What follows belongs to an exercise in optimizing a design on an open flow for small area, a short achievable clock period and few clock cycles per item; a production flow would make more cautious choices. RTL that was checked went through simulation tests only; none was proved equivalent to the original. Some runs may be left out. An edit can pass the tests and still lose a function that they never use. For runs 3 to 5 and 8, only the layout was checked, not whether the RTL still works.

run_1/congestion_map.png
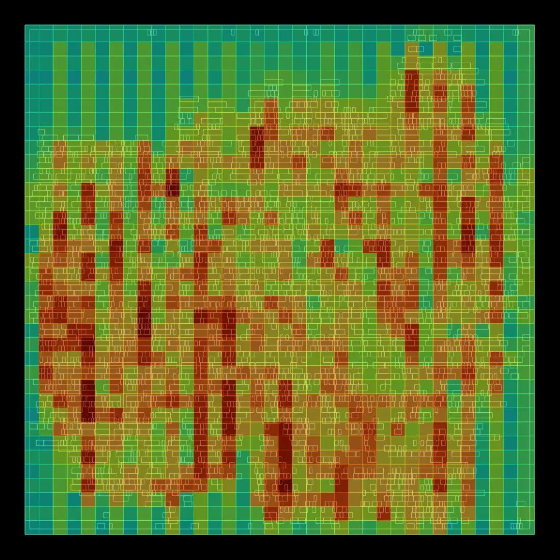
run_1/sizing.png
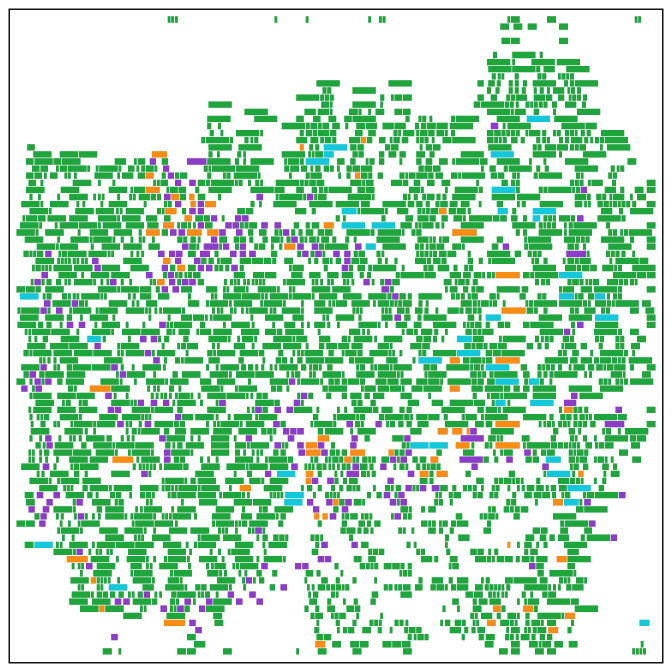
run_1/floorplan.png
Bar = 50 um. Pins as bars on the die edge.
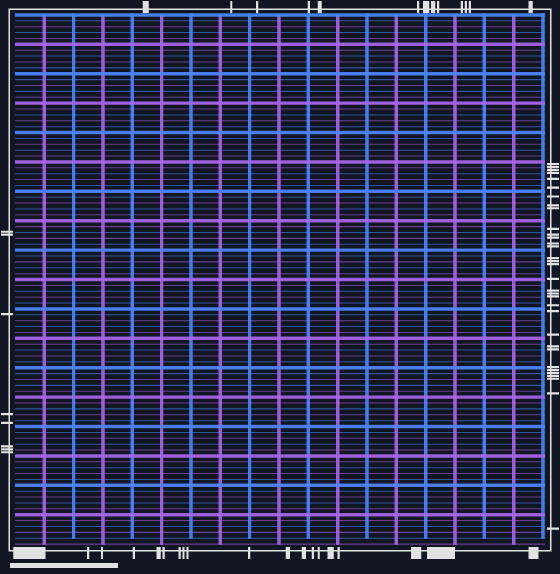
<file path="flow/run.sh">
#!/bin/bash
# synth_recipe.tcl (not shown) runs the flow's synth.tcl, then flattens the netlist and writes it again
# the make line also repeats each setting of config.mk as NAME=value (left out here)
make -C /OpenROAD-flow-scripts/flow DESIGN_CONFIG=/design/flow/config.mk WORK_HOME=/design/flow/orfs CLKGATE_MAP_FILE= SYNTH_SCRIPT=/design/flow/synth_recipe.tcl finish
</file>
<file path="flow/config.mk">
export PLATFORM = sky130hd
export DESIGN_NAME = CONV
export DESIGN_NICKNAME = CONV
export VERILOG_FILES = /design/flow/design.v
export SDC_FILE = /design/flow/constraint.sdc
export NUM_CORES = 4
export LEC_CHECK = 0
export CAP_MARGIN = 20
export CORE_MARGIN = 2
export CORE_UTILIZATION = 40
export SLEW_MARGIN = 20
</file>
<file path="flow/constraint.sdc">
create_clock -name core_clock -period 8.0 [get_ports {clk}]
set_input_delay 1.6000 -clock core_clock [delete_from_list [all_inputs] [get_ports {clk}]]
set_output_delay 1.6000 -clock core_clock [all_outputs]
set_load 0.01 [all_outputs]
</file>
<file path="flow/design.v">
module  CONV(
	input				clk,
	input				rst_n,
	input 				mode,
	input       		in_valid,
	output reg			out_valid,
	output 		[13:0] 	AWADDR,
	output		 [7:0] 	AWLEN,
	output 				AWVALID,
	input 				AWREADY,
	output reg  [31:0]	WDATA,
	output 				WVALID,
	input 				WREADY,
	output 		[13:0] 	ARADDR,
	output 		 [7:0] 	ARLEN,
	output 				ARVALID,
	input 				ARREADY,
	input		[31:0] 	RDATA,
	input 				RVALID,
	output reg			RREADY
);
localparam WEIGHT1 	= 20'hABC2E;
localparam WEIGHT2 	= 20'hB52E2;
localparam WEIGHT3 	= 20'hAF5C4;
localparam WEIGHT4 	= 20'hE5518;
localparam WEIGHT5 	= 20'h71650;
localparam WEIGHT6 	= 20'hA938B;
localparam WEIGHT7 	= 20'h5251F;
localparam WEIGHT8 	= 20'h7DFC0;
localparam WEIGHT9 	= 20'hEB885;
localparam BIAS 	= 16'h1310;
localparam IDLE 	= 4'd0;
localparam CONV_K1 	= 4'd1;
localparam CONV_K2 	= 4'd2;
localparam CONV_K3 	= 4'd3;
localparam CONV_K4 	= 4'd4;
localparam CONV_K5 	= 4'd5;
localparam CONV_K6 	= 4'd6;
localparam CONV_K7 	= 4'd7;
localparam CONV_K8 	= 4'd8;
localparam CONV_K9 	= 4'd9;
localparam RELU 	= 4'd10;
localparam MUL 		= 4'd11;
localparam READ 	= 4'd12;
localparam WRITE_L0 = 4'd13;
localparam POOL 	= 4'd14;
localparam WRITE_L1 = 4'd15;
reg  		 [3:0] 	state_r, state_w, state_tmp;
reg  		 [5:0]	cnt_x, cnt_y;
reg					mode_;
wire 			 	is_up, is_down, is_left, is_right;
wire 				skip_mul;
wire 		[11:0] 	P1, P2, P3, P4, P5, P6, P7, P8, P9;
wire 		[15:0]  data_in;
wire 		[19:0] 	weight;
reg  signed	[35:0] 	product;
reg 				mul_fin;
reg  signed [36:0]	conv_result;
wire 		[31:0]	relu_result;
reg 		[31:0] 	max_pool_result;
wire 				update_mp_result;
assign is_up 	= (cnt_y == 6'd0  || (cnt_y == 6'd1  && mode_));
assign is_down 	= (cnt_y == 6'd63 || (cnt_y == 6'd62 && mode_));
assign is_left 	= (cnt_x == 6'd0  || (cnt_x == 6'd1  && mode_));
assign is_right = (cnt_x == 6'd63 || (cnt_x == 6'd62 && mode_));
assign skip_mul   = (state_tmp == CONV_K1 && (is_up || is_left)) 	||
					(state_tmp == CONV_K2 && (is_up))				||
					(state_tmp == CONV_K3 && (is_up || is_right)) 	||
					(state_tmp == CONV_K4 && (is_left))				||
					(state_tmp == CONV_K6 && (is_right)) 			||
					(state_tmp == CONV_K7 && (is_down || is_left)) 	||
					(state_tmp == CONV_K8 && (is_down)) 			||
					(state_tmp == CONV_K9 && (is_down || is_right));
assign P1 = (mode_ == 1'b0) ? {cnt_y, cnt_x} - 7'd65 : {cnt_y, cnt_x} - 8'd130;
assign P2 = (mode_ == 1'b0) ? {cnt_y, cnt_x} - 7'd64 : {cnt_y, cnt_x} - 8'd128;
assign P3 = (mode_ == 1'b0) ? {cnt_y, cnt_x} - 6'd63 : {cnt_y, cnt_x} - 7'd126;
assign P4 = (mode_ == 1'b0) ? {cnt_y, cnt_x} - 1'd1  : {cnt_y, cnt_x} - 2'd2  ;
assign P5 = (mode_ == 1'b0) ? {cnt_y, cnt_x}		 : {cnt_y, cnt_x}         ;
assign P6 = (mode_ == 1'b0) ? {cnt_y, cnt_x} + 1'd1	 : {cnt_y, cnt_x} + 2'd2  ;
assign P7 = (mode_ == 1'b0) ? {cnt_y, cnt_x} + 6'd63 : {cnt_y, cnt_x} + 7'd126;
assign P8 = (mode_ == 1'b0) ? {cnt_y, cnt_x} + 7'd64 : {cnt_y, cnt_x} + 8'd128;
assign P9 = (mode_ == 1'b0) ? {cnt_y, cnt_x} + 7'd65 : {cnt_y, cnt_x} + 8'd130;
assign data_in = RDATA[31:16];
assign weight = (state_tmp == CONV_K1) ? WEIGHT1 :
				(state_tmp == CONV_K2) ? WEIGHT2 :
				(state_tmp == CONV_K3) ? WEIGHT3 :
				(state_tmp == CONV_K4) ? WEIGHT4 :
				(state_tmp == CONV_K5) ? WEIGHT5 :
				(state_tmp == CONV_K6) ? WEIGHT6 :
				(state_tmp == CONV_K7) ? WEIGHT7 :
				(state_tmp == CONV_K8) ? WEIGHT8 :
				(state_tmp == CONV_K9) ? WEIGHT9 : 20'd0;
assign ARADDR = (state_tmp == CONV_K1) ? P1 :
				(state_tmp == CONV_K2) ? P2 :
				(state_tmp == CONV_K3) ? P3 :
				(state_tmp == CONV_K4) ? P4 :
				(state_tmp == CONV_K5) ? P5 :
				(state_tmp == CONV_K6) ? P6 :
				(state_tmp == CONV_K7) ? P7 :
				(state_tmp == CONV_K8) ? P8 :
				(state_tmp == CONV_K9) ? P9 : 14'd0;
assign ARLEN = 8'd0;
assign ARVALID = (state_r == READ) && (~skip_mul) && (state_tmp != RELU);
assign AWADDR = (state_r == POOL) ? {4'b1000, cnt_y[5:1], cnt_x[5:1]} : {1'b1, cnt_y, cnt_x};
assign AWLEN = 8'd0;
assign AWVALID = (state_r == RELU || state_r == POOL);
assign WVALID = (state_r == WRITE_L0 || state_r == WRITE_L1);
assign relu_result = (conv_result[36]) ? 32'd0 : conv_result[31:0];
assign update_mp_result = ((WDATA > max_pool_result) && WVALID);
always @(*) begin
	case(state_r)
		IDLE: 		state_w = (in_valid) ? READ : IDLE;
		READ: 		state_w = (ARREADY && ~skip_mul) ? state_tmp : READ;
		CONV_K1: 	state_w = (skip_mul) ? READ : ((RVALID) ? MUL : CONV_K1); 
		CONV_K2: 	state_w = (skip_mul) ? READ : ((RVALID) ? MUL : CONV_K2);
		CONV_K3: 	state_w = (skip_mul) ? READ : ((RVALID) ? MUL : CONV_K3);
		CONV_K4: 	state_w = (skip_mul) ? READ : ((RVALID) ? MUL : CONV_K4);
		CONV_K5: 	state_w = (skip_mul) ? READ : ((RVALID) ? MUL : CONV_K5);
		CONV_K6: 	state_w = (skip_mul) ? READ : ((RVALID) ? MUL : CONV_K6);
		CONV_K7: 	state_w = (skip_mul) ? READ : ((RVALID) ? MUL : CONV_K7);
		CONV_K8: 	state_w = (skip_mul) ? READ : ((RVALID) ? MUL : CONV_K8);
		CONV_K9: 	state_w = (skip_mul) ? RELU : ((RVALID) ? MUL : CONV_K9);
		MUL: 		state_w = (state_tmp == CONV_K9) ? RELU : READ;
		RELU: 		state_w = (AWREADY) ? WRITE_L0 : RELU;
		WRITE_L0: 	state_w = (WREADY) ? ((cnt_x[0] && cnt_y[0]) ? POOL : READ) : WRITE_L0;
		POOL: 		state_w = (AWREADY) ? WRITE_L1 : POOL;
		WRITE_L1: 	state_w = (WREADY) ? ((cnt_x[5:1] == 5'd31 && cnt_y[5:1] == 5'd31) ? IDLE : READ) : WRITE_L1;
	endcase
end
always @(posedge clk or negedge rst_n) begin
	if (!rst_n)	state_r <= IDLE;
	else 		state_r <= state_w;
end
always @(posedge clk or negedge rst_n) begin
	if (!rst_n)								state_tmp <= CONV_K1;
	else if (state_r == RELU)				state_tmp <= CONV_K1;
	else if (state_r == MUL) 				state_tmp <= state_tmp + 4'd1;
	else if (state_r == READ && skip_mul) 	state_tmp <= state_tmp + 4'd1;
end
always @(posedge clk or negedge rst_n) begin
	if (!rst_n)	begin
		cnt_x <= 6'd0;
		cnt_y <= 6'd0;
	end
	else if (state_r == WRITE_L0 && WREADY) begin
		cnt_x <= {cnt_x[5:1], cnt_x[0] + 1'd1};
		cnt_y <= (cnt_x[0]) ? {cnt_y[5:1], cnt_y[0] + 1'd1} : cnt_y;
	end
	else if (state_r == WRITE_L1 && WREADY) begin
		cnt_x <= {cnt_x[5:1] + 5'd1, cnt_x[0]};
		cnt_y <= (cnt_x[5:1] == 5'd31) ? {cnt_y[5:1] + 1'd1, cnt_y[0]} : cnt_y;
	end
end
always @(posedge clk or negedge rst_n) begin
	if (!rst_n)			RREADY <= 1'b0;
	else if (ARVALID)	RREADY <= 1'b1;
	else if (RVALID) 	RREADY <= 1'b0;
end
always @(posedge clk or negedge rst_n) begin
	if (!rst_n)					product <= 36'd0;
	else if (state_w == MUL)	product <= $signed(data_in) * $signed(weight);
end
always @(posedge clk or negedge rst_n) begin
	if (!rst_n)					mul_fin <= 1'b0;
	else if (state_w == MUL) 	mul_fin <= 1'b1;
	else 						mul_fin <= 1'b0;
end
always @(posedge clk or negedge rst_n) begin
	if (!rst_n)					conv_result <= BIAS;
	else if (WVALID && WREADY) 	conv_result <= BIAS;
	else if (mul_fin) 			conv_result <= conv_result + product;
end
always @(posedge clk or negedge rst_n) begin
	if (!rst_n)								max_pool_result <= 32'd0;
	else if (state_r == WRITE_L1 && WREADY) max_pool_result <= 32'd0;
	else if (update_mp_result) 				max_pool_result <= WDATA;
end
always @(posedge clk or negedge rst_n) begin
	if (!rst_n)						WDATA <= 32'd0;
	else if (state_w == WRITE_L0)	WDATA <= relu_result;
	else if (state_w == WRITE_L1)	WDATA <= max_pool_result;
	else 							WDATA <= WDATA;
end
always @(posedge clk or negedge rst_n) begin
	if (!rst_n)							out_valid <= 1'b0;
	else if (WREADY && state_w == IDLE) out_valid <= 1'b1;
	else 								out_valid <= 1'b0;
end
always @(posedge clk or negedge rst_n) begin
	if (!rst_n)			mode_ <= 1'b0;
	else if (in_valid) 	mode_ <= mode;
	else 				mode_ <= mode_;
end
endmodule
</file>
==> summary.txt, run 1 <==
Yosys
  – Synthesized-area fraction occupied by xor and xnor cells: 0.0355
  – Multiplexer share of the synthesized area: 0.0142
  – Main combinational cell family by area after synthesis: adder cells
  – Post-synthesis sequential area ratio: 0.167
  – Fraction of synthesis flops using an asynchronous set or reset pin: 1.00
  – Synthesized area divided by synthesized cell count: approximately 8.4 sq um
  – Synth Cell Area: between 0.02 and 0.025 sq mm
  – Commonest register cell after synthesis: sky130_fd_sc_hd__dfrtp_1
  – Synth top area cells: sky130_fd_sc_hd__fa_1, sky130_fd_sc_hd__dfrtp_1, sky130_fd_sc_hd__ha_1

Drt
  – Vias: 20,700
  – Detail Route Antenna Nets: 0
  – Count of routing violations after the opening detailed-route iteration: between 1,000 and 1,500

Worst setup path
  – Data arrival time of the critical path: 8.07 ns
  – Reg-to-reg setup timing slack: 0.26 ns
  – Worst Path Required: approximately 8.3 ns
  – Worst setup path category: reg2reg
  – Max stage delay on crit path: between 0.5 and 0.6 ns
  – Reg-to-Reg End: product[34]$_DFFE_PN0P_

Timing
  – Setup Skew: roughly 0.018 ns
  – Part of the cycle the worst path needs: 0.967
  – Final setup TNS: 0 ns
  – Final hold viol count: 0
  – Min Tclk post-route: around 7.7 ns
  – Number of pins exceeding their max-slew limit in the final report: 0

Clock network
  – Gates resized, CTS repair: 9
  – Post-CTS Repair Setup Buffers: 0
  – Num Clock Sinks: approximately 160
  – TritonCTS clock tree: yes
  – Root cell of the clock tree: sky130_fd_sc_hd__clkbuf_16
  – Clock latency reported for the late side of the worst-skew pair: approximately 0.45 ns

Placement
  – Cell Count Post-Placement: between 3,000 and 4,000
  – Final HPWL DP: approximately 56 mm

Run status
  – Outcome: finished clean

Die
  – Row count: 90
  – Starting density of the core: 0.403

Cells and area
  – Fin nets: approximately 3,600
  – Count of filler cells inserted in the layout: roughly 5,900

Global routing
  – Via count of the first global-routing pass: ~22,000
  – Remaining global-route overflow: 0

Worst hold path
  – Hold-critical path endpoint: RREADY$_DFFE_PN0P_
  – Class of the tightest hold or removal check: reg2reg
  – Cell depth of the worst min-delay path: 1
Testbench counts for the RTL of run 1, summed over its fixed seeds: cycles 1,756,983, images 12.
About congestion_map.png:
GR met2 Demand/Resource: 0.381
Avg WL per Cell: 18.1 um
aggregate global-route resource usage: 0.230
Global Route met1 Usage: 0.311
peak-usage layer in the global routing report: met2

About sizing.png:
[green] x1 and smaller | cells: 2,747 | most used: inv_1
[cyan] x6 and larger | cells: 40 | most used: clkbuf_16
[orange] x2 | cells: 66 | most used: mux2_2
[purple] x3 and x4 | cells: 216 | most used: buf_4
post-route setup slack: 0.262 ns
summed area of non-filler cells in the final layout: 0.0279 sq mm
buffer count excluding the clock tree in the final layout: 299
layout overhead on the synthesized area: 15.3%

About floorplan.png:
[blue] VDD
[purple] VSS
signal pins: 121
met4 straps: 18
met1 rails: 91
rows: 90
met5 straps: 18
floorplan die width: 250 um
Core Area: 0.0600 sq mm
y dimension of the die: 250 um

[run 1: metal layers]
layer,GRT usage,share of wire,up-vias
li1,-,-,9680
met1,0.311,0.44,10300
met2,0.381,0.47,650
met3,0.0275,0.055,124
met4,0.0814,0.033,0
met5,0,0,-
[run 1: stage by stage]
stage                     hold WS, ns  setup WS, ns
after CTS                       0.489        0.0426
after global routing            0.511       -0.0163
after global placement          0.470        -0.204
after floorplan                 0.456         0.203
after detailed placement        0.472        -0.247
final                           0.483         0.262
[run 1: cell type report]
cell class	instances	share of cell area
inverters	479	0.0645
diodes	1	0.0000898
well taps	782	0.0351
flip-flops and latches	161	0.145
clock inverters	15	0.00673
clock buffers	17	0.0153
multi-input cells	2098	0.641
repair buffers	299	0.0922
[run 1: critical path: cells and delay by family (launching register included)]
kind	cells	cell delay, ns
buffers and inverters	10	1.25
adders and majority gates	8	3.63
DFF	1	0.58
and+or+nand+nor	5	0.86
xor gates and xnor gates	1	0.20
AOI/OAI and AO/OA	5	1.10
[run 1: registers in the layout, summed over array words and instances (netlist names)]
| register | cells |
|---|---|
| RREADY | 1 |
| WDATA | 32 |
| cnt_x | 6 |
| cnt_y | 6 |
| conv_result | 37 |
| max_pool_result | 32 |
| mode_ | 1 |
| mul_fin | 1 |
| out_valid | 1 |
| product | 36 |
| state_r | 4 |
| state_tmp | 4 |
[run 1: worst max path at each step]
stage | slack, ns | cells past startpoint | to
2_1_floorplan | 0.20 | 26 | product[35]$_DFFE_PN0P_
3_3_place_gp | -0.20 | 23 | product[35]$_DFFE_PN0P_
3_5_place_dp | -0.25 | 22 | product[35]$_DFFE_PN0P_
4_1_cts | 0.04 | 29 | product[34]$_DFFE_PN0P_
5_1_grt | -0.02 | 29 | product[34]$_DFFE_PN0P_
6_report | 0.26 | 29 | product[34]$_DFFE_PN0P_
[run 1: cell usage in the layout, fill, tap and decap left out, drive strengths merged, types with 35 or more instances in the layout]
master	Yosys	routed
xnor2	65	65
dfrtp	156	156
fa	319	319
o21ai	176	176
ha	179	179
a21oi	230	230
nand3	67	67
clkdlybuf4s50	0	84
a21o	35	35
nor2	157	157
and2	152	152
nand2	295	295
buf	61	214
inv	475	483
==> run 2: a larger rewrite; changed files in full <==
==> flow/design.v <==
module  CONV(
	input				clk,
	input				rst_n,
	input 				mode,
	input       		in_valid,
	output reg			out_valid,
	output 		[13:0] 	AWADDR,
	output		 [7:0] 	AWLEN,
	output 				AWVALID,
	input 				AWREADY,
	output reg  [31:0]	WDATA,
	output 				WVALID,
	input 				WREADY,
	output 		[13:0] 	ARADDR,
	output 		 [7:0] 	ARLEN,
	output 				ARVALID,
	input 				ARREADY,
	input		[31:0] 	RDATA,
	input 				RVALID,
	output reg			RREADY
);
reg			mode_r;
wire [5:0]	dd = mode_r ? 6'd2 : 6'd1;
reg			ar_on;
reg  [5:0]	ar_y, ar_c;
reg  [1:0]	ar_e;		 
wire		ar_v0n = (ar_y == 6'd0) || (mode_r && ar_y == 6'd1);
wire		ar_v2  = !((ar_y == 6'd63) || (mode_r && ar_y == 6'd62));
wire		ar_v3  = ar_y[0] && ((!ar_c[0] && ar_c != 6'd0) || ar_c == 6'd63);
wire		ar_lastc = (ar_c == 6'd63);
wire		ar_lasty = (ar_y == 6'd63);
wire [5:0]	ar_y1 = ar_y + 6'd1;
wire		ar_nv0n = (ar_y1 == 6'd0) || (mode_r && ar_y1 == 6'd1);
wire		ar_newcol = (ar_e == 2'd3) || (ar_e == 2'd2 && !ar_v3) || (ar_e == 2'd1 && !ar_v2 && !ar_v3);
wire [5:0]	ar_row = (ar_e == 2'd0) ? ar_y - dd : (ar_e == 2'd2) ? ar_y + dd : ar_y;
wire [4:0]	ar_rbx = ar_c[0] ? 5'd31 : ar_c[5:1] - 5'd1;
assign ARADDR = (ar_e == 2'd3) ? {4'b1000, ar_y[5:1], ar_rbx} : {2'b00, ar_row, ar_c};
assign ARLEN = 8'd0;
assign ARVALID = ar_on;
always @(posedge clk or negedge rst_n) begin
	if (!rst_n) begin
		ar_on <= 1'b0; ar_y <= 6'd0; ar_c <= 6'd0; ar_e <= 2'd1;
	end else if (in_valid) begin
		ar_on <= 1'b1; ar_y <= 6'd0; ar_c <= 6'd0; ar_e <= 2'd1;
	end else if (ar_on && ARREADY) begin
		if (ar_newcol) begin
			if (ar_lastc) begin
				ar_c <= 6'd0;
				if (ar_lasty) ar_on <= 1'b0;
				else begin ar_y <= ar_y1; ar_e <= ar_nv0n ? 2'd1 : 2'd0; end
			end else begin
				ar_c <= ar_c + 6'd1;
				ar_e <= ar_v0n ? 2'd1 : 2'd0;
			end
		end else if (ar_e == 2'd0) ar_e <= 2'd1;
		else if (ar_e == 2'd1 && ar_v2) ar_e <= 2'd2;
		else ar_e <= 2'd3;
	end
end
reg			rs_on;
reg  [5:0]	rs_y, rs_c;
reg  [1:0]	rs_e;
wire		rs_v0n = (rs_y == 6'd0) || (mode_r && rs_y == 6'd1);
wire		rs_v2  = !((rs_y == 6'd63) || (mode_r && rs_y == 6'd62));
wire		rs_v3  = rs_y[0] && ((!rs_c[0] && rs_c != 6'd0) || rs_c == 6'd63);
wire		rs_lastc = (rs_c == 6'd63);
wire		rs_lasty = (rs_y == 6'd63);
wire [5:0]	rs_y1 = rs_y + 6'd1;
wire		rs_nv0n = (rs_y1 == 6'd0) || (mode_r && rs_y1 == 6'd1);
wire		rs_newcol = (rs_e == 2'd3) || (rs_e == 2'd2 && !rs_v3) || (rs_e == 2'd1 && !rs_v2 && !rs_v3);
wire		rs_colend = (rs_e == 2'd2) || (rs_e == 2'd1 && !rs_v2);
reg			c5f;		 
reg  [11:0]	p_n;		 
wire		e_y_odd_x_even = p_n[6] && !p_n[0];
reg			tmpf;		 
reg  [31:0]	tmp;
reg  [287:0] win;		 
always @(*) RREADY = rs_on && ((rs_e == 2'd3) ? !tmpf : !c5f);
wire		r_acc = RVALID && RREADY;
always @(posedge clk or negedge rst_n) begin
	if (!rst_n) begin
		rs_on <= 1'b0; rs_y <= 6'd0; rs_c <= 6'd0; rs_e <= 2'd1;
	end else if (in_valid) begin
		rs_on <= 1'b1; rs_y <= 6'd0; rs_c <= 6'd0; rs_e <= 2'd1;
	end else if (r_acc) begin
		if (rs_newcol) begin
			if (rs_lastc) begin
				rs_c <= 6'd0;
				if (rs_lasty) rs_on <= 1'b0;
				else begin rs_y <= rs_y1; rs_e <= rs_nv0n ? 2'd1 : 2'd0; end
			end else begin
				rs_c <= rs_c + 6'd1;
				rs_e <= rs_v0n ? 2'd1 : 2'd0;
			end
		end else if (rs_e == 2'd0) rs_e <= 2'd1;
		else if (rs_e == 2'd1 && rs_v2) rs_e <= 2'd2;
		else rs_e <= 2'd3;
	end
end
always @(posedge clk) begin
	if (r_acc && rs_e == 2'd3) tmp <= RDATA;
end
reg  [1:0]	pc;			 
reg  [1:0]	ph;			 
reg			act;		 
reg  [1:0]	j;			 
reg  [11:0]	e_n;		 
reg  [1:0]	rmask, cmask;	 
reg  [26-1:0] T;
reg			Tv, Tfirst, Tlast;
reg  [36:0]	acc;
reg			rv;			 
wire		push;
wire		frz = rv && !push && Tv && Tfirst;
wire		phantom = !rs_on && !c5f && (ph != 2'd2) && (pc == 2'd2);
wire		shift = !frz && (c5f || phantom) && (!act || j == 2'd0);
wire		start_out = shift && (pc == 2'd2);
wire [11:0]	e_n1 = e_n + 12'd1;
always @(posedge clk or negedge rst_n) begin
	if (!rst_n) c5f <= 1'b0;
	else if (in_valid) c5f <= 1'b0;
	else if (shift) c5f <= 1'b0;
	else if (r_acc && rs_e != 2'd3 && rs_colend) c5f <= 1'b1;
end
always @(posedge clk or negedge rst_n) begin
	if (!rst_n) tmpf <= 1'b0;
	else if (in_valid) tmpf <= 1'b0;
	else if (r_acc && rs_e == 2'd3) tmpf <= 1'b1;
	else if (push && e_y_odd_x_even) tmpf <= 1'b0;
end
always @(posedge clk) begin
	if (shift) win[239:0] <= win[287:48];
	if (r_acc && rs_e == 2'd0) win[255:240] <= RDATA[31:16];
	if (r_acc && rs_e == 2'd1) win[271:256] <= RDATA[31:16];
	if (r_acc && rs_e == 2'd2) win[287:272] <= RDATA[31:16];
end
always @(posedge clk or negedge rst_n) begin
	if (!rst_n) begin
		pc <= 2'd0; ph <= 2'd0; act <= 1'b0; j <= 2'd3; e_n <= 12'hfff;
		rmask <= 2'd0; cmask <= 2'd0; Tv <= 1'b0; Tfirst <= 1'b0; Tlast <= 1'b0;
	end else if (in_valid) begin
		pc <= 2'd0; ph <= 2'd0; act <= 1'b0; j <= 2'd3; e_n <= 12'hfff; Tv <= 1'b0;
	end else if (!frz) begin
		if (shift && pc != 2'd2) pc <= pc + 2'd1;
		if (shift && phantom) ph <= ph + 2'd1;
		Tv <= act;
		Tfirst <= (j == 2'd3);
		Tlast <= (j == 2'd0);
		if (act) begin
			j <= j - 2'd1;
			if (j == 2'd0) act <= start_out;
		end else if (start_out) begin
			act <= 1'b1;
		end
		if (start_out) begin
			j <= 2'd3;
			e_n <= e_n1;
			rmask[0] <= (e_n1[11:6] == 6'd0) || (mode_r && e_n1[11:6] == 6'd1);
			rmask[1] <= (e_n1[11:6] == 6'd63) || (mode_r && e_n1[11:6] == 6'd62);
			cmask[0] <= (e_n1[5:0] == 6'd0) || (mode_r && e_n1[5:0] == 6'd1);
			cmask[1] <= (e_n1[5:0] == 6'd63) || (mode_r && e_n1[5:0] == 6'd62);
		end
	end
end
wire [15:0] p0 = mode_r ? win[16*(0*3+0) +: 16] : win[16*(1*3+0) +: 16];
wire [15:0] p1 = win[16*(2*3+0) +: 16];
wire [15:0] p2 = mode_r ? win[16*(4*3+0) +: 16] : win[16*(3*3+0) +: 16];
wire [15:0] p3 = mode_r ? win[16*(0*3+1) +: 16] : win[16*(1*3+1) +: 16];
wire [15:0] p4 = win[16*(2*3+1) +: 16];
wire [15:0] p5 = mode_r ? win[16*(4*3+1) +: 16] : win[16*(3*3+1) +: 16];
wire [15:0] p6 = mode_r ? win[16*(0*3+2) +: 16] : win[16*(1*3+2) +: 16];
wire [15:0] p7 = win[16*(2*3+2) +: 16];
wire [15:0] p8 = mode_r ? win[16*(4*3+2) +: 16] : win[16*(3*3+2) +: 16];
wire m0 = rmask[0] | cmask[0], m1 = rmask[0], m2 = rmask[0] | cmask[1];
wire m3 = cmask[0], m5 = cmask[1];
wire m6 = rmask[1] | cmask[0], m7 = rmask[1], m8 = rmask[1] | cmask[1];
function [3:0] dig;
	input [15:0] p;
	input [1:0] jj;
	input mm;
	begin
		case (jj)
			2'd3: dig = mm ? 4'b1000 : {~p[15], p[14:12]};
			2'd2: dig = mm ? 4'b0000 : p[11:8];
			2'd1: dig = mm ? 4'b0000 : p[7:4];
			default: dig = mm ? 4'b0000 : p[3:0];
		endcase
	end
endfunction
wire [3:0] dg0 = dig(p0, j, m0);
wire [3:0] dg1 = dig(p1, j, m1);
wire [3:0] dg2 = dig(p2, j, m2);
wire [3:0] dg3 = dig(p3, j, m3);
wire [3:0] dg4 = dig(p4, j, 1'b0);
wire [3:0] dg5 = dig(p5, j, m5);
wire [3:0] dg6 = dig(p6, j, m6);
wire [3:0] dg7 = dig(p7, j, m7);
wire [3:0] dg8 = dig(p8, j, m8);
wire [26-1:0] tree = 26'd80
      + ({22'd0, ~dg0} << 1)
      + ({22'd0, ~dg0} << 4)
      + ({22'd0, dg0} << 6)
      + ({22'd0, ~dg0} << 10)
      + ({22'd0, ~dg0} << 14)
      + ({22'd0, ~dg0} << 16)
      + ({22'd0, ~dg0} << 18)
      + ({22'd0, dg1} << 1)
      + ({22'd0, ~dg1} << 5)
      + ({22'd0, ~dg1} << 8)
      + ({22'd0, dg1} << 10)
      + ({22'd0, dg1} << 12)
      + ({22'd0, dg1} << 14)
      + ({22'd0, ~dg1} << 16)
      + ({22'd0, ~dg1} << 18)
      + ({22'd0, dg2} << 2)
      + ({22'd0, ~dg2} << 6)
      + ({22'd0, ~dg2} << 9)
      + ({22'd0, ~dg2} << 11)
      + ({22'd0, ~dg2} << 16)
      + ({22'd0, ~dg2} << 18)
      + ({22'd0, ~dg3} << 3)
      + ({22'd0, dg3} << 5)
      + ({22'd0, dg3} << 8)
      + ({22'd0, dg3} << 10)
      + ({22'd0, dg3} << 12)
      + ({22'd0, dg3} << 14)
      + ({22'd0, ~dg3} << 17)
      + ({22'd0, dg4} << 4)
      + ({22'd0, dg4} << 6)
      + ({22'd0, ~dg4} << 9)
      + ({22'd0, ~dg4} << 11)
      + ({22'd0, dg4} << 13)
      + ({22'd0, ~dg4} << 16)
      + ({22'd0, dg4} << 19)
      + ({22'd0, ~dg5} << 0)
      + ({22'd0, ~dg5} << 2)
      + ({22'd0, dg5} << 4)
      + ({22'd0, ~dg5} << 7)
      + ({22'd0, dg5} << 10)
      + ({22'd0, dg5} << 12)
      + ({22'd0, dg5} << 15)
      + ({22'd0, dg5} << 17)
      + ({22'd0, ~dg5} << 19)
      + ({22'd0, ~dg6} << 0)
      + ({22'd0, dg6} << 5)
      + ({22'd0, dg6} << 8)
      + ({22'd0, dg6} << 10)
      + ({22'd0, dg6} << 13)
      + ({22'd0, dg6} << 16)
      + ({22'd0, dg6} << 18)
      + ({22'd0, ~dg7} << 6)
      + ({22'd0, ~dg7} << 13)
      + ({22'd0, dg7} << 19)
      + ({22'd0, dg8} << 0)
      + ({22'd0, dg8} << 2)
      + ({22'd0, dg8} << 7)
      + ({22'd0, ~dg8} << 11)
      + ({22'd0, ~dg8} << 14)
      + ({22'd0, ~dg8} << 16);
always @(posedge clk) begin
	if (!frz && act) T <= tree;
end
wire [36:0] acc_base = Tfirst ? 37'd6149136 : {acc[32:0], 4'b0000};
always @(posedge clk) begin
	if (!frz && Tv) acc <= acc_base + {{(37-26){1'b0}}, T};
end
reg			wv, pm, wm, fin;
reg  [31:0]	mx;
wire [31:0]	relu = acc[36] ? 32'd0 : acc[31:0];
wire		can_push = !pm && (!wv || WREADY) && !(e_y_odd_x_even && !tmpf);
assign		push = rv && can_push;
wire [31:0]	other = p_n[0] ? mx : tmp;
wire [31:0]	cmpv = (other > relu) ? other : relu;
wire [31:0]	mx_new = (p_n[0] || p_n[6]) ? cmpv : relu;
always @(posedge clk or negedge rst_n) begin
	if (!rst_n) rv <= 1'b0;
	else if (in_valid) rv <= 1'b0;
	else if (!frz && Tv && Tlast) rv <= 1'b1;
	else if (push) rv <= 1'b0;
end
always @(posedge clk) begin
	if (push) begin
		WDATA <= relu;
		mx <= mx_new;
	end else if (wv && WREADY && pm) WDATA <= mx;
end
always @(posedge clk or negedge rst_n) begin
	if (!rst_n) begin
		wv <= 1'b0; pm <= 1'b0; wm <= 1'b0; fin <= 1'b0; p_n <= 12'd0; out_valid <= 1'b0;
	end else begin
		out_valid <= wv && WREADY && wm && fin;
		if (in_valid) begin
			wv <= 1'b0; pm <= 1'b0; wm <= 1'b0; fin <= 1'b0; p_n <= 12'd0;
		end else if (push) begin
			wv <= 1'b1; wm <= 1'b0; pm <= p_n[0]; p_n <= p_n + 12'd1;
			if (p_n == 12'd4095) fin <= 1'b1;
		end else if (wv && WREADY) begin
			if (pm) begin pm <= 1'b0; wm <= 1'b1; end
			else wv <= 1'b0;
		end
	end
end
assign WVALID = wv;
reg			aw_on, aw_l1;
reg  [11:0]	aw_n;
assign AWVALID = aw_on;
assign AWLEN = 8'd0;
assign AWADDR = aw_l1 ? {4'b1000, aw_n[11:7], aw_n[5:1]} : {2'b01, aw_n};
always @(posedge clk or negedge rst_n) begin
	if (!rst_n) begin
		aw_on <= 1'b0; aw_l1 <= 1'b0; aw_n <= 12'd0;
	end else if (in_valid) begin
		aw_on <= 1'b1; aw_l1 <= 1'b0; aw_n <= 12'd0;
	end else if (aw_on && AWREADY) begin
		if (!aw_l1 && aw_n[0]) aw_l1 <= 1'b1;
		else begin
			aw_l1 <= 1'b0;
			aw_n <= aw_n + 12'd1;
			if (aw_n == 12'd4095) aw_on <= 1'b0;
		end
	end
end
always @(posedge clk or negedge rst_n) begin
	if (!rst_n) mode_r <= 1'b0;
	else if (in_valid) mode_r <= mode;
end
endmodule
run_2/floorplan.png
Bar = 100 um. Pins as bars on the die edge.
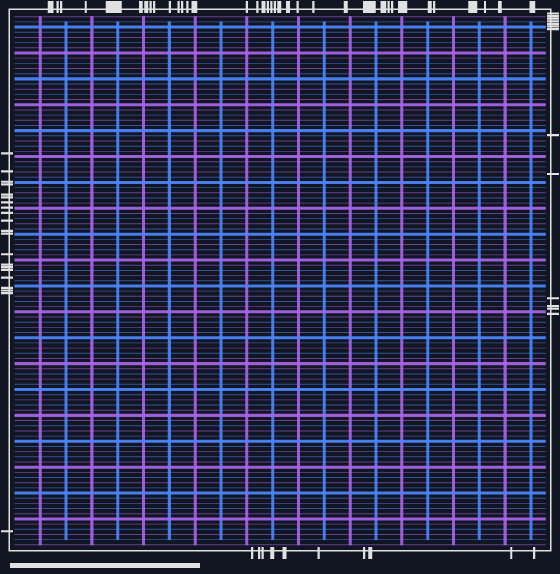
[blue] VDD
[purple] VSS
signal pins: 121
met1 rails: 103
floorplan die width: 284 um
Core Area: 0.0775 sq mm

run_2/class_map.png
Fill, decap, tap and diode cells in grey.
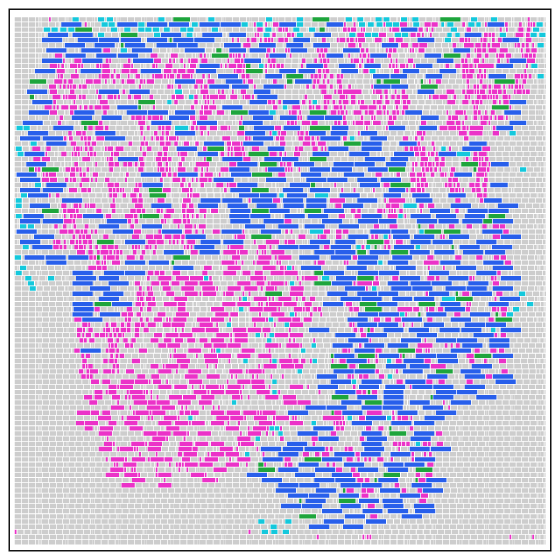
[magenta] remaining logic cells | cells: 1,884
[blue] registers | cells: 535
[cyan] remaining buffers and delay cells | cells: 167
[green] clock drivers and dummy loads | cells: 108
fraction of standard cell area that is sequential: 0.438
row count: 102
Core Util, Final: 0.461
summed area of non-filler cells in the final layout: 0.0357 sq mm

==> run 2 against run 1 <==
Against the previous run:
- wire length is 14% higher
- fmax is 1.7% higher
- clock-buffer cell count is 55 higher
- register-to-register slack better by 0.13 ns
- via count is 3.4% lower
- final area is 28% higher
- worst setup slack better by 0.13 ns
- core utilization is 0.38 points lower
- area after synthesis is 29% higher
- critical endpoint is now T[23]$_DFFE_PP_
- largest cell class is now registers
==> summary.txt, run 2 <==
Timing
  – Final hold slack: 0.404 ns (was 0.483 ns)
  – Post-route setup slack: 0.388 ns (was 0.262 ns)
  – Min Tclk post-route: 7.61 ns (was 7.74 ns)
  – Final hold viol count: 0 (unchanged)
  – Final setup TNS: 0 ns (unchanged)
  – RSZ-0062 raised after global routing: false
  – Number of pins exceeding their max-slew limit in the final report: 0 (unchanged)
  – Final setup violation count: 0 (unchanged)
  – Part of the cycle the worst path needs: 0.951 (was 0.967)
  – Setup Skew: 0.0284 ns (was 0.0181 ns)

Yosys
  – Post-synth top area share: 0.426 (was 0.264)
  – Commonest register cell after synthesis: sky130_fd_sc_hd__edfxtp_1 (was sky130_fd_sc_hd__dfrtp_1)
  – Most used standard cells in the synthesized netlist: sky130_fd_sc_hd__edfxtp_1, sky130_fd_sc_hd__inv_1, sky130_fd_sc_hd__fa_1, sky130_fd_sc_hd__ha_1, sky130_fd_sc_hd__nand2_1 (was sky130_fd_sc_hd__inv_1, sky130_fd_sc_hd__fa_1, sky130_fd_sc_hd__nand2_1, sky130_fd_sc_hd__a21oi_1, sky130_fd_sc_hd__ha_1)
  – Synthesized-area fraction occupied by xor and xnor cells: 0.0232 (was 0.0355)
  – Count of flip-flops with a built-in enable after synthesis: 444 (was 0)
  – Post-synthesis sequential area ratio: 0.499 (was 0.167)
  – Synth top area cells: sky130_fd_sc_hd__edfxtp_1, sky130_fd_sc_hd__fa_1, sky130_fd_sc_hd__ha_1 (was sky130_fd_sc_hd__fa_1, sky130_fd_sc_hd__dfrtp_1, sky130_fd_sc_hd__ha_1)
  – Multiplexer share of the synthesized area: 0.0544 (was 0.0142)
  – Fraction of synthesis flops using an asynchronous set or reset pin: 0.170 (was 1.00)
  – Synthesized area divided by synthesized cell count: 12.4 sq um (was 8.39 sq um)
  – Cell type with the largest total area after synthesis: sky130_fd_sc_hd__edfxtp_1 (was sky130_fd_sc_hd__fa_1)
  – Main combinational cell family by area after synthesis: adder cells (unchanged)
  – Most frequent cell after synthesis: sky130_fd_sc_hd__edfxtp_1 (was sky130_fd_sc_hd__inv_1)
  – Number of unique standard cell types used by synthesis: 91 (was 80)
  – Synth Cell Area: 0.0313 sq mm (was 0.0242 sq mm)

Clock network
  – TritonCTS clock tree: yes (unchanged)
  – Clock Path Buffers: 3 (was 2)
  – Root cell of the clock tree: sky130_fd_sc_hd__clkbuf_16 (unchanged)
  – Cts bufs inserted: 59 (was 17)
  – Num Clock Sinks: 535 (was 161)
  – Clock latency reported for the late side of the worst-skew pair: 0.63 ns (was 0.45 ns)

Global routing
  – Via count of the first global-routing pass: 20,800 (was 21,600)
  – Peak-usage layer in the global routing report: met2 (unchanged)
  – Remaining global-route overflow: 0 (unchanged)
  – Aggregate global-route resource usage: 0.199 (was 0.230)
  – Global Route met1 Usage: 0.277 (was 0.311)
  – GR met2 Demand/Resource: 0.326 (was 0.381)
  – Global Route met3 Usage: 0.0266 (was 0.0275)
  – First-pass GRT wire length: 124 mm (was 115 mm)

Worst setup path
  – Worst r2r src: j[0]$_DFFE_PN1P_ (was state_tmp[0]$_DFFE_PN1P_)
  – Worst Path Required: 8.36 ns (was 8.33 ns)
  – Reg-to-reg setup timing slack: 0.39 ns (was 0.26 ns)
  – Length in cells of the worst reg-to-reg path: 24 (was 29)
  – Critical-path maximum fanout: 19 (was 12)
  – Reg-to-Reg End: T[23]$_DFFE_PP_ (was product[34]$_DFFE_PN0P_)
  – Endpoint of the worst setup timing path: T[23]$_DFFE_PP_ (was product[34]$_DFFE_PN0P_)
  – Data arrival time of the critical path: 7.97 ns (was 8.07 ns)
  – Worst setup path category: reg2reg (unchanged)

Placement
  – Final HPWL DP: 58.8 mm (was 56.3 mm)
  – Gp weighted congestion: 0.946 (was 0.951)
  – Post-place instance area: 0.0337 sq mm (was 0.0270 sq mm)
  – Pre-CTS WS: 0.322 ns (was -0.247 ns)
  – Cell Count Post-Placement: 3,624 (was 3,814)

Drt
  – Total length of routed met3 wires: 3.61 mm (was 3.82 mm)
  – DRT Wirelength: 79.7 mm (was 69.8 mm)
  – Count of routing violations after the opening detailed-route iteration: 1,562 (was 1,302)
  – Amount of wire on met2 after detailed routing: 38.1 mm (was 32.8 mm)
  – Highest routed metal layer: met4 (unchanged)
  – Avg WL per Cell: 21.3 um (was 18.1 um)
  – Met1 WL: 35.9 mm (was 30.9 mm)
  – Detail Route Antenna Nets: 0 (unchanged)
  – Vias: 20,000 (was 20,700)

Run status
  – Outcome: finished clean (unchanged)

Cells and area
  – Commonest cells after routing, fill and taps aside: sky130_fd_sc_hd__edfxtp_1, sky130_fd_sc_hd__inv_1, sky130_fd_sc_hd__fa_1 (was sky130_fd_sc_hd__inv_1, sky130_fd_sc_hd__fa_1, sky130_fd_sc_hd__nand2_1)
  – Register ranked first by flip-flop count: win (was conv_result)
  – Layout overhead on the synthesized area: 14.0% (was 15.3%)
  – Top flop regs: win (288), acc (34) (was conv_result (37), product (36))
  – Antenna cell count: 0 (was 1)
  – Fin nets: 3,031 (was 3,594)
  – Number of flip-flops under the largest register name: 288 (was 37)
  – Ratio of cells with drive above 1 in the final layout: 0.107 (was 0.105)
  – Commonest non-fill, non-tap cell in the layout: sky130_fd_sc_hd__edfxtp_1 (was sky130_fd_sc_hd__inv_1)

Worst hold path
  – Hold-critical path endpoint: win[232]$_DFFE_PP_ (was RREADY$_DFFE_PN0P_)
  – Class of the tightest hold or removal check: reg2reg (unchanged)
  – Cell depth of the worst min-delay path: 0 (was 1)

Die
  – Area of the die: 0.0805 sq mm (was 0.0624 sq mm)
  – Starting density of the core: 0.404 (was 0.403)
Testbench counts for the RTL of run 2, summed over its fixed seeds: cycles 241,174, images 12.
run 2: cell types whose count changed in the layout (fill, tap and decap cells not counted), sizes merged, moves of 112 or more:
cell | before | now
edfxtp | 0 | 444
inv | 483 | 278
nand2 | 295 | 141
buf | 214 | 66
and2 | 152 | 15
fa | 319 | 191
a21oi | 230 | 118
run 2: critical path, cell delays in order (launching register included):
cell,delay [ns]
sky130_fd_sc_hd__dfstp_2,0.57
sky130_fd_sc_hd__inv_1,0.09
sky130_fd_sc_hd__ha_2,0.36
sky130_fd_sc_hd__buf_4,0.28
sky130_fd_sc_hd__a22o_1,0.23
sky130_fd_sc_hd__mux4_2,0.53
sky130_fd_sc_hd__a32oi_4,0.47
sky130_fd_sc_hd__xor2_1,0.20
sky130_fd_sc_hd__ha_1,0.31
sky130_fd_sc_hd__inv_1,0.05
sky130_fd_sc_hd__fa_1,0.50
sky130_fd_sc_hd__inv_1,0.05
sky130_fd_sc_hd__fa_1,0.52
sky130_fd_sc_hd__inv_1,0.09
sky130_fd_sc_hd__fa_1,0.55
sky130_fd_sc_hd__inv_1,0.06
sky130_fd_sc_hd__fa_1,0.50
sky130_fd_sc_hd__fa_1,0.44
sky130_fd_sc_hd__ha_1,0.37
sky130_fd_sc_hd__a21o_1,0.22
sky130_fd_sc_hd__a211oi_1,0.26
sky130_fd_sc_hd__o21ai_0,0.13
sky130_fd_sc_hd__nor2_1,0.25
sky130_fd_sc_hd__o21bai_1,0.13
sky130_fd_sc_hd__xor2_1,0.17
run 2: repair_timing:
action	CTS	global route
resized for setup	0	2
buffers inserted	0	0
setup endpoints to repair	0	4
run 2: final cells by class:
| class | instances | area (sq um) |
|---|---|---|
| clock buffer | 72 | 1580 |
| clock inverter | 36 | 397 |
| fill | 7080 | 41800 |
| inverter | 274 | 1030 |
| multi-input combinational | 1610 | 14200 |
| sequential | 535 | 15600 |
| tap | 1040 | 1300 |
| timing repair buffer | 167 | 1590 |
run 2: cell families after synthesis:
logic type / count (synthesis)
adder cells (fa/ha/maj): 344
AO/OA/AOI/OAI: 462
buffers and inverters: 393
flip-flops: 535
multiplexers: 149
XOR/XNOR: 83
other: 1
AND/OR/NAND/NOR: 555
--- run 3: outline of the changes from run 2 ---
flow/design.v: 327 -> 716 lines; modules unchanged: 0
  CONV: edited, 327 -> 716 lines
--- a/flow/config.mk
+++ b/flow/config.mk
@@ -9,3 +9,4 @@
 export CORE_MARGIN = 2
 export CORE_UTILIZATION = 40
+export SETUP_SLACK_MARGIN = 4.0
 export SLEW_MARGIN = 20
run_3/class_map.png
Fill, decap, tap and diode cells in grey.
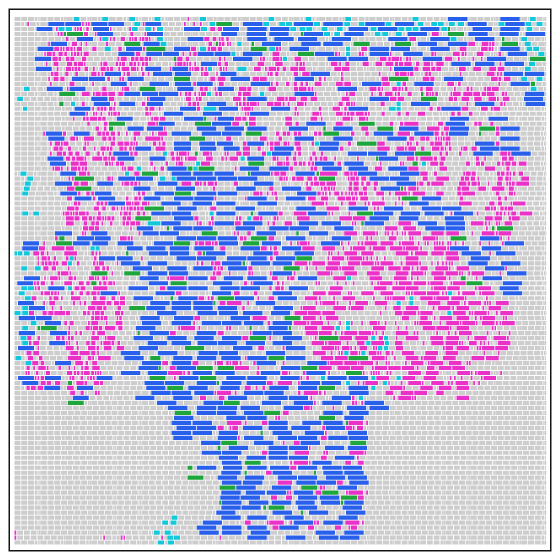
[cyan] remaining buffers and delay cells | cells: 161
[magenta] remaining logic cells | cells: 1,911
[blue] registers | cells: 625
[green] clock drivers and dummy loads | cells: 134
fraction of standard cell area that is sequential: 0.470
Core Area: 0.0837 sq mm
Core Util, Final: 0.462
row count: 106
summed area of non-filler cells in the final layout: 0.0387 sq mm

run_3/sizing.png
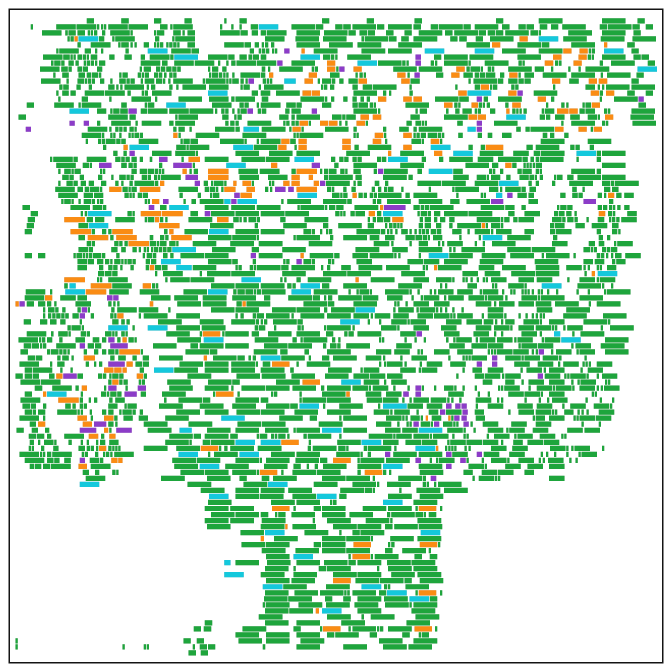
[green] x1 and smaller | cells: 2,478 | most used: edfxtp_1
[purple] x3 and x4 | cells: 83 | most used: buf_4
[orange] x2 | cells: 179 | most used: mux2_2
[cyan] x6 and larger | cells: 91 | most used: clkbuf_16
layout overhead on the synthesized area: 14.5%
post-route setup slack: 4.12 ns

==> run 3 against run 2 <==
Against the previous run:
- sequential share of layout area grew 3.2 points
- largest cell class unchanged
- via count grew 2.4%
- cell count grew 6.2%
- first-iteration DRC count grew 5.5%
- clock-buffer cell count grew 18
- sequential cell count grew 90
- wire length shrank 1.8%
- critical path depth shrank 14
- fmax grew 96%
==> summary.txt, run 3 <==
Run status
  – Outcome: finished clean (unchanged)

Clock network
  – Cts bufs inserted: 72 (was 59)
  – Clock latency reported for the late side of the worst-skew pair: 0.64 ns (was 0.63 ns)
  – Num Clock Sinks: 625 (was 535)
  – CTS Hold Buffers Added: 0 (unchanged)
  – TritonCTS clock tree: yes (unchanged)
  – Clock Path Buffers: 3 (unchanged)
  – Root cell of the clock tree: sky130_fd_sc_hd__clkbuf_16 (unchanged)

Global routing
  – First-pass GRT wire length: 123 mm (was 124 mm)
  – Via count of the first global-routing pass: 21,400 (was 20,800)
  – Largest net degree at the start of global routing: 209 (was 109)
  – Aggregate global-route resource usage: 0.184 (was 0.199)
  – Remaining global-route overflow: 0 (unchanged)

Cells and area
  – Top flop regs: win (288), dgr (36), acc (34) (was win (288), acc (34))
  – Number of flip-flops under the largest register name: 288 (unchanged)
  – Commonest cells after routing, fill and taps aside: sky130_fd_sc_hd__edfxtp_1, sky130_fd_sc_hd__inv_1, sky130_fd_sc_hd__fa_1 (unchanged)
  – Fin nets: 3,141 (was 3,031)
  – Commonest non-fill, non-tap cell in the layout: sky130_fd_sc_hd__edfxtp_1 (unchanged)
  – Antenna cell count: 0 (unchanged)
  – Register ranked first by flip-flop count: win (unchanged)
  – Ratio of cells with drive above 1 in the final layout: 0.125 (was 0.107)

Worst setup path
  – Max stage delay on crit path: 0.63 ns (was 0.57 ns)
  – Series of cell instances along the critical path: clkinvlp_4 -> buf_4 -> fa_1 -> inv_1 -> fa_1 -> inv_1 -> fa_1 -> fa_1 -> inv_1 -> fa_1 (was inv_1 -> ha_2 -> buf_4 -> a22o_1 -> mux4_2 -> a32oi_4 -> xor2_1 -> ha_1 -> inv_1 -> fa_1 -> inv_1 -> fa_1 -> inv_1 -> fa_1 -> inv_1 -> fa_1 -> fa_1 -> ha_1 -> a21o_1 -> a211oi_1 -> o21ai_0 -> nor2_1 -> o21bai_1 -> xor2_1)
  – Data arrival time of the critical path: 4.24 ns (was 7.97 ns)
  – CP most frequent cell: sky130_fd_sc_hd__fa_1
  – Count of buffer and inverter cells on the critical path: 5 (was 6)
  – Kind of start point of the critical path: register (unchanged)
  – Worst Path Required: 8.36 ns (about the same)
  – CP max stage cell: sky130_fd_sc_hd__edfxtp_1 (was sky130_fd_sc_hd__dfstp_2)
  – Critical-path maximum fanout: 6 (was 19)
  – Cell family with most CP delay: adder cells (unchanged)
  – Worst setup path category: reg2reg (unchanged)

Yosys
  – Most used standard cells in the synthesized netlist: sky130_fd_sc_hd__edfxtp_1, sky130_fd_sc_hd__inv_1, sky130_fd_sc_hd__fa_1, sky130_fd_sc_hd__nand2_1, sky130_fd_sc_hd__nor2_1 (was sky130_fd_sc_hd__edfxtp_1, sky130_fd_sc_hd__inv_1, sky130_fd_sc_hd__fa_1, sky130_fd_sc_hd__ha_1, sky130_fd_sc_hd__nand2_1)
  – Synth top area cells: sky130_fd_sc_hd__edfxtp_1, sky130_fd_sc_hd__fa_1, sky130_fd_sc_hd__dfrtp_1 (was sky130_fd_sc_hd__edfxtp_1, sky130_fd_sc_hd__fa_1, sky130_fd_sc_hd__ha_1)
  – Number of unique standard cell types used by synthesis: 101 (was 91)
  – Synthesized area divided by synthesized cell count: 12.8 sq um (was 12.4 sq um)
  – Post-synth top area share: 0.448 (was 0.426)
  – Fraction of synthesis flops using an asynchronous set or reset pin: 0.194 (was 0.170)
  – Post-synthesis sequential area ratio: 0.538 (was 0.499)
  – Count of flip-flops with a built-in enable after synthesis: 504 (was 444)
  – Cell type with the largest total area after synthesis: sky130_fd_sc_hd__edfxtp_1 (unchanged)
  – Post-Syn Instances: 2,644 (was 2,522)
  – Commonest register cell after synthesis: sky130_fd_sc_hd__edfxtp_1 (unchanged)
  – Most frequent cell after synthesis: sky130_fd_sc_hd__edfxtp_1 (unchanged)
  – Synth Cell Area: 0.0338 sq mm (was 0.0313 sq mm)

Timing
  – Setup Skew: 0.0506 ns (was 0.0284 ns)
  – Number of pins exceeding their max-slew limit in the final report: 0 (unchanged)
  – Final setup violation count: 0 (unchanged)
  – Part of the cycle the worst path needs: 0.485 (was 0.951)
  – Final hold viol count: 0 (unchanged)
  – Final setup TNS: 0 ns (unchanged)
  – RSZ-0062 raised after global routing: true (was false)
  – Min Tclk post-route: 3.88 ns (was 7.61 ns)
  – Final hold slack: 0.402 ns (was 0.404 ns)

Drt
  – DRT Wirelength: 78.3 mm (was 79.7 mm)
  – Detail Route Antenna Nets: 0 (unchanged)
  – Avg WL per Cell: 19.7 um (was 21.3 um)
  – Vias: 20,500 (was 20,000)
  – Via-per-instance ratio: 5.17 (was 5.36)
  – Count of routing violations after the opening detailed-route iteration: 1,648 (was 1,562)
  – Remaining design rule violation count: 0 (unchanged)

Placement
  – Gp weighted congestion: 0.923 (was 0.946)
  – Post-place instance area: 0.0359 sq mm (was 0.0337 sq mm)
  – Final HPWL DP: 55.6 mm (was 58.8 mm)
  – Cell Count Post-Placement: 3,792 (was 3,624)
  – Pre-CTS WS: 3.29 ns (was 0.322 ns)

Die
  – Area of the die: 0.0868 sq mm (was 0.0805 sq mm)
  – Starting density of the core: 0.404 (about the same)
  – Y dimension of the die: 295 um (was 284 um)
  – Floorplan die width: 295 um (was 284 um)

Flow run
  – Number of maximum-capacitance violations: 0 (unchanged)

Worst hold path
  – Class of the tightest hold or removal check: reg2reg (unchanged)
## run 3: cell types whose count changed after synthesis, sizes merged, moves of 17 or more
| cell | previous run | this run |
|---|---|---|
| nor2 | 125 | 152 |
| dfrtp | 75 | 105 |
| or2 | 28 | 9 |
| a222oi | 18 | 46 |
| ha | 153 | 114 |
| edfxtp | 444 | 504 |
| fa | 191 | 216 |
| clkbuf | 64 | 81 |
| a221oi | 24 | 4 |
| nor2b | 63 | 38 |
| mux2 | 98 | 68 |
| inv | 273 | 384 |
| mux2i | 44 | 18 |
## run 3: final timing paths
check	startpoint	cells after the start	end	slack [ns]
worst max-delay path	dgr[22]$_DFFE_PP_	10	tc[15]$_DFFE_PP_	4.12
worst min register to register	win[267]$_DFFE_PP_	0	win[219]$_DFFE_PP_	0.40
worst max register to register	dgr[22]$_DFFE_PP_	10	tc[15]$_DFFE_PP_	4.12
max in group asynchronous	rst_n	2	mode_r$_DFFE_PN0P_	5.59
worst min-delay path	win[267]$_DFFE_PP_	0	win[219]$_DFFE_PP_	0.40
min in group asynchronous	rst_n	1	aw_a[10]$_DFFE_PN0P_	0.99
## run 3: layout make-up
class / instances / area, sq um
tap: 1134 / 1420
clock buffer: 90 / 1890
multi-input combinational: 1526 / 13800
sequential: 625 / 18200
timing repair buffer: 161 / 1500
clock inverter: 44 / 457
inverter: 384 / 1450
timing repair inverter: 1 / 7.51
fill: 7451 / 45000
## run 3: logic make-up (layout without fill, tap and decap cells)
| group | count (synthesis) | count (layout) | synth area share |
|---|---|---|---|
| buffers and inverters | 510 | 680 | 0.0607 |
| DFF | 625 | 625 | 0.538 |
| xor gates and xnor gates | 73 | 73 | 0.0189 |
| adders and majority gates | 330 | 330 | 0.170 |
| muxes | 104 | 104 | 0.0400 |
| and+or+nand+nor | 565 | 566 | 0.0830 |
| AOI/OAI and AO/OA | 436 | 436 | 0.0888 |
| other | 1 | 17 | 0.000111 |
## run 3: timing repair
| item | in CTS | in global routing |
|---|---|---|
| setup endpoints to repair | 48 | 64 |
| cloned | 2 | 0 |
| setup buffers | 2 | 34 |
| resized for setup | 19 | 9 |
| pin swaps | 4 | 3 |
| endpoints found under the hold margin | 0 | 0 |
## run 3: routing by layer
metal	GRT usage	share of wire	vias up
met5	0	0.00017	-
met4	0.0511	0.026	2
met3	0.0287	0.046	126
met2	0.312	0.50	516
met1	0.245	0.43	10400
li1	-	-	9502
--- run 4 (diff from run 3) ---
--- a/flow/config.mk
+++ b/flow/config.mk
@@ -9,4 +9,4 @@
 export CORE_MARGIN = 2
 export CORE_UTILIZATION = 40
-export SETUP_SLACK_MARGIN = 4.0
+export SETUP_SLACK_MARGIN = 5.0
 export SLEW_MARGIN = 20
run_4/congestion_map.png
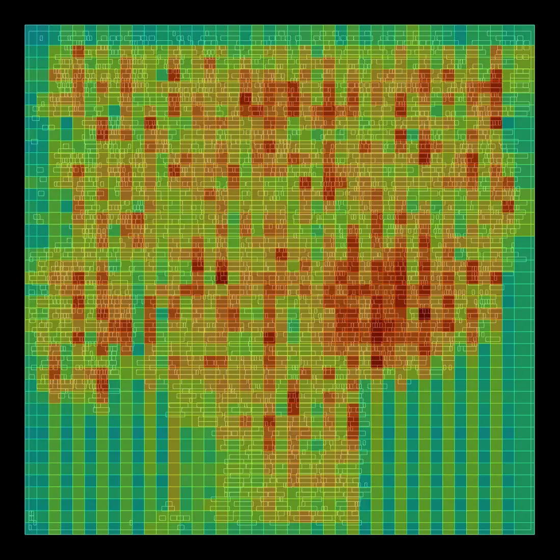
Global Route met1 Usage: 0.257
GR met2 Demand/Resource: 0.326
Core Util, Final: 0.492
aggregate global-route resource usage: 0.192

run_4/sizing.png
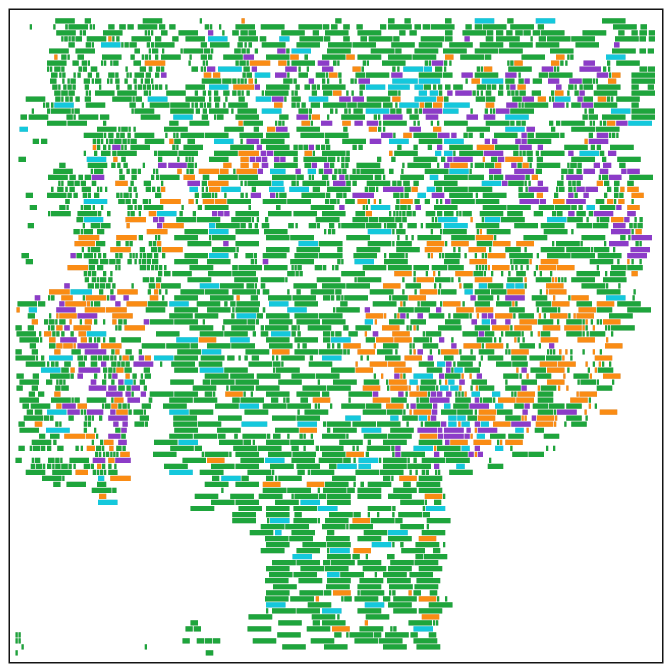
[cyan] x6 and larger | cells: 152 | most used: clkbuf_16
[purple] x3 and x4 | cells: 248 | most used: buf_4
[orange] x2 | cells: 338 | most used: fa_2
[green] x1 and smaller | cells: 2,201 | most used: edfxtp_1
summed area of non-filler cells in the final layout: 0.0412 sq mm
layout overhead on the synthesized area: 21.9%
buffer count excluding the clock tree in the final layout: 272

==> run 4 against run 3 <==
Against the previous run:
- via count up 4.0%
- sequential share of layout area down 2.8 points
- sequential cell count unchanged
- final area up 6.5%
- fmax up 4.5%
- non-clock buffer count up 111
- critical path depth down 1
- worst hold slack better by 0.0020 ns
- core utilization up 3.0 points
==> summary.txt, run 4 <==
Run status
  – Outcome: finished clean (unchanged)

Timing
  – RSZ-0062 raised after global routing: true (unchanged)
  – Post-route setup slack: 4.29 ns (was 4.12 ns)
  – Final setup TNS: 0 ns (unchanged)
  – Part of the cycle the worst path needs: 0.464 (was 0.485)
  – Setup Skew: 0.0367 ns (was 0.0506 ns)
  – Min Tclk post-route: 3.71 ns (was 3.88 ns)
  – Final setup violation count: 0 (unchanged)

Cells and area
  – Ratio of cells with drive above 1 in the final layout: 0.251 (was 0.125)
  – Antenna cell count: 0 (unchanged)
  – Top flop regs: win (288), dgr (36), acc (34) (unchanged)
  – Register ranked first by flip-flop count: win (unchanged)
  – Sequential cell area: 0.0182 sq mm (about the same)
  – Count of filler cells inserted in the layout: 7,252 (was 7,451)
  – Commonest cells after routing, fill and taps aside: sky130_fd_sc_hd__edfxtp_1, sky130_fd_sc_hd__inv_1, sky130_fd_sc_hd__nand2_1 (was sky130_fd_sc_hd__edfxtp_1, sky130_fd_sc_hd__inv_1, sky130_fd_sc_hd__fa_1)
  – Number of flip-flops under the largest register name: 288 (unchanged)
  – Fin nets: 3,253 (was 3,141)

Worst setup path
  – Reg-to-reg setup timing slack: 4.29 ns (was 4.12 ns)
  – CP max stage cell: sky130_fd_sc_hd__fa_2 (was sky130_fd_sc_hd__edfxtp_1)
  – Worst Path Required: 8.35 ns (was 8.36 ns)
  – Max stage delay on crit path: 0.54 ns (was 0.63 ns)
  – CP most frequent cell: sky130_fd_sc_hd__fa_2 (was sky130_fd_sc_hd__fa_1)
  – Critical-path maximum fanout: 3 (was 6)
  – Length in cells of the worst reg-to-reg path: 9 (was 10)
  – Worst r2r src: dgr[3]$_DFFE_PP_ (was dgr[22]$_DFFE_PP_)
  – Worst setup path category: reg2reg (unchanged)
  – Data arrival time of the critical path: 4.07 ns (was 4.24 ns)
  – Launching instance or port of the critical path: dgr[3]$_DFFE_PP_ (was dgr[22]$_DFFE_PP_)
  – Kind of start point of the critical path: register (unchanged)
  – Endpoint of the worst setup timing path: tc[20]$_DFFE_PP_ (was tc[15]$_DFFE_PP_)

Yosys
  – Cell type with the largest total area after synthesis: sky130_fd_sc_hd__edfxtp_1 (unchanged)
  – Most used standard cells in the synthesized netlist: sky130_fd_sc_hd__edfxtp_1, sky130_fd_sc_hd__inv_1, sky130_fd_sc_hd__fa_1, sky130_fd_sc_hd__nand2_1, sky130_fd_sc_hd__nor2_1 (unchanged)
  – Number of unique standard cell types used by synthesis: 101 (unchanged)
  – Post-synthesis sequential area ratio: 0.538 (unchanged)
  – Synthesized area divided by synthesized cell count: 12.8 sq um (unchanged)
  – Post-Syn Instances: 2,644 (unchanged)
  – Synth Cell Area: 0.0338 sq mm (unchanged)
  – Count of flip-flops with a built-in enable after synthesis: 504 (unchanged)

Global routing
  – Remaining global-route overflow: 0 (unchanged)
  – Peak-usage layer in the global routing report: met2 (unchanged)
  – Global Route met3 Usage: 0.0287 (unchanged)
  – First-pass GRT wire length: 128 mm (was 123 mm)

Clock network
  – Num Clock Sinks: 625 (unchanged)
  – Root cell of the clock tree: sky130_fd_sc_hd__clkbuf_16 (unchanged)
  – Clock Path Buffers: 3 (unchanged)

Drt
  – Remaining design rule violation count: 0 (unchanged)
  – Count of routing violations after the opening detailed-route iteration: 2,004 (was 1,648)
  – Total length of routed met3 wires: 4.20 mm (was 3.64 mm)
  – Avg WL per Cell: 20.5 um (was 19.7 um)
  – DRT Wirelength: 83.6 mm (was 78.3 mm)
  – Met1 WL: 36.1 mm (was 33.7 mm)

Placement
  – Post-place instance area: 0.0366 sq mm (was 0.0359 sq mm)
  – Final HPWL DP: 55.8 mm (was 55.6 mm)
  – Gp weighted congestion: 0.932 (was 0.923)

Die
  – Area of the die: 0.0868 sq mm (unchanged)
  – Row count: 106 (unchanged)
  – Starting density of the core: 0.404 (unchanged)

Worst hold path
  – Class of the tightest hold or removal check: reg2reg (unchanged)
[run 4: cell counts after synthesis]
Identical to the previous run, type by type.
[run 4: kinds of logic (layout without fill, tap and decap cells)]
family | Yosys count | in the layout | share of synthesized area
AND/OR/NAND/NOR | 565 | 568 | 0.0830
XOR/XNOR | 73 | 73 | 0.0189
multiplexers | 104 | 104 | 0.0400
AO/OA/AOI/OAI | 436 | 436 | 0.0888
adder cells (fa/ha/maj) | 330 | 330 | 0.170
other | 1 | 17 | 0.000111
buffers and inverters | 510 | 786 | 0.0607
flip-flops | 625 | 625 | 0.538
[run 4: final cells by class]
class | instances | area share
clock buffer | 86 | 0.0448
clock inverter | 43 | 0.0129
inverter | 384 | 0.0363
multi-input combinational | 1528 | 0.364
sequential | 625 | 0.442
tap | 1134 | 0.0345
timing repair buffer | 272 | 0.0652
timing repair inverter | 1 | 0.000122
[run 4: timing repair]
item	in CTS	in global routing
pin swaps	73	67
hold buffers	0	0
resized for setup	229	80
setup endpoints to repair	393	247
gates cloned	10	4
buffers inserted	102	37
[run 4: stage by stage]
| step | hold slack, ns | instances | util |
|---|---|---|---|
| after detailed placement | 0.405 | 3791 | 0.438 |
| after CTS | 0.409 | 4032 | 0.485 |
| after global placement | 0.401 | 3791 | 0.438 |
| after floorplan | 0.400 | 2660 | - |
| final | 0.404 | 4073 | 0.492 |
| after global routing | 0.422 | 4073 | 0.492 |
[run 4: worst min-delay path by stage]
stage | end | cells past startpoint | slack (ns)
finish | win[224]$_DFFE_PP_ | 0 | 0.40
global route | win[227]$_DFFE_PP_ | 0 | 0.42
CTS | win[224]$_DFFE_PP_ | 0 | 0.41
detailed placement | win[198]$_DFFE_PP_ | 0 | 0.40
global placement | win[212]$_DFFE_PP_ | 0 | 0.40
floorplan | win[192]$_DFFE_PP_ | 0 | 0.40
[run 4: critical path, delay by kind of cell, from the launching register on]
family / cells / cell delay [ns]
buffers and inverters: 3 / 0.12
adder cells (fa/ha/maj): 6 / 2.85
flip-flops: 1 / 0.47
--- run 5 (diff from run 4) ---
--- a/flow/config.mk
+++ b/flow/config.mk
@@ -9,4 +9,4 @@
 export CORE_MARGIN = 2
 export CORE_UTILIZATION = 40
-export SETUP_SLACK_MARGIN = 5.0
+export SETUP_SLACK_MARGIN = 4.6
 export SLEW_MARGIN = 20
run_5/sizing.png
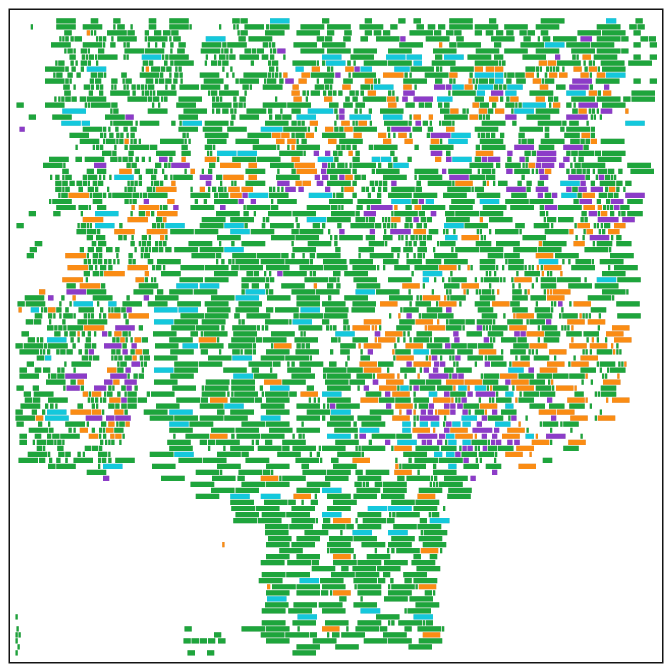
layout overhead on the synthesized area: 20.5%
post-route setup slack: 4.33 ns

run_5/floorplan.png
Bar = 100 um. Pins as bars on the die edge.
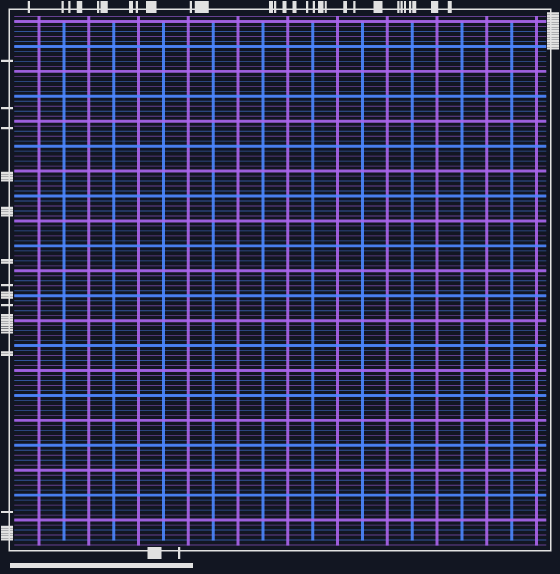
y dimension of the die: 295 um
floorplan die width: 295 um

==> run 5 against run 4 <==
Against the previous run:
- global-route usage is 0.41 points lower
- non-clock buffer count is 13 lower
- die area stayed put
- wire length is 2.8% lower
- worst hold slack better by 0.0071 ns
- register-to-register slack better by 0.04 ns
==> summary.txt, run 5 <==
Run status
  – Outcome: finished clean (unchanged)

Global routing
  – Aggregate global-route resource usage: 0.188 (was 0.192)
  – Largest net degree at the start of global routing: 207 (was 95)
  – First-pass GRT wire length: 125 mm (was 128 mm)
  – Remaining global-route overflow: 0 (unchanged)
  – Via count of the first global-routing pass: 21,800 (was 22,200)
  – Antenna violations before repair: 1 (unchanged)

Clock network
  – Clock latency reported for the late side of the worst-skew pair: 0.62 ns (was 0.63 ns)
  – Num Clock Sinks: 625 (unchanged)
  – TritonCTS clock tree: yes (unchanged)
  – Clock Path Buffers: 3 (unchanged)
  – Gates resized, CTS repair: 118 (was 229)
  – Post-CTS Repair Setup Buffers: 91 (was 102)

Worst setup path
  – Reg-to-Reg End: tc[20]$_DFFE_PP_ (unchanged)
  – Length in cells of the worst reg-to-reg path: 9 (unchanged)
  – Worst r2r src: dgr[7]$_DFFE_PP_ (was dgr[3]$_DFFE_PP_)
  – Kind of start point of the critical path: register (unchanged)
  – Reg-to-reg setup timing slack: 4.33 ns (was 4.29 ns)
  – Critical-path maximum fanout: 2 (was 3)
  – Data arrival time of the critical path: 4.01 ns (was 4.07 ns)
  – Worst Path Required: 8.35 ns (about the same)
  – Worst setup path category: reg2reg (unchanged)

Worst hold path
  – Hold Startpoint: win[287]$_DFFE_PP_ (was win[272]$_DFFE_PP_)
  – Hold-critical path endpoint: win[239]$_DFFE_PP_ (was win[224]$_DFFE_PP_)
  – Class of the tightest hold or removal check: reg2reg (unchanged)
  – Cell depth of the worst min-delay path: 0 (unchanged)

Flow run
  – Number of maximum-capacitance violations: 0 (unchanged)

Drt
  – Count of routing violations after the opening detailed-route iteration: 1,626 (was 2,004)
  – Vias: 21,100 (was 21,300)
  – DRT Wirelength: 81.2 mm (was 83.6 mm)
  – Detail Route Antenna Nets: 0 (unchanged)
  – Avg WL per Cell: 20.0 um (was 20.5 um)
  – Via-per-instance ratio: 5.20 (was 5.24)

Placement
  – Final HPWL DP: 56.0 mm (was 55.8 mm)
  – Post-place instance area: 0.0362 sq mm (was 0.0366 sq mm)
  – Pre-CTS WS: 3.52 ns (was 3.48 ns)
  – Gp weighted congestion: 0.922 (was 0.932)

Yosys
  – Most used standard cells in the synthesized netlist: sky130_fd_sc_hd__edfxtp_1, sky130_fd_sc_hd__inv_1, sky130_fd_sc_hd__fa_1, sky130_fd_sc_hd__nand2_1, sky130_fd_sc_hd__nor2_1 (unchanged)
  – Synth Cell Area: 0.0338 sq mm (unchanged)
  – Number of unique standard cell types used by synthesis: 101 (unchanged)
  – Post-synthesis sequential area ratio: 0.538 (unchanged)
  – Count of flip-flops with a built-in enable after synthesis: 504 (unchanged)
  – Most frequent cell after synthesis: sky130_fd_sc_hd__edfxtp_1 (unchanged)
  – Cell type with the largest total area after synthesis: sky130_fd_sc_hd__edfxtp_1 (unchanged)
  – Synthesized area divided by synthesized cell count: 12.8 sq um (unchanged)
  – Post-synth top area share: 0.448 (unchanged)

Cells and area
  – Antenna cell count: 0 (unchanged)
  – Post-route insts no fill: 4,057 (was 4,073)
  – Commonest non-fill, non-tap cell in the layout: sky130_fd_sc_hd__edfxtp_1 (unchanged)
  – Register ranked first by flip-flop count: win (unchanged)
  – Ratio of cells with drive above 1 in the final layout: 0.225 (was 0.251)
  – Top flop regs: win (288), dgr (36), acc (34) (unchanged)
  – Commonest cells after routing, fill and taps aside: sky130_fd_sc_hd__edfxtp_1, sky130_fd_sc_hd__inv_1, sky130_fd_sc_hd__nand2_1 (unchanged)
  – Number of flip-flops under the largest register name: 288 (unchanged)
  – Fin nets: 3,237 (was 3,253)

Die
  – Row count: 106 (unchanged)
  – Core Area: 0.0837 sq mm (unchanged)
  – Starting density of the core: 0.404 (unchanged)
  – Area of the die: 0.0868 sq mm (unchanged)

Timing
  – Number of pins exceeding their max-slew limit in the final report: 0 (unchanged)
  – Setup Skew: 0.0377 ns (was 0.0367 ns)
  – Part of the cycle the worst path needs: 0.458 (was 0.464)
  – RSZ-0062 raised after global routing: true (unchanged)
  – Min Tclk post-route: 3.67 ns (was 3.71 ns)
  – Final hold viol count: 0 (unchanged)
  – Final hold slack: 0.411 ns (was 0.404 ns)
  – Final setup TNS: 0 ns (unchanged)
## run 5: kinds of logic after synthesis
| family | count (synthesis) | synth area share |
|---|---|---|
| AOI/OAI and AO/OA | 436 | 0.0888 |
| xor gates and xnor gates | 73 | 0.0189 |
| adders and majority gates | 330 | 0.170 |
| buffers and inverters | 510 | 0.0607 |
| DFF | 625 | 0.538 |
| muxes | 104 | 0.0400 |
| other | 1 | 0.000111 |
| and+or+nand+nor | 565 | 0.0830 |
## run 5: critical path: stages, from the launching register on
cell,delay [ns]
sky130_fd_sc_hd__edfxtp_1,0.44
sky130_fd_sc_hd__fa_2,0.50
sky130_fd_sc_hd__fa_2,0.55
sky130_fd_sc_hd__inv_2,0.04
sky130_fd_sc_hd__fa_2,0.53
sky130_fd_sc_hd__inv_2,0.04
sky130_fd_sc_hd__fa_2,0.33
sky130_fd_sc_hd__fa_2,0.54
sky130_fd_sc_hd__inv_2,0.04
sky130_fd_sc_hd__fa_2,0.42
## run 5: worst max-delay path by stage
stage | startpoint | endpoint | cells past startpoint | slack (ns)
after floorplan | pc[0]$_DFFE_PN0P_ | e_n[4]$_DFFE_PN1P_ | 11 | 0.25
after global placement | p_n[0]$_DFFE_PN0N_ | mx[23]$_DFFE_PP_ | 12 | 3.77
final | dgr[7]$_DFFE_PP_ | tc[20]$_DFFE_PP_ | 9 | 4.33
after detailed placement | j1[0]$_DFFE_PN0P_ | acc[30]$_DFFE_PP_ | 12 | 3.52
after CTS | dgr[7]$_DFFE_PP_ | tc[20]$_DFFE_PP_ | 9 | 4.33
after global routing | j1[0]$_DFFE_PN0P_ | acc[27]$_DFFE_PP_ | 13 | 4.24
## run 5: per-layer routing
layer | vias up | share of wire | track usage
li1 | 9683 | - | -
met1 | 10700 | 0.42 | 0.250
met2 | 611 | 0.49 | 0.311
met3 | 125 | 0.057 | 0.0331
met4 | 2 | 0.031 | 0.0656
met5 | - | 0.00020 | 0
## run 5: layout make-up
| type | count | area, sq um |
|---|---|---|
| clock buffer | 88 | 1900 |
| clock inverter | 40 | 483 |
| fill | 7246 | 43000 |
| inverter | 384 | 1510 |
| multi-input combinational | 1526 | 14600 |
| sequential | 625 | 18200 |
| tap | 1134 | 1420 |
| timing repair buffer | 259 | 2600 |
| timing repair inverter | 1 | 5.00 |
--- run 6 (diff from run 5) ---
--- a/flow/design.v
+++ b/flow/design.v
@@ -28,5 +28,5 @@
 wire		ar_v0n = (ar_y == 6'd0) || (mode_r && ar_y == 6'd1);
 wire		ar_v2  = !((ar_y == 6'd63) || (mode_r && ar_y == 6'd62));
-wire		ar_v3  = ar_y[0] && ((!ar_c[0] && ar_c != 6'd0) || ar_c == 6'd63);
+wire		ar_v3  = ar_y[0] && ar_c[0];
 wire [5:0]	ar_y1 = ar_y + 6'd1;
 wire		ar_nv0n = (ar_y1 == 6'd0) || (mode_r && ar_y1 == 6'd1);
@@ -51,6 +51,5 @@
 end
 wire [5:0]	an_row = (an_e == 2'd0) ? an_y - dd : (an_e == 2'd2) ? an_y + dd : an_y;
-wire [4:0]	an_rbx = an_c[0] ? 5'd31 : an_c[5:1] - 5'd1;
-wire [13:0]	an_a = (an_e == 2'd3) ? {4'b1000, an_y[5:1], an_rbx} : {2'b00, an_row, an_c};
+wire [13:0]	an_a = (an_e == 2'd3) ? {4'b1000, an_y[5:1], an_c[5:1]} : {2'b00, an_row, an_c};
 assign ARADDR = ar_a;
 assign ARLEN = 8'd0;
@@ -70,5 +69,5 @@
 wire		rs_v0n = (rs_y == 6'd0) || (mode_r && rs_y == 6'd1);
 wire		rs_v2  = !((rs_y == 6'd63) || (mode_r && rs_y == 6'd62));
-wire		rs_v3  = rs_y[0] && ((!rs_c[0] && rs_c != 6'd0) || rs_c == 6'd63);
+wire		rs_v3  = rs_y[0] && rs_c[0];
 wire [5:0]	rs_y1 = rs_y + 6'd1;
 wire		rs_nv0n = (rs_y1 == 6'd0) || (mode_r && rs_y1 == 6'd1);
@@ -94,8 +93,11 @@
 end
 reg			c5f;		 
+reg			f3, f4;		 
 reg  [11:0]	p_n;		 
 wire		p_oddeven = p_n[6] && !p_n[0];
-reg			tmpf;		 
-reg  [31:0]	tmp;
+reg  [1:0]	tmpf;		 
+reg  [31:0]	tmp0, tmp1;
+wire		p_tf = p_n[1] ? tmpf[1] : tmpf[0];
+wire [31:0]	p_tmp = p_n[1] ? tmp1 : tmp0;
 reg  [287:0] win;		 
 wire		r_acc = RVALID && RREADY;
@@ -111,5 +113,6 @@
 end
 always @(posedge clk) begin
-	if (r_acc && rs_e == 2'd3) tmp <= RDATA;
+	if (r_acc && rs_e == 2'd3 && !rs_c[1]) tmp0 <= RDATA;
+	if (r_acc && rs_e == 2'd3 && rs_c[1]) tmp1 <= RDATA;
 end
 reg  [1:0]	pc;			 
@@ -126,34 +129,53 @@
 reg			rv;			 
 reg			wv, pm, wm, fin;
-wire		can_push_r = !pm && !wv && !(p_oddeven && !tmpf);
+wire		can_push_r = !pm && !wv && !(p_oddeven && !p_tf);
 wire		frz = rv && v1 && (j1 == 2'd3) && !can_push_r;
-wire		phantom = !rs_on && !c5f && (ph != 2'd2) && (pc == 2'd2);
-wire		shift = !frz && (c5f || phantom) && (!act || j == 2'd0);
-wire		start_out = shift && (pc == 2'd2);
+wire [1:0]	pc_need = mode_r ? 2'd2 : 2'd1;
+wire		pc_done = (pc == pc_need);
+wire		col_rdy = mode_r ? c5f : f3;
+wire		q_empty = !c5f && (mode_r || (!f3 && !f4));
+wire		phantom = !rs_on && q_empty && (ph != pc_need) && pc_done;
+wire		shift = !frz && (col_rdy || phantom) && (!act || j == 2'd0);
+wire		start_out = shift && pc_done;
+wire		mv3 = !mode_r && f4 && (!f3 || shift);
+wire		mv4 = !mode_r && c5f && (!f4 || mv3);
+wire		en3 = mode_r ? shift : mv3;
+wire		en4 = mode_r ? shift : mv4;
 wire [11:0]	e_n1 = e_n + 12'd1;
 wire		push;
-reg			c5f_n, tmpf_n;
+reg			c5f_n;
+reg  [1:0]	tmpf_n;
 always @(*) begin
 	c5f_n = c5f;
-	if (shift) c5f_n = 1'b0;
+	if (en4) c5f_n = 1'b0;
 	else if (r_pix && rs_colend) c5f_n = 1'b1;
 	tmpf_n = tmpf;
-	if (r_acc && rs_e == 2'd3) tmpf_n = 1'b1;
-	else if (push && p_oddeven) tmpf_n = 1'b0;
+	if (push && p_oddeven) tmpf_n[p_n[1]] = 1'b0;
+	if (r_acc && rs_e == 2'd3) tmpf_n[rs_c[1]] = 1'b1;
 end
-wire		rr_n = rn_on && ((rn_e == 2'd3) ? !tmpf_n : !c5f_n);
-wire		rr_keep = rs_on && ((rs_e == 2'd3) ? !tmpf_n : !c5f_n);
+wire		f4_n = mv4 ? 1'b1 : (mv3 ? 1'b0 : f4);
+wire		act_n = frz ? act : (act ? ((j == 2'd0) ? start_out : 1'b1) : start_out);
+wire [1:0]	j_n = frz ? j : (start_out ? 2'd3 : (act ? j - 2'd1 : j));
+wire		rv_n = (!frz && v1 && j1 == 2'd0) ? 1'b1 : (push ? 1'b0 : rv);
+wire		c5go_n = mode_r ? ((!act_n || j_n == 2'd0) && !rv_n) : !f4_n;
+wire		c5free_n = !c5f_n || c5go_n;
+wire		rr_n = rn_on && ((rn_e == 2'd3) ? !(rn_c[1] ? tmpf_n[1] : tmpf_n[0]) : c5free_n);
+wire		rr_keep = rs_on && ((rs_e == 2'd3) ? !(rs_c[1] ? tmpf_n[1] : tmpf_n[0]) : c5free_n);
 always @(posedge clk or negedge rst_n) begin
 	if (!rst_n) begin
-		c5f <= 1'b0; tmpf <= 1'b0; RREADY <= 1'b0;
+		c5f <= 1'b0; tmpf <= 2'b00; RREADY <= 1'b0; f3 <= 1'b0; f4 <= 1'b0;
 	end else if (in_valid) begin
-		c5f <= 1'b0; tmpf <= 1'b0; RREADY <= 1'b0;
+		c5f <= 1'b0; tmpf <= 2'b00; RREADY <= 1'b0; f3 <= 1'b0; f4 <= 1'b0;
 	end else begin
 		c5f <= c5f_n; tmpf <= tmpf_n;
+		f3 <= mv3 ? 1'b1 : (shift ? 1'b0 : f3);
+		f4 <= mv4 ? 1'b1 : (mv3 ? 1'b0 : f4);
 		RREADY <= r_acc ? rr_n : rr_keep;
 	end
 end
 always @(posedge clk) begin
-	if (shift) win[239:0] <= win[287:48];
+	if (shift) win[143:0] <= win[191:48];
+	if (en3) win[191:144] <= win[239:192];
+	if (en4) win[239:192] <= win[287:240];
 	if (r_pix && rs_e == 2'd0) win[255:240] <= RDATA[31:16];
 	if (r_pix && rs_e == 2'd1) win[271:256] <= RDATA[31:16];
@@ -167,5 +189,5 @@
 		pc <= 2'd0; ph <= 2'd0; act <= 1'b0; j <= 2'd3; e_n <= 12'hfff; v0 <= 1'b0; v1 <= 1'b0;
 	end else if (!frz) begin
-		if (shift && pc != 2'd2) pc <= pc + 2'd1;
+		if (shift && !pc_done) pc <= pc + 2'd1;
 		if (shift && phantom) ph <= ph + 2'd1;
 		v0 <= act; j0 <= j;
@@ -187,13 +209,13 @@
 	end
 end
-wire [15:0] p0 = mode_r ? win[16*(0*3+0) +: 16] : win[16*(1*3+0) +: 16];
-wire [15:0] p1 = win[16*(2*3+0) +: 16];
-wire [15:0] p2 = mode_r ? win[16*(4*3+0) +: 16] : win[16*(3*3+0) +: 16];
-wire [15:0] p3 = mode_r ? win[16*(0*3+1) +: 16] : win[16*(1*3+1) +: 16];
-wire [15:0] p4 = win[16*(2*3+1) +: 16];
-wire [15:0] p5 = mode_r ? win[16*(4*3+1) +: 16] : win[16*(3*3+1) +: 16];
-wire [15:0] p6 = mode_r ? win[16*(0*3+2) +: 16] : win[16*(1*3+2) +: 16];
-wire [15:0] p7 = win[16*(2*3+2) +: 16];
-wire [15:0] p8 = mode_r ? win[16*(4*3+2) +: 16] : win[16*(3*3+2) +: 16];
+wire [15:0] p0 = win[16*(0*3+0) +: 16];
+wire [15:0] p1 = mode_r ? win[16*(2*3+0) +: 16] : win[16*(1*3+0) +: 16];
+wire [15:0] p2 = mode_r ? win[16*(4*3+0) +: 16] : win[16*(2*3+0) +: 16];
+wire [15:0] p3 = win[16*(0*3+1) +: 16];
+wire [15:0] p4 = mode_r ? win[16*(2*3+1) +: 16] : win[16*(1*3+1) +: 16];
+wire [15:0] p5 = mode_r ? win[16*(4*3+1) +: 16] : win[16*(2*3+1) +: 16];
+wire [15:0] p6 = win[16*(0*3+2) +: 16];
+wire [15:0] p7 = mode_r ? win[16*(2*3+2) +: 16] : win[16*(1*3+2) +: 16];
+wire [15:0] p8 = mode_r ? win[16*(4*3+2) +: 16] : win[16*(2*3+2) +: 16];
 wire m0 = rmask[0] | cmask[0], m1 = rmask[0], m2 = rmask[0] | cmask[1];
 wire m3 = cmask[0], m5 = cmask[1];
@@ -652,7 +674,7 @@
 reg  [31:0]	mx;
 wire [31:0]	relu = acc[36] ? 32'd0 : acc[31:0];
-wire		can_push = !pm && (!wv || WREADY) && !(p_oddeven && !tmpf);
+wire		can_push = !pm && (!wv || WREADY) && !(p_oddeven && !p_tf);
 assign		push = rv && can_push;
-wire [31:0]	other = p_n[0] ? mx : tmp;
+wire [31:0]	other = p_n[0] ? mx : p_tmp;
 wire [31:0]	cmpv = (other > relu) ? other : relu;
 wire [31:0]	mx_new = (p_n[0] || p_n[6]) ? cmpv : relu;
--- a/flow/config.mk
+++ b/flow/config.mk
@@ -6,4 +6,5 @@
 export NUM_CORES = 4
 export LEC_CHECK = 0
+export ABC_CLOCK_PERIOD_IN_PS = 3500
 export CAP_MARGIN = 20
 export CORE_MARGIN = 2
run_6/clock_nets.png
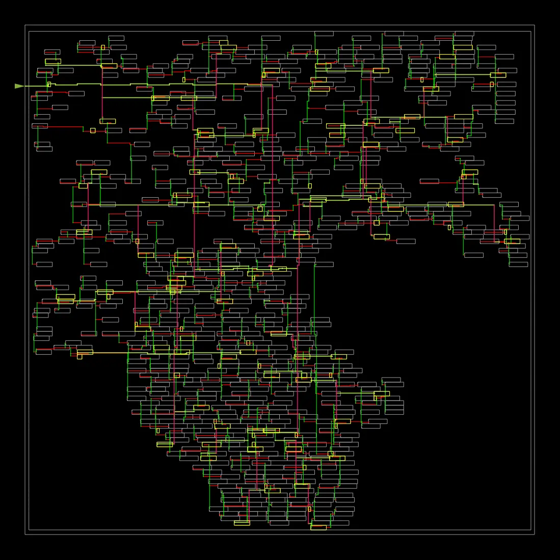
clock latency reported for the late side of the worst-skew pair: 0.61 ns
sequential cell count of the final layout: 660

run_6/congestion_map.png
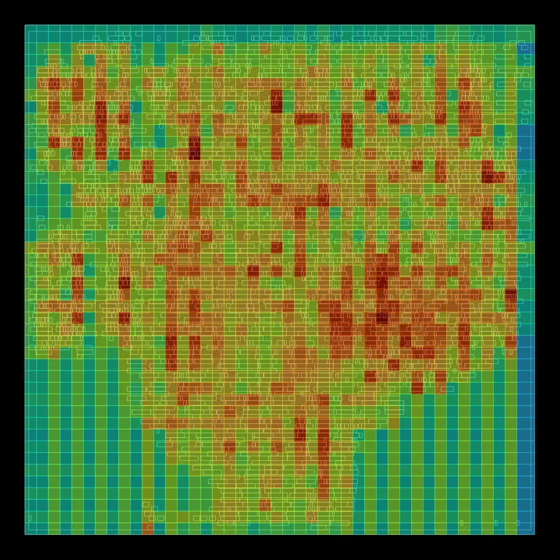
aggregate global-route resource usage: 0.191
GR met2 Demand/Resource: 0.331
Global Route met1 Usage: 0.256
Global Route met3 Usage: 0.0264

==> run 6 against run 5 <==
Against the previous run:
- still clean
- wire length rose by 6.2%
- fmax fell by 0.16%
- clock-buffer cell count rose by 4
- core utilization fell by 0.21 points
- worst hold slack got worse by 0.0061 ns
- first-iteration DRC count rose by 5.2%
- area after synthesis rose by 3.9%
- clock skew fell by 0.012 ns
- register-to-register slack barely moved
- cell count rose by 4.1%
==> summary.txt, run 6 <==
Timing
  – Post-route setup slack: 4.33 ns (about the same)
  – Final hold slack: 0.405 ns (was 0.411 ns)
  – Final setup TNS: 0 ns (unchanged)
  – Final hold viol count: 0 (unchanged)
  – Part of the cycle the worst path needs: 0.459 (was 0.458)
  – Setup Skew: 0.0257 ns (was 0.0377 ns)
  – Number of pins exceeding their max-slew limit in the final report: 0 (unchanged)
  – Final setup violation count: 0 (unchanged)

Worst setup path
  – Length in cells of the worst reg-to-reg path: 10 (was 9)
  – CP most frequent cell: sky130_fd_sc_hd__fa_1 (was sky130_fd_sc_hd__fa_2)
  – Count of buffer and inverter cells on the critical path: 5 (was 3)
  – Kind of start point of the critical path: register (unchanged)
  – Cell family with most CP delay: adder cells (unchanged)
  – Series of cell instances along the critical path: buf_6 -> buf_8 -> fa_1 -> inv_1 -> fa_1 -> fa_1 -> inv_1 -> fa_2 -> inv_2 -> fa_2 (was fa_2 -> fa_2 -> inv_2 -> fa_2 -> inv_2 -> fa_2 -> fa_2 -> inv_2 -> fa_2)
  – CP max stage cell: sky130_fd_sc_hd__edfxtp_1 (was sky130_fd_sc_hd__fa_2)
  – Worst r2r src: dgr[16]$_DFFE_PP_ (was dgr[7]$_DFFE_PP_)
  – Data arrival time of the critical path: 4.01 ns (about the same)
  – Launching instance or port of the critical path: dgr[16]$_DFFE_PP_ (was dgr[7]$_DFFE_PP_)
  – Max stage delay on crit path: 0.54 ns (was 0.55 ns)
  – Worst setup path category: reg2reg (unchanged)
  – Total stage count of the critical path: 10 (was 9)

Die
  – Row count: 108 (was 106)
  – Floorplan die width: 300 um (was 295 um)
  – Core Area: 0.0869 sq mm (was 0.0837 sq mm)

Placement
  – Final HPWL DP: 58.7 mm (was 56.0 mm)
  – Pre-CTS WS: 3.24 ns (was 3.52 ns)
  – Gp weighted congestion: 0.938 (was 0.922)

Clock network
  – TritonCTS clock tree: yes (unchanged)
  – Cts bufs inserted: 72 (was 70)
  – Root cell of the clock tree: sky130_fd_sc_hd__clkbuf_16 (unchanged)
  – Clock Path Buffers: 3 (unchanged)
  – Num Clock Sinks: 660 (was 625)

Cells and area
  – Register ranked first by flip-flop count: win (unchanged)
  – Fin nets: 3,376 (was 3,237)
  – Count of filler cells inserted in the layout: 7,555 (was 7,246)
  – Commonest cells after routing, fill and taps aside: sky130_fd_sc_hd__edfxtp_1, sky130_fd_sc_hd__inv_1, sky130_fd_sc_hd__nand2_1 (unchanged)
  – Ratio of cells with drive above 1 in the final layout: 0.200 (was 0.225)
  – Layout overhead on the synthesized area: 19.9% (was 20.5%)

Yosys
  – Post-synth top area share: 0.459 (was 0.448)
  – Synthesized area divided by synthesized cell count: 12.5 sq um (was 12.8 sq um)
  – Count of flip-flops with a built-in enable after synthesis: 536 (was 504)
  – Fraction of synthesis flops using an asynchronous set or reset pin: 0.188 (was 0.194)
  – Number of unique standard cell types used by synthesis: 78 (was 101)
  – Post-synthesis sequential area ratio: 0.548 (was 0.538)
  – Commonest register cell after synthesis: sky130_fd_sc_hd__edfxtp_1 (unchanged)
  – Cell type with the largest total area after synthesis: sky130_fd_sc_hd__edfxtp_1 (unchanged)

Run status
  – Outcome: finished clean (unchanged)

Drt
  – DRT Wirelength: 86.3 mm (was 81.2 mm)
  – Remaining design rule violation count: 0 (unchanged)
  – Detail Route Antenna Nets: 0 (unchanged)
  – Count of routing violations after the opening detailed-route iteration: 1,710 (was 1,626)
  – Avg WL per Cell: 20.4 um (was 20.0 um)

Global routing
  – Largest net degree at the start of global routing: 86 (was 207)
  – Via count of the first global-routing pass: 22,900 (was 21,800)

Flow run
  – Number of maximum-capacitance violations: 0 (unchanged)
Testbench counts for the RTL of run 6, summed over its fixed seeds: cycles 224,650, images 12.
## run 6: final cells by class
type,count,area (sq um),share of cell area
repair buffers,262,2590,0.0615
multi-input cells,1637,15000,0.356
flip-flops and latches,660,19200,0.457
clock inverters,38,415,0.00987
well taps,1155,1450,0.0343
inverters,378,1480,0.0351
clock buffers,92,1940,0.0462
## run 6: cell families (layout without fill, tap and decap cells)
logic type / count (synthesis) / in the layout / synth area share
DFF: 660 / 660 / 0.548
and+or+nand+nor: 616 / 616 / 0.0845
buffers and inverters: 518 / 770 / 0.0583
AOI/OAI and AO/OA: 480 / 480 / 0.0882
adders and majority gates: 326 / 326 / 0.162
muxes: 116 / 116 / 0.0383
xor gates and xnor gates: 82 / 82 / 0.0205
other: 1 / 17 / 0.000107
## run 6: worst min path at each step
stage / start / endpoint / slack, ns / cells past startpoint
after floorplan: win[148]$_DFFE_PP_ / win[100]$_DFFE_PP_ / 0.40 / 0
after global placement: win[180]$_DFFE_PP_ / win[132]$_DFFE_PP_ / 0.40 / 0
after detailed placement: win[188]$_DFFE_PP_ / win[140]$_DFFE_PP_ / 0.40 / 0
after CTS: win[284]$_DFFE_PP_ / win[236]$_DFFE_PP_ / 0.41 / 0
after global routing: win[150]$_DFFE_PP_ / win[102]$_DFFE_PP_ / 0.42 / 0
final: win[284]$_DFFE_PP_ / win[236]$_DFFE_PP_ / 0.41 / 0
## run 6: timing repair
action                     in CTS  in global routing
gates cloned                    3                  2
setup endpoints to repair     381                256
pin swaps                      71                 62
setup buffers                  80                 45
hold endpoints to repair        0                  0
resized for setup             150                131
## run 6: per-layer routing
layer / wire [um] / vias up / share of wire / global-route usage
met1: 37200 / 11200 / 0.43 / 0.256
met5: 13 / - / 0.00015 / 0
met3: 4020 / 113 / 0.047 / 0.0264
li1: - / 10200 / - / -
met2: 43400 / 530 / 0.50 / 0.331
met4: 1650 / 2 / 0.019 / 0.0448
## run 6: metrics by stage
stage	util	std cells	instance area [sq um]
2_1_floorplan	-	2815	35400
3_3_place_gp	0.432	3960	37500
3_5_place_dp	0.432	3961	37500
4_1_cts	0.474	4174	41200
5_1_grt	0.484	4222	42100
6_report	0.484	4222	42100
--- run 7 (diff from run 6) ---
--- a/flow/config.mk
+++ b/flow/config.mk
@@ -6,5 +6,4 @@
 export NUM_CORES = 4
 export LEC_CHECK = 0
-export ABC_CLOCK_PERIOD_IN_PS = 3500
 export CAP_MARGIN = 20
 export CORE_MARGIN = 2
run_7/class_map.png
Fill, decap, tap and diode cells in grey.
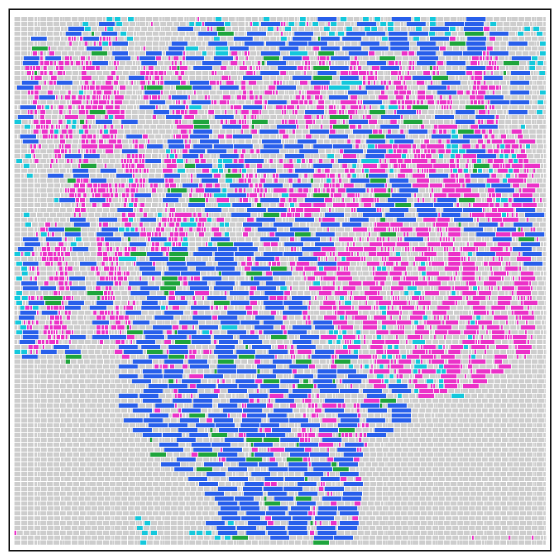
Core Util, Final: 0.484
Core Area: 0.0869 sq mm
fraction of standard cell area that is sequential: 0.457

run_7/floorplan.png
Bar = 100 um. Pins as bars on the die edge.
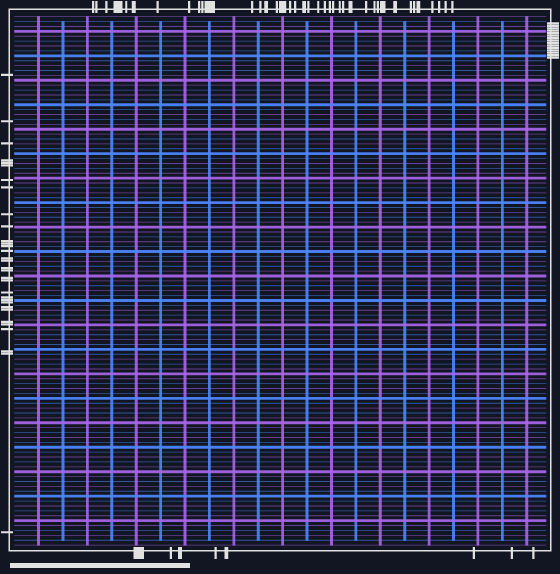
[blue] VDD
[purple] VSS
met4 straps: 21
signal pins: 121
met5 straps: 21
floorplan die width: 300 um

==> run 7 against run 6 <==
Against the previous run:
- register-to-register slack about the same
- worst setup slack unchanged
- largest cell class unchanged
==> summary.txt, run 7 <==
Run status
  – Outcome: finished clean (unchanged)

Worst hold path
  – Hold-critical path endpoint: win[236]$_DFFE_PP_ (unchanged)
  – Cell depth of the worst min-delay path: 0 (unchanged)
  – Hold Startpoint: win[284]$_DFFE_PP_ (unchanged)
  – Class of the tightest hold or removal check: reg2reg (unchanged)

Worst setup path
  – Series of cell instances along the critical path: buf_6 -> buf_8 -> fa_1 -> inv_1 -> fa_1 -> fa_1 -> inv_1 -> fa_2 -> inv_2 -> fa_2 (unchanged)
  – Category of the worst setup path capture point: register (unchanged)
  – CP most frequent cell: sky130_fd_sc_hd__fa_1 (unchanged)
  – CP max stage cell: sky130_fd_sc_hd__edfxtp_1 (unchanged)
  – Data arrival time of the critical path: 4.01 ns (about the same)
  – Length in cells of the worst reg-to-reg path: 10 (unchanged)
  – Max stage delay on crit path: 0.54 ns (about the same)
  – Reg-to-reg setup timing slack: 4.33 ns (about the same)
  – Critical-path maximum fanout: 3 (unchanged)
  – Worst setup path category: reg2reg (unchanged)
  – Kind of start point of the critical path: register (unchanged)
  – Worst Path Required: 8.34 ns (about the same)
  – Worst r2r src: dgr[16]$_DFFE_PP_ (unchanged)
  – Reg-to-Reg End: tc[17]$_DFFE_PP_ (unchanged)

Cells and area
  – Commonest cells after routing, fill and taps aside: sky130_fd_sc_hd__edfxtp_1, sky130_fd_sc_hd__inv_1, sky130_fd_sc_hd__nand2_1 (unchanged)
  – Commonest non-fill, non-tap cell in the layout: sky130_fd_sc_hd__edfxtp_1 (unchanged)
  – Fin nets: 3,376 (unchanged)
  – Count of filler cells inserted in the layout: 7,555 (unchanged)
  – Layout overhead on the synthesized area: 19.9% (unchanged)
  – Ratio of cells with drive above 1 in the final layout: 0.200 (unchanged)
  – Summed area of non-filler cells in the final layout: 0.0421 sq mm (unchanged)
  – Register ranked first by flip-flop count: win (unchanged)
  – Top flop regs: win (288), dgr (36), acc (34) (unchanged)
  – Post-route insts no fill: 4,222 (unchanged)
  – Number of flip-flops under the largest register name: 288 (unchanged)
  – Antenna cell count: 0 (unchanged)

Placement
  – Pre-CTS WS: 3.24 ns (unchanged)
  – Port-buffer cells: 103 (unchanged)
  – Cell Count Post-Placement: 3,961 (unchanged)
  – Final HPWL DP: 58.7 mm (unchanged)
  – Gp weighted congestion: 0.938 (unchanged)
  – Post-place instance area: 0.0375 sq mm (unchanged)

Timing
  – RSZ-0062 raised after global routing: true (unchanged)
  – Part of the cycle the worst path needs: 0.459 (unchanged)
  – Post-route setup slack: 4.33 ns (unchanged)
  – Relative slew slack: 0.268 (unchanged)
  – Final setup TNS: 0 ns (unchanged)
  – Transition time at the pin with the least slew margin: 1.10 ns (unchanged)
  – Final hold viol count: 0 (unchanged)
  – Min Tclk post-route: 3.67 ns (unchanged)
  – Highest attainable clock frequency: 272 MHz (unchanged)
  – Setup Skew: 0.0257 ns (unchanged)
  – Final hold slack: 0.405 ns (unchanged)
  – Number of pins exceeding their max-slew limit in the final report: 0 (unchanged)
  – Final setup violation count: 0 (unchanged)

Global routing
  – Largest net degree at the start of global routing: 86 (unchanged)
  – Remaining global-route overflow: 0 (unchanged)
  – Via count of the first global-routing pass: 22,900 (unchanged)
  – First-pass GRT wire length: 133 mm (unchanged)
  – Antenna violations before repair: 1 (unchanged)
  – Aggregate global-route resource usage: 0.191 (unchanged)

Clock network
  – CTS H-tree depth: 3 (unchanged)
  – Clock latency reported for the late side of the worst-skew pair: 0.61 ns (about the same)
  – Cts bufs inserted: 72 (unchanged)
  – Clock Path Buffers: 3 (unchanged)
  – Root cell of the clock tree: sky130_fd_sc_hd__clkbuf_16 (unchanged)
  – TritonCTS clock tree: yes (unchanged)
  – CTS Hold Buffers Added: 0 (unchanged)
  – Num Clock Sinks: 660 (unchanged)
  – Clock transition time at the flip-flop clock pins of the worst setup and hold paths: 0.06 ns (about the same)

Drt
  – Count of routing violations after the opening detailed-route iteration: 1,710 (unchanged)
  – Via-per-instance ratio: 5.21 (unchanged)
  – DRT Wirelength: 86.3 mm (unchanged)
  – Detail Route Antenna Nets: 0 (unchanged)
  – First-pass DRT Iterations: 7 (unchanged)
  – Remaining design rule violation count: 0 (unchanged)
  – Avg WL per Cell: 20.4 um (unchanged)
  – Vias: 22,000 (unchanged)

Flow run
  – Number of maximum-capacitance violations: 0 (unchanged)

Yosys
  – Fraction of synthesis flops using an asynchronous set or reset pin: 0.188 (unchanged)
  – Most frequent cell after synthesis: sky130_fd_sc_hd__edfxtp_1 (unchanged)
  – Number of unique standard cell types used by synthesis: 78 (unchanged)
  – Post-Syn Instances: 2,799 (unchanged)
  – Cell type with the largest total area after synthesis: sky130_fd_sc_hd__edfxtp_1 (unchanged)
  – Most used standard cells in the synthesized netlist: sky130_fd_sc_hd__edfxtp_1, sky130_fd_sc_hd__inv_1, sky130_fd_sc_hd__fa_1, sky130_fd_sc_hd__nand2_1, sky130_fd_sc_hd__nor2_1 (unchanged)
  – Post-synth top area share: 0.459 (unchanged)
  – Synthesized area divided by synthesized cell count: 12.5 sq um (unchanged)
  – Post-synthesis sequential area ratio: 0.548 (unchanged)
  – Post-synthesis register bit count: 660 (unchanged)
  – Synth top area cells: sky130_fd_sc_hd__edfxtp_1, sky130_fd_sc_hd__fa_1, sky130_fd_sc_hd__dfrtp_1 (unchanged)
  – Count of flip-flops with a built-in enable after synthesis: 536 (unchanged)
  – Synth Cell Area: 0.0351 sq mm (unchanged)
  – Number of warnings reported in the yosys synthesis log: 1 (unchanged)
  – Commonest register cell after synthesis: sky130_fd_sc_hd__edfxtp_1 (unchanged)

Die
  – Area of the die: 0.0901 sq mm (unchanged)
  – Starting density of the core: 0.404 (unchanged)
  – Number of I/O pins: 121 (unchanged)
  – Row count: 108 (unchanged)
## run 7: cell counts after synthesis
Identical to the previous run, type by type.
## run 7: logic make-up (layout without fill, tap and decap cells)
logic type | Yosys count | after routing | synth area share
flip-flops | 660 | 660 | 0.548
AND/OR/NAND/NOR | 616 | 616 | 0.0845
buffers and inverters | 518 | 770 | 0.0583
AO/OA/AOI/OAI | 480 | 480 | 0.0882
adder cells (fa/ha/maj) | 326 | 326 | 0.162
multiplexers | 116 | 116 | 0.0383
XOR/XNOR | 82 | 82 | 0.0205
other | 1 | 17 | 0.000107
## run 7: critical path: cells and delay by family, from the launching register on
family,cells,cell delay (ns)
adders and majority gates,5,2.41
buffers and inverters,5,0.46
DFF,1,0.54
## run 7: how the worst max path moves through the flow
stage / slack (ns) / end / start / depth (start not counted)
3_3_place_gp: 3.27 / p_n[8]$_DFFE_PN0N_ / WREADY / 11
5_1_grt: 4.27 / tc[20]$_DFFE_PP_ / dgr[1]$_DFFE_PP_ / 9
3_5_place_dp: 3.24 / p_n[8]$_DFFE_PN0N_ / WREADY / 11
4_1_cts: 4.34 / tc[19]$_DFFE_PP_ / dgr[0]$_DFFE_PP_ / 11
2_1_floorplan: 4.35 / tc[20]$_DFFE_PP_ / dgr[7]$_DFFE_PP_ / 9
6_report: 4.33 / tc[17]$_DFFE_PP_ / dgr[16]$_DFFE_PP_ / 10
## run 7: per-layer routing
metal	wire length (um)	track usage	vias up
li1	-	-	10200
met1	37200	0.256	11200
met2	43400	0.331	530
met3	4020	0.0264	113
met4	1650	0.0448	2
met5	13	0	-
## run 7: what timing repair did
action,4_1_cts,5_1_grt
pin swaps,71,62
resized for setup,150,131
setup buffers,80,45
endpoints found under the setup margin,381,256
gates cloned,3,2
## run 7: area by class of cell
| type | instances | area, sq um | share of cell area |
|---|---|---|---|
| clock inverters | 38 | 415 | 0.00987 |
| flip-flops and latches | 660 | 19200 | 0.457 |
| inverters | 378 | 1480 | 0.0351 |
| well taps | 1155 | 1450 | 0.0343 |
| repair buffers | 262 | 2590 | 0.0615 |
| clock buffers | 92 | 1940 | 0.0462 |
| multi-input cells | 1637 | 15000 | 0.356 |
--- run 8 (diff from run 7) ---
--- a/flow/design.v
+++ b/flow/design.v
@@ -124,4 +124,6 @@
 reg			v0, v1;
 reg  [1:0]	j0, j1;
+reg			f1, l1;		 
+reg  [3:0]	n1;			 
 reg  [35:0]	dgr;
 reg  [26-1:0] ts, tc;
@@ -130,5 +132,5 @@
 reg			wv, pm, wm, fin;
 wire		can_push_r = !pm && !wv && !(p_oddeven && !p_tf);
-wire		frz = rv && v1 && (j1 == 2'd3) && !can_push_r;
+wire		frz = rv && v1 && f1 && !can_push_r;
 wire [1:0]	pc_need = mode_r ? 2'd2 : 2'd1;
 wire		pc_done = (pc == pc_need);
@@ -157,5 +159,5 @@
 wire		act_n = frz ? act : (act ? ((j == 2'd0) ? start_out : 1'b1) : start_out);
 wire [1:0]	j_n = frz ? j : (start_out ? 2'd3 : (act ? j - 2'd1 : j));
-wire		rv_n = (!frz && v1 && j1 == 2'd0) ? 1'b1 : (push ? 1'b0 : rv);
+wire		rv_n = (!frz && v1 && l1) ? 1'b1 : (push ? 1'b0 : rv);
 wire		c5go_n = mode_r ? ((!act_n || j_n == 2'd0) && !rv_n) : !f4_n;
 wire		c5free_n = !c5f_n || c5go_n;
@@ -193,4 +195,6 @@
 		v0 <= act; j0 <= j;
 		v1 <= v0; j1 <= j0;
+		f1 <= (j0 == 2'd3); l1 <= (j0 == 2'd0);
+		n1 <= (j0 == 2'd3) ? 4'd5 : (j0 == 2'd2) ? 4'd5 : (j0 == 2'd1) ? 4'd5 : 4'd0;
 		if (act) begin
 			j <= j - 2'd1;
@@ -234,26 +238,32 @@
 	end
 endfunction
+wire [3:0] dn0 = dig(p0, j, m0), dn1 = dig(p1, j, m1), dn2 = dig(p2, j, m2);
+wire [3:0] dn3 = dig(p3, j, m3), dn4 = dig(p4, j, 1'b0), dn5 = dig(p5, j, m5);
+wire [3:0] dn6 = dig(p6, j, m6), dn7 = dig(p7, j, m7), dn8 = dig(p8, j, m8);
+wire s1 = ~dn0[3] ^ dn1[3];
+wire c2 = ~dn0[3] & dn1[3];
+wire s3 = ~dn0[0] ^ dn1[2];
+wire c4 = ~dn0[0] & dn1[2];
+wire s5 = ~dn0[2] ^ ~dn0[0];
+wire c6 = ~dn0[2] & ~dn0[0];
+wire s7 = ~dn0[3] ^ ~dn0[1];
+wire c8 = ~dn0[3] & ~dn0[1];
+wire s9 = ~dn0[2] ^ ~dn0[0];
+wire c10 = ~dn0[2] & ~dn0[0];
+wire s11 = ~dn0[3] ^ ~dn0[1] ^ ~dn1[3];
+wire c12 = (~dn0[3] & ~dn0[1]) | (~dn0[3] & ~dn1[3]) | (~dn0[1] & ~dn1[3]);
+wire s13 = ~dn1[1] ^ ~dn2[3];
+wire c14 = ~dn1[1] & ~dn2[3];
+wire [13:0] q1_n = {c14, s13, c12, s11, c10, s9, c8, s7, c6, s5, c4, s3, c2, s1};
+reg  [14-1:0] q1;
 always @(posedge clk) begin
-	if (!frz && act) dgr <= {dig(p8, j, m8), dig(p7, j, m7), dig(p6, j, m6),
-	                         dig(p5, j, m5), dig(p4, j, 1'b0), dig(p3, j, m3),
-	                         dig(p2, j, m2), dig(p1, j, m1), dig(p0, j, m0)};
+	if (!frz && act) begin
+		dgr <= {dn8, dn7, dn6, dn5, dn4, dn3, dn2, dn1, dn0};
+		q1 <= q1_n;
+	end
 end
 wire [3:0] dg0 = dgr[3:0], dg1 = dgr[7:4], dg2 = dgr[11:8];
 wire [3:0] dg3 = dgr[15:12], dg4 = dgr[19:16], dg5 = dgr[23:20];
 wire [3:0] dg6 = dgr[27:24], dg7 = dgr[31:28], dg8 = dgr[35:32];
-wire s1 = ~dg0[3] ^ dg1[3];
-wire c2 = ~dg0[3] & dg1[3];
-wire s3 = ~dg0[0] ^ dg1[2];
-wire c4 = ~dg0[0] & dg1[2];
-wire s5 = ~dg0[2] ^ ~dg0[0];
-wire c6 = ~dg0[2] & ~dg0[0];
-wire s7 = ~dg0[3] ^ ~dg0[1];
-wire c8 = ~dg0[3] & ~dg0[1];
-wire s9 = ~dg0[2] ^ ~dg0[0];
-wire c10 = ~dg0[2] & ~dg0[0];
-wire s11 = ~dg0[3] ^ ~dg0[1] ^ ~dg1[3];
-wire c12 = (~dg0[3] & ~dg0[1]) | (~dg0[3] & ~dg1[3]) | (~dg0[1] & ~dg1[3]);
-wire s13 = ~dg1[1] ^ ~dg2[3];
-wire c14 = ~dg1[1] & ~dg2[3];
 wire s15 = ~dg0[1] ^ ~dg1[0];
 wire c16 = ~dg0[1] & ~dg1[0];
@@ -302,6 +312,6 @@
 wire s59 = dg5[2] ^ dg5[0] ^ dg6[2];
 wire c60 = (dg5[2] & dg5[0]) | (dg5[2] & dg6[2]) | (dg5[0] & dg6[2]);
-wire s61 = s1 ^ dg1[1] ^ ~dg2[2];
-wire c62 = (s1 & dg1[1]) | (s1 & ~dg2[2]) | (dg1[1] & ~dg2[2]);
+wire s61 = q1[0] ^ dg1[1] ^ ~dg2[2];
+wire c62 = (q1[0] & dg1[1]) | (q1[0] & ~dg2[2]) | (dg1[1] & ~dg2[2]);
 wire s63 = dg3[3] ^ dg3[1] ^ ~dg4[2];
 wire c64 = (dg3[3] & dg3[1]) | (dg3[3] & ~dg4[2]) | (dg3[1] & ~dg4[2]);
@@ -310,6 +320,6 @@
 wire s67 = dg6[3] ^ dg6[0] ^ ~dg7[0];
 wire c68 = (dg6[3] & dg6[0]) | (dg6[3] & ~dg7[0]) | (dg6[0] & ~dg7[0]);
-wire s69 = c2 ^ s3 ^ dg1[0];
-wire c70 = (c2 & s3) | (c2 & dg1[0]) | (s3 & dg1[0]);
+wire s69 = q1[1] ^ q1[2] ^ dg1[0];
+wire c70 = (q1[1] & q1[2]) | (q1[1] & dg1[0]) | (q1[2] & dg1[0]);
 wire s71 = ~dg2[3] ^ dg3[2] ^ dg3[0];
 wire c72 = (~dg2[3] & dg3[2]) | (~dg2[3] & dg3[0]) | (dg3[2] & dg3[0]);
@@ -318,6 +328,6 @@
 wire s75 = dg6[1] ^ ~dg7[1] ^ ~dg8[3];
 wire c76 = (dg6[1] & ~dg7[1]) | (dg6[1] & ~dg8[3]) | (~dg7[1] & ~dg8[3]);
-wire s77 = c4 ^ ~dg0[1] ^ dg1[3];
-wire c78 = (c4 & ~dg0[1]) | (c4 & dg1[3]) | (~dg0[1] & dg1[3]);
+wire s77 = q1[3] ^ ~dg0[1] ^ dg1[3];
+wire c78 = (q1[3] & ~dg0[1]) | (q1[3] & dg1[3]) | (~dg0[1] & dg1[3]);
 wire s79 = dg1[1] ^ dg3[3] ^ dg3[1];
 wire c80 = (dg1[1] & dg3[3]) | (dg1[1] & dg3[1]) | (dg3[3] & dg3[1]);
@@ -326,6 +336,6 @@
 wire s83 = dg6[2] ^ ~dg7[2];
 wire c84 = dg6[2] & ~dg7[2];
-wire s85 = s5 ^ dg1[2] ^ ~dg1[0];
-wire c86 = (s5 & dg1[2]) | (s5 & ~dg1[0]) | (dg1[2] & ~dg1[0]);
+wire s85 = q1[4] ^ dg1[2] ^ ~dg1[0];
+wire c86 = (q1[4] & dg1[2]) | (q1[4] & ~dg1[0]) | (dg1[2] & ~dg1[0]);
 wire s87 = ~dg2[0] ^ dg3[2] ^ dg4[3];
 wire c88 = (~dg2[0] & dg3[2]) | (~dg2[0] & dg4[3]) | (dg3[2] & dg4[3]);
@@ -334,6 +344,6 @@
 wire s91 = dg6[0] ^ ~dg7[3] ^ ~dg8[2];
 wire c92 = (dg6[0] & ~dg7[3]) | (dg6[0] & ~dg8[2]) | (~dg7[3] & ~dg8[2]);
-wire s93 = c6 ^ s7 ^ dg1[3];
-wire c94 = (c6 & s7) | (c6 & dg1[3]) | (s7 & dg1[3]);
+wire s93 = q1[5] ^ q1[6] ^ dg1[3];
+wire c94 = (q1[5] & q1[6]) | (q1[5] & dg1[3]) | (q1[6] & dg1[3]);
 wire s95 = ~dg1[1] ^ ~dg2[1] ^ dg3[3];
 wire c96 = (~dg1[1] & ~dg2[1]) | (~dg1[1] & dg3[3]) | (~dg2[1] & dg3[3]);
@@ -342,6 +352,6 @@
 wire s99 = dg5[0] ^ dg6[1] ^ ~dg8[3];
 wire c100 = (dg5[0] & dg6[1]) | (dg5[0] & ~dg8[3]) | (dg6[1] & ~dg8[3]);
-wire s101 = c8 ^ s9 ^ ~dg1[2];
-wire c102 = (c8 & s9) | (c8 & ~dg1[2]) | (s9 & ~dg1[2]);
+wire s101 = q1[7] ^ q1[8] ^ ~dg1[2];
+wire c102 = (q1[7] & q1[8]) | (q1[7] & ~dg1[2]) | (q1[8] & ~dg1[2]);
 wire s103 = ~dg1[0] ^ ~dg2[2] ^ ~dg2[0];
 wire c104 = (~dg1[0] & ~dg2[2]) | (~dg1[0] & ~dg2[0]) | (~dg2[2] & ~dg2[0]);
@@ -350,6 +360,6 @@
 wire s107 = dg5[1] ^ dg6[2] ^ dg6[0];
 wire c108 = (dg5[1] & dg6[2]) | (dg5[1] & dg6[0]) | (dg6[2] & dg6[0]);
-wire s109 = c10 ^ s11 ^ s13;
-wire c110 = (c10 & s11) | (c10 & s13) | (s11 & s13);
+wire s109 = q1[9] ^ q1[10] ^ q1[12];
+wire c110 = (q1[9] & q1[10]) | (q1[9] & q1[12]) | (q1[10] & q1[12]);
 wire s111 = ~dg2[1] ^ ~dg3[2] ^ ~dg4[3];
 wire c112 = (~dg2[1] & ~dg3[2]) | (~dg2[1] & ~dg4[3]) | (~dg3[2] & ~dg4[3]);
@@ -358,6 +368,6 @@
 wire s115 = dg6[3] ^ dg6[1] ^ dg7[0];
 wire c116 = (dg6[3] & dg6[1]) | (dg6[3] & dg7[0]) | (dg6[1] & dg7[0]);
-wire s117 = c12 ^ c14 ^ ~dg0[2];
-wire c118 = (c12 & c14) | (c12 & ~dg0[2]) | (c14 & ~dg0[2]);
+wire s117 = q1[11] ^ q1[13] ^ ~dg0[2];
+wire c118 = (q1[11] & q1[13]) | (q1[11] & ~dg0[2]) | (q1[13] & ~dg0[2]);
 wire s119 = ~dg1[2] ^ ~dg2[2] ^ ~dg3[3];
 wire c120 = (~dg1[2] & ~dg2[2]) | (~dg1[2] & ~dg3[3]) | (~dg2[2] & ~dg3[3]);
@@ -667,6 +677,5 @@
 	if (!frz && v0) begin ts <= tree_s; tc <= tree_c; end
 end
-wire [3:0]	lnib = (j1 == 2'd2) ? 4'd5 : (j1 == 2'd1) ? 4'd5 : 4'd0;
-wire [36:0]	acc_base = (j1 == 2'd3) ? {33'd384326, 4'd5} : {acc[32:0], lnib};
+wire [36:0]	acc_base = {f1 ? 33'd384326 : acc[32:0], n1};
 always @(posedge clk) begin
 	if (!frz && v1) acc <= acc_base + {{(37-26){1'b0}}, ts} + {{(37-26){1'b0}}, tc};
@@ -677,10 +686,11 @@
 assign		push = rv && can_push;
 wire [31:0]	other = p_n[0] ? mx : p_tmp;
-wire [31:0]	cmpv = (other > relu) ? other : relu;
+wire		o_gt = acc[36] || (other > acc[31:0]);
+wire [31:0]	cmpv = o_gt ? other : acc[31:0];
 wire [31:0]	mx_new = (p_n[0] || p_n[6]) ? cmpv : relu;
 always @(posedge clk or negedge rst_n) begin
 	if (!rst_n) rv <= 1'b0;
 	else if (in_valid) rv <= 1'b0;
-	else if (!frz && v1 && j1 == 2'd0) rv <= 1'b1;
+	else if (!frz && v1 && l1) rv <= 1'b1;
 	else if (push) rv <= 1'b0;
 end
run_8/congestion_map.png
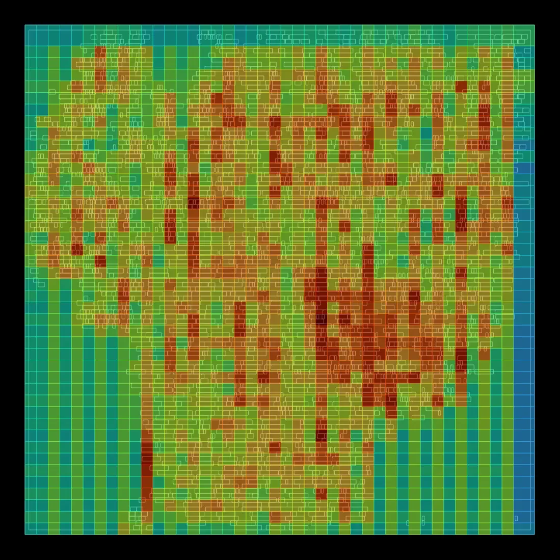
Avg WL per Cell: 20.7 um
Global Route met3 Usage: 0.0334
Core Util, Final: 0.478
Global Route met1 Usage: 0.250
aggregate global-route resource usage: 0.193

run_8/layers.png
Bar = 100 um. Two of the layers only.
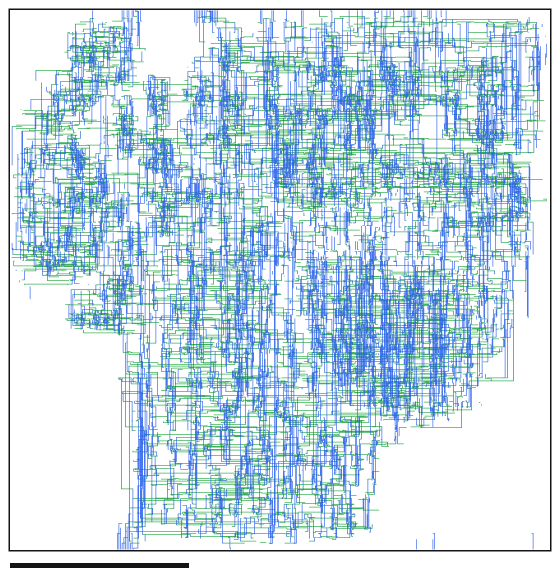
[green] M1 | wire length: 36.6 mm
[blue] M2 | wire length: 43.4 mm
Vias: 22,300
DRT Wirelength: 87.7 mm

==> run 8 against run 7 <==
Against the previous run:
- clock-buffer cell count grew 4
- global-route usage grew 0.17 points
==> summary.txt, run 8 <==
Timing
  – Final setup TNS: 0 ns (unchanged)
  – Setup Skew: 0.0406 ns (was 0.0257 ns)

Placement
  – Cell Count Post-Placement: 3,978 (was 3,961)

Worst setup path
  – Kind of start point of the critical path: register (unchanged)

Cells and area
  – Number of flip-flops under the largest register name: 288 (unchanged)
  – Sequential cell area: 0.0196 sq mm (was 0.0192 sq mm)
  – Layout clock area frac: 0.0564 (was 0.0561)
  – Buffer count excluding the clock tree in the final layout: 254 (was 262)

Drt
  – Detail Route Antenna Nets: 0 (unchanged)
  – Via-per-instance ratio: 5.26 (was 5.21)
  – Highest routed metal layer: met5 (unchanged)

Clock network
  – Clock transition time at the flip-flop clock pins of the worst setup and hold paths: 0.06 ns (about the same)
  – Num Clock Sinks: 673 (was 660)

Worst hold path
  – Class of the tightest hold or removal check: reg2reg (unchanged)

Die
  – Starting density of the core: 0.403 (was 0.404)
  – Floorplan die width: 302 um (was 300 um)

Flow run
  – Number of maximum-capacitance violations: 0 (unchanged)

Yosys
  – Most frequent cell after synthesis: sky130_fd_sc_hd__edfxtp_1 (unchanged)
  – Post-synth top area share: 0.465 (was 0.459)
  – Number of warnings reported in the yosys synthesis log: 1 (unchanged)

Global routing
  – GR met2 Demand/Resource: 0.327 (was 0.331)
  – Antenna violations before repair: 4 (was 1)

Run status
  – Outcome: finished clean (unchanged)
-- run 8: timing repair --
action	CTS	global route
buffers inserted	92	28
pin swaps	88	98
cloned	2	1
setup endpoints to repair	308	223
resized for setup	145	122
-- run 8: metrics by stage --
step / setup slack [ns] / hold WS [ns]
final: 4.39 / 0.388
after global routing: 4.23 / 0.400
after CTS: 4.43 / 0.379
after detailed placement: 3.70 / 0.405
after global placement: 3.67 / 0.400
after floorplan: 1.76 / 0.400
-- run 8: kinds of logic (layout without fill, tap and decap cells) --
group / Yosys count / after routing / share of synthesized area
multiplexers: 88 / 88 / 0.0292
buffers and inverters: 532 / 778 / 0.0591
flip-flops: 673 / 673 / 0.552
AO/OA/AOI/OAI: 462 / 462 / 0.0935
other: 1 / 21 / 0.000105
XOR/XNOR: 83 / 83 / 0.0204
AND/OR/NAND/NOR: 643 / 644 / 0.0860
adder cells (fa/ha/maj): 326 / 326 / 0.160
-- run 8: worst min-delay path by stage --
| stage | from | to | slack, ns | cells past startpoint |
|---|---|---|---|---|
| 2_1_floorplan | win[148]$_DFFE_PP_ | win[100]$_DFFE_PP_ | 0.40 | 0 |
| 4_1_cts | win[240]$_DFFE_PP_ | win[192]$_DFFE_PP_ | 0.38 | 0 |
| 5_1_grt | win[240]$_DFFE_PP_ | win[192]$_DFFE_PP_ | 0.40 | 0 |
| 3_3_place_gp | win[268]$_DFFE_PP_ | win[220]$_DFFE_PP_ | 0.40 | 0 |
| 3_5_place_dp | win[153]$_DFFE_PP_ | win[105]$_DFFE_PP_ | 0.40 | 0 |
| 6_report | win[240]$_DFFE_PP_ | win[192]$_DFFE_PP_ | 0.39 | 0 |
-- run 8: critical path, delay by kind of cell, from the launching register on --
family | cells | cell delay (ns)
buf+inv | 2 | 0.31
flops | 1 | 0.43
fa+ha+maj | 2 | 0.68
compound gates | 5 | 1.27
mux | 1 | 0.31
simple gates | 3 | 0.37

==> static timing again, ports no longer ideal <==
In the flow no input, the clock included, has a driving cell. The finished layouts below were timed again as built, in two steps.
Step 1, drivers: a clkbuf_16 drives clk and a buf_2 each remaining input, both assumed.
Step 2 adds t to the input delays and takes it off the output delays; t is the mean of the earliest and latest rising clock arrival at the registers after step 1. Input paths then give back, and output paths get back, about the clock's delay inside the block.
a / b / c = no drivers / after step 1 / after step 2; a / b = the first two.
run | t (ns) | setup WS [ns] | worst setup path at the end | slew at the worst register clock pin (ns) | pins driven straight from the clock port
run 1 | 0.488 | 0.262 / 0.262 / -0.186 | input to register | 0.08 / 0.08 | 1
run 2 | 0.680 | 0.388 / 0.388 / 0.388 | register to register | 0.06 / 0.06 | 1
run 3 | 0.679 | 4.120 / 4.120 / 3.808 | input to register | 0.07 / 0.07 | 1
run 4 | 0.683 | 4.289 / 4.289 / 4.289 | register to register | 0.07 / 0.07 | 1
run 5 | 0.674 | 4.333 / 4.333 / 4.130 | input to register | 0.06 / 0.06 | 1
run 6 | 0.665 | 4.327 / 4.327 / 4.015 | input to register | 0.07 / 0.07 | 1
run 7 | 0.665 | 4.327 / 4.327 / 4.015 | input to register | 0.07 / 0.07 | 1
run 8 | 0.671 | 4.387 / 4.387 / 4.061 | input to register | 0.06 / 0.06 | 1
Met with ideal ports but missed after step 2: setup timing in run 1. For run 1, which loses most, drivers alone change the setup slack by 0.000 ns; drivers and shift together by -0.448 ns.
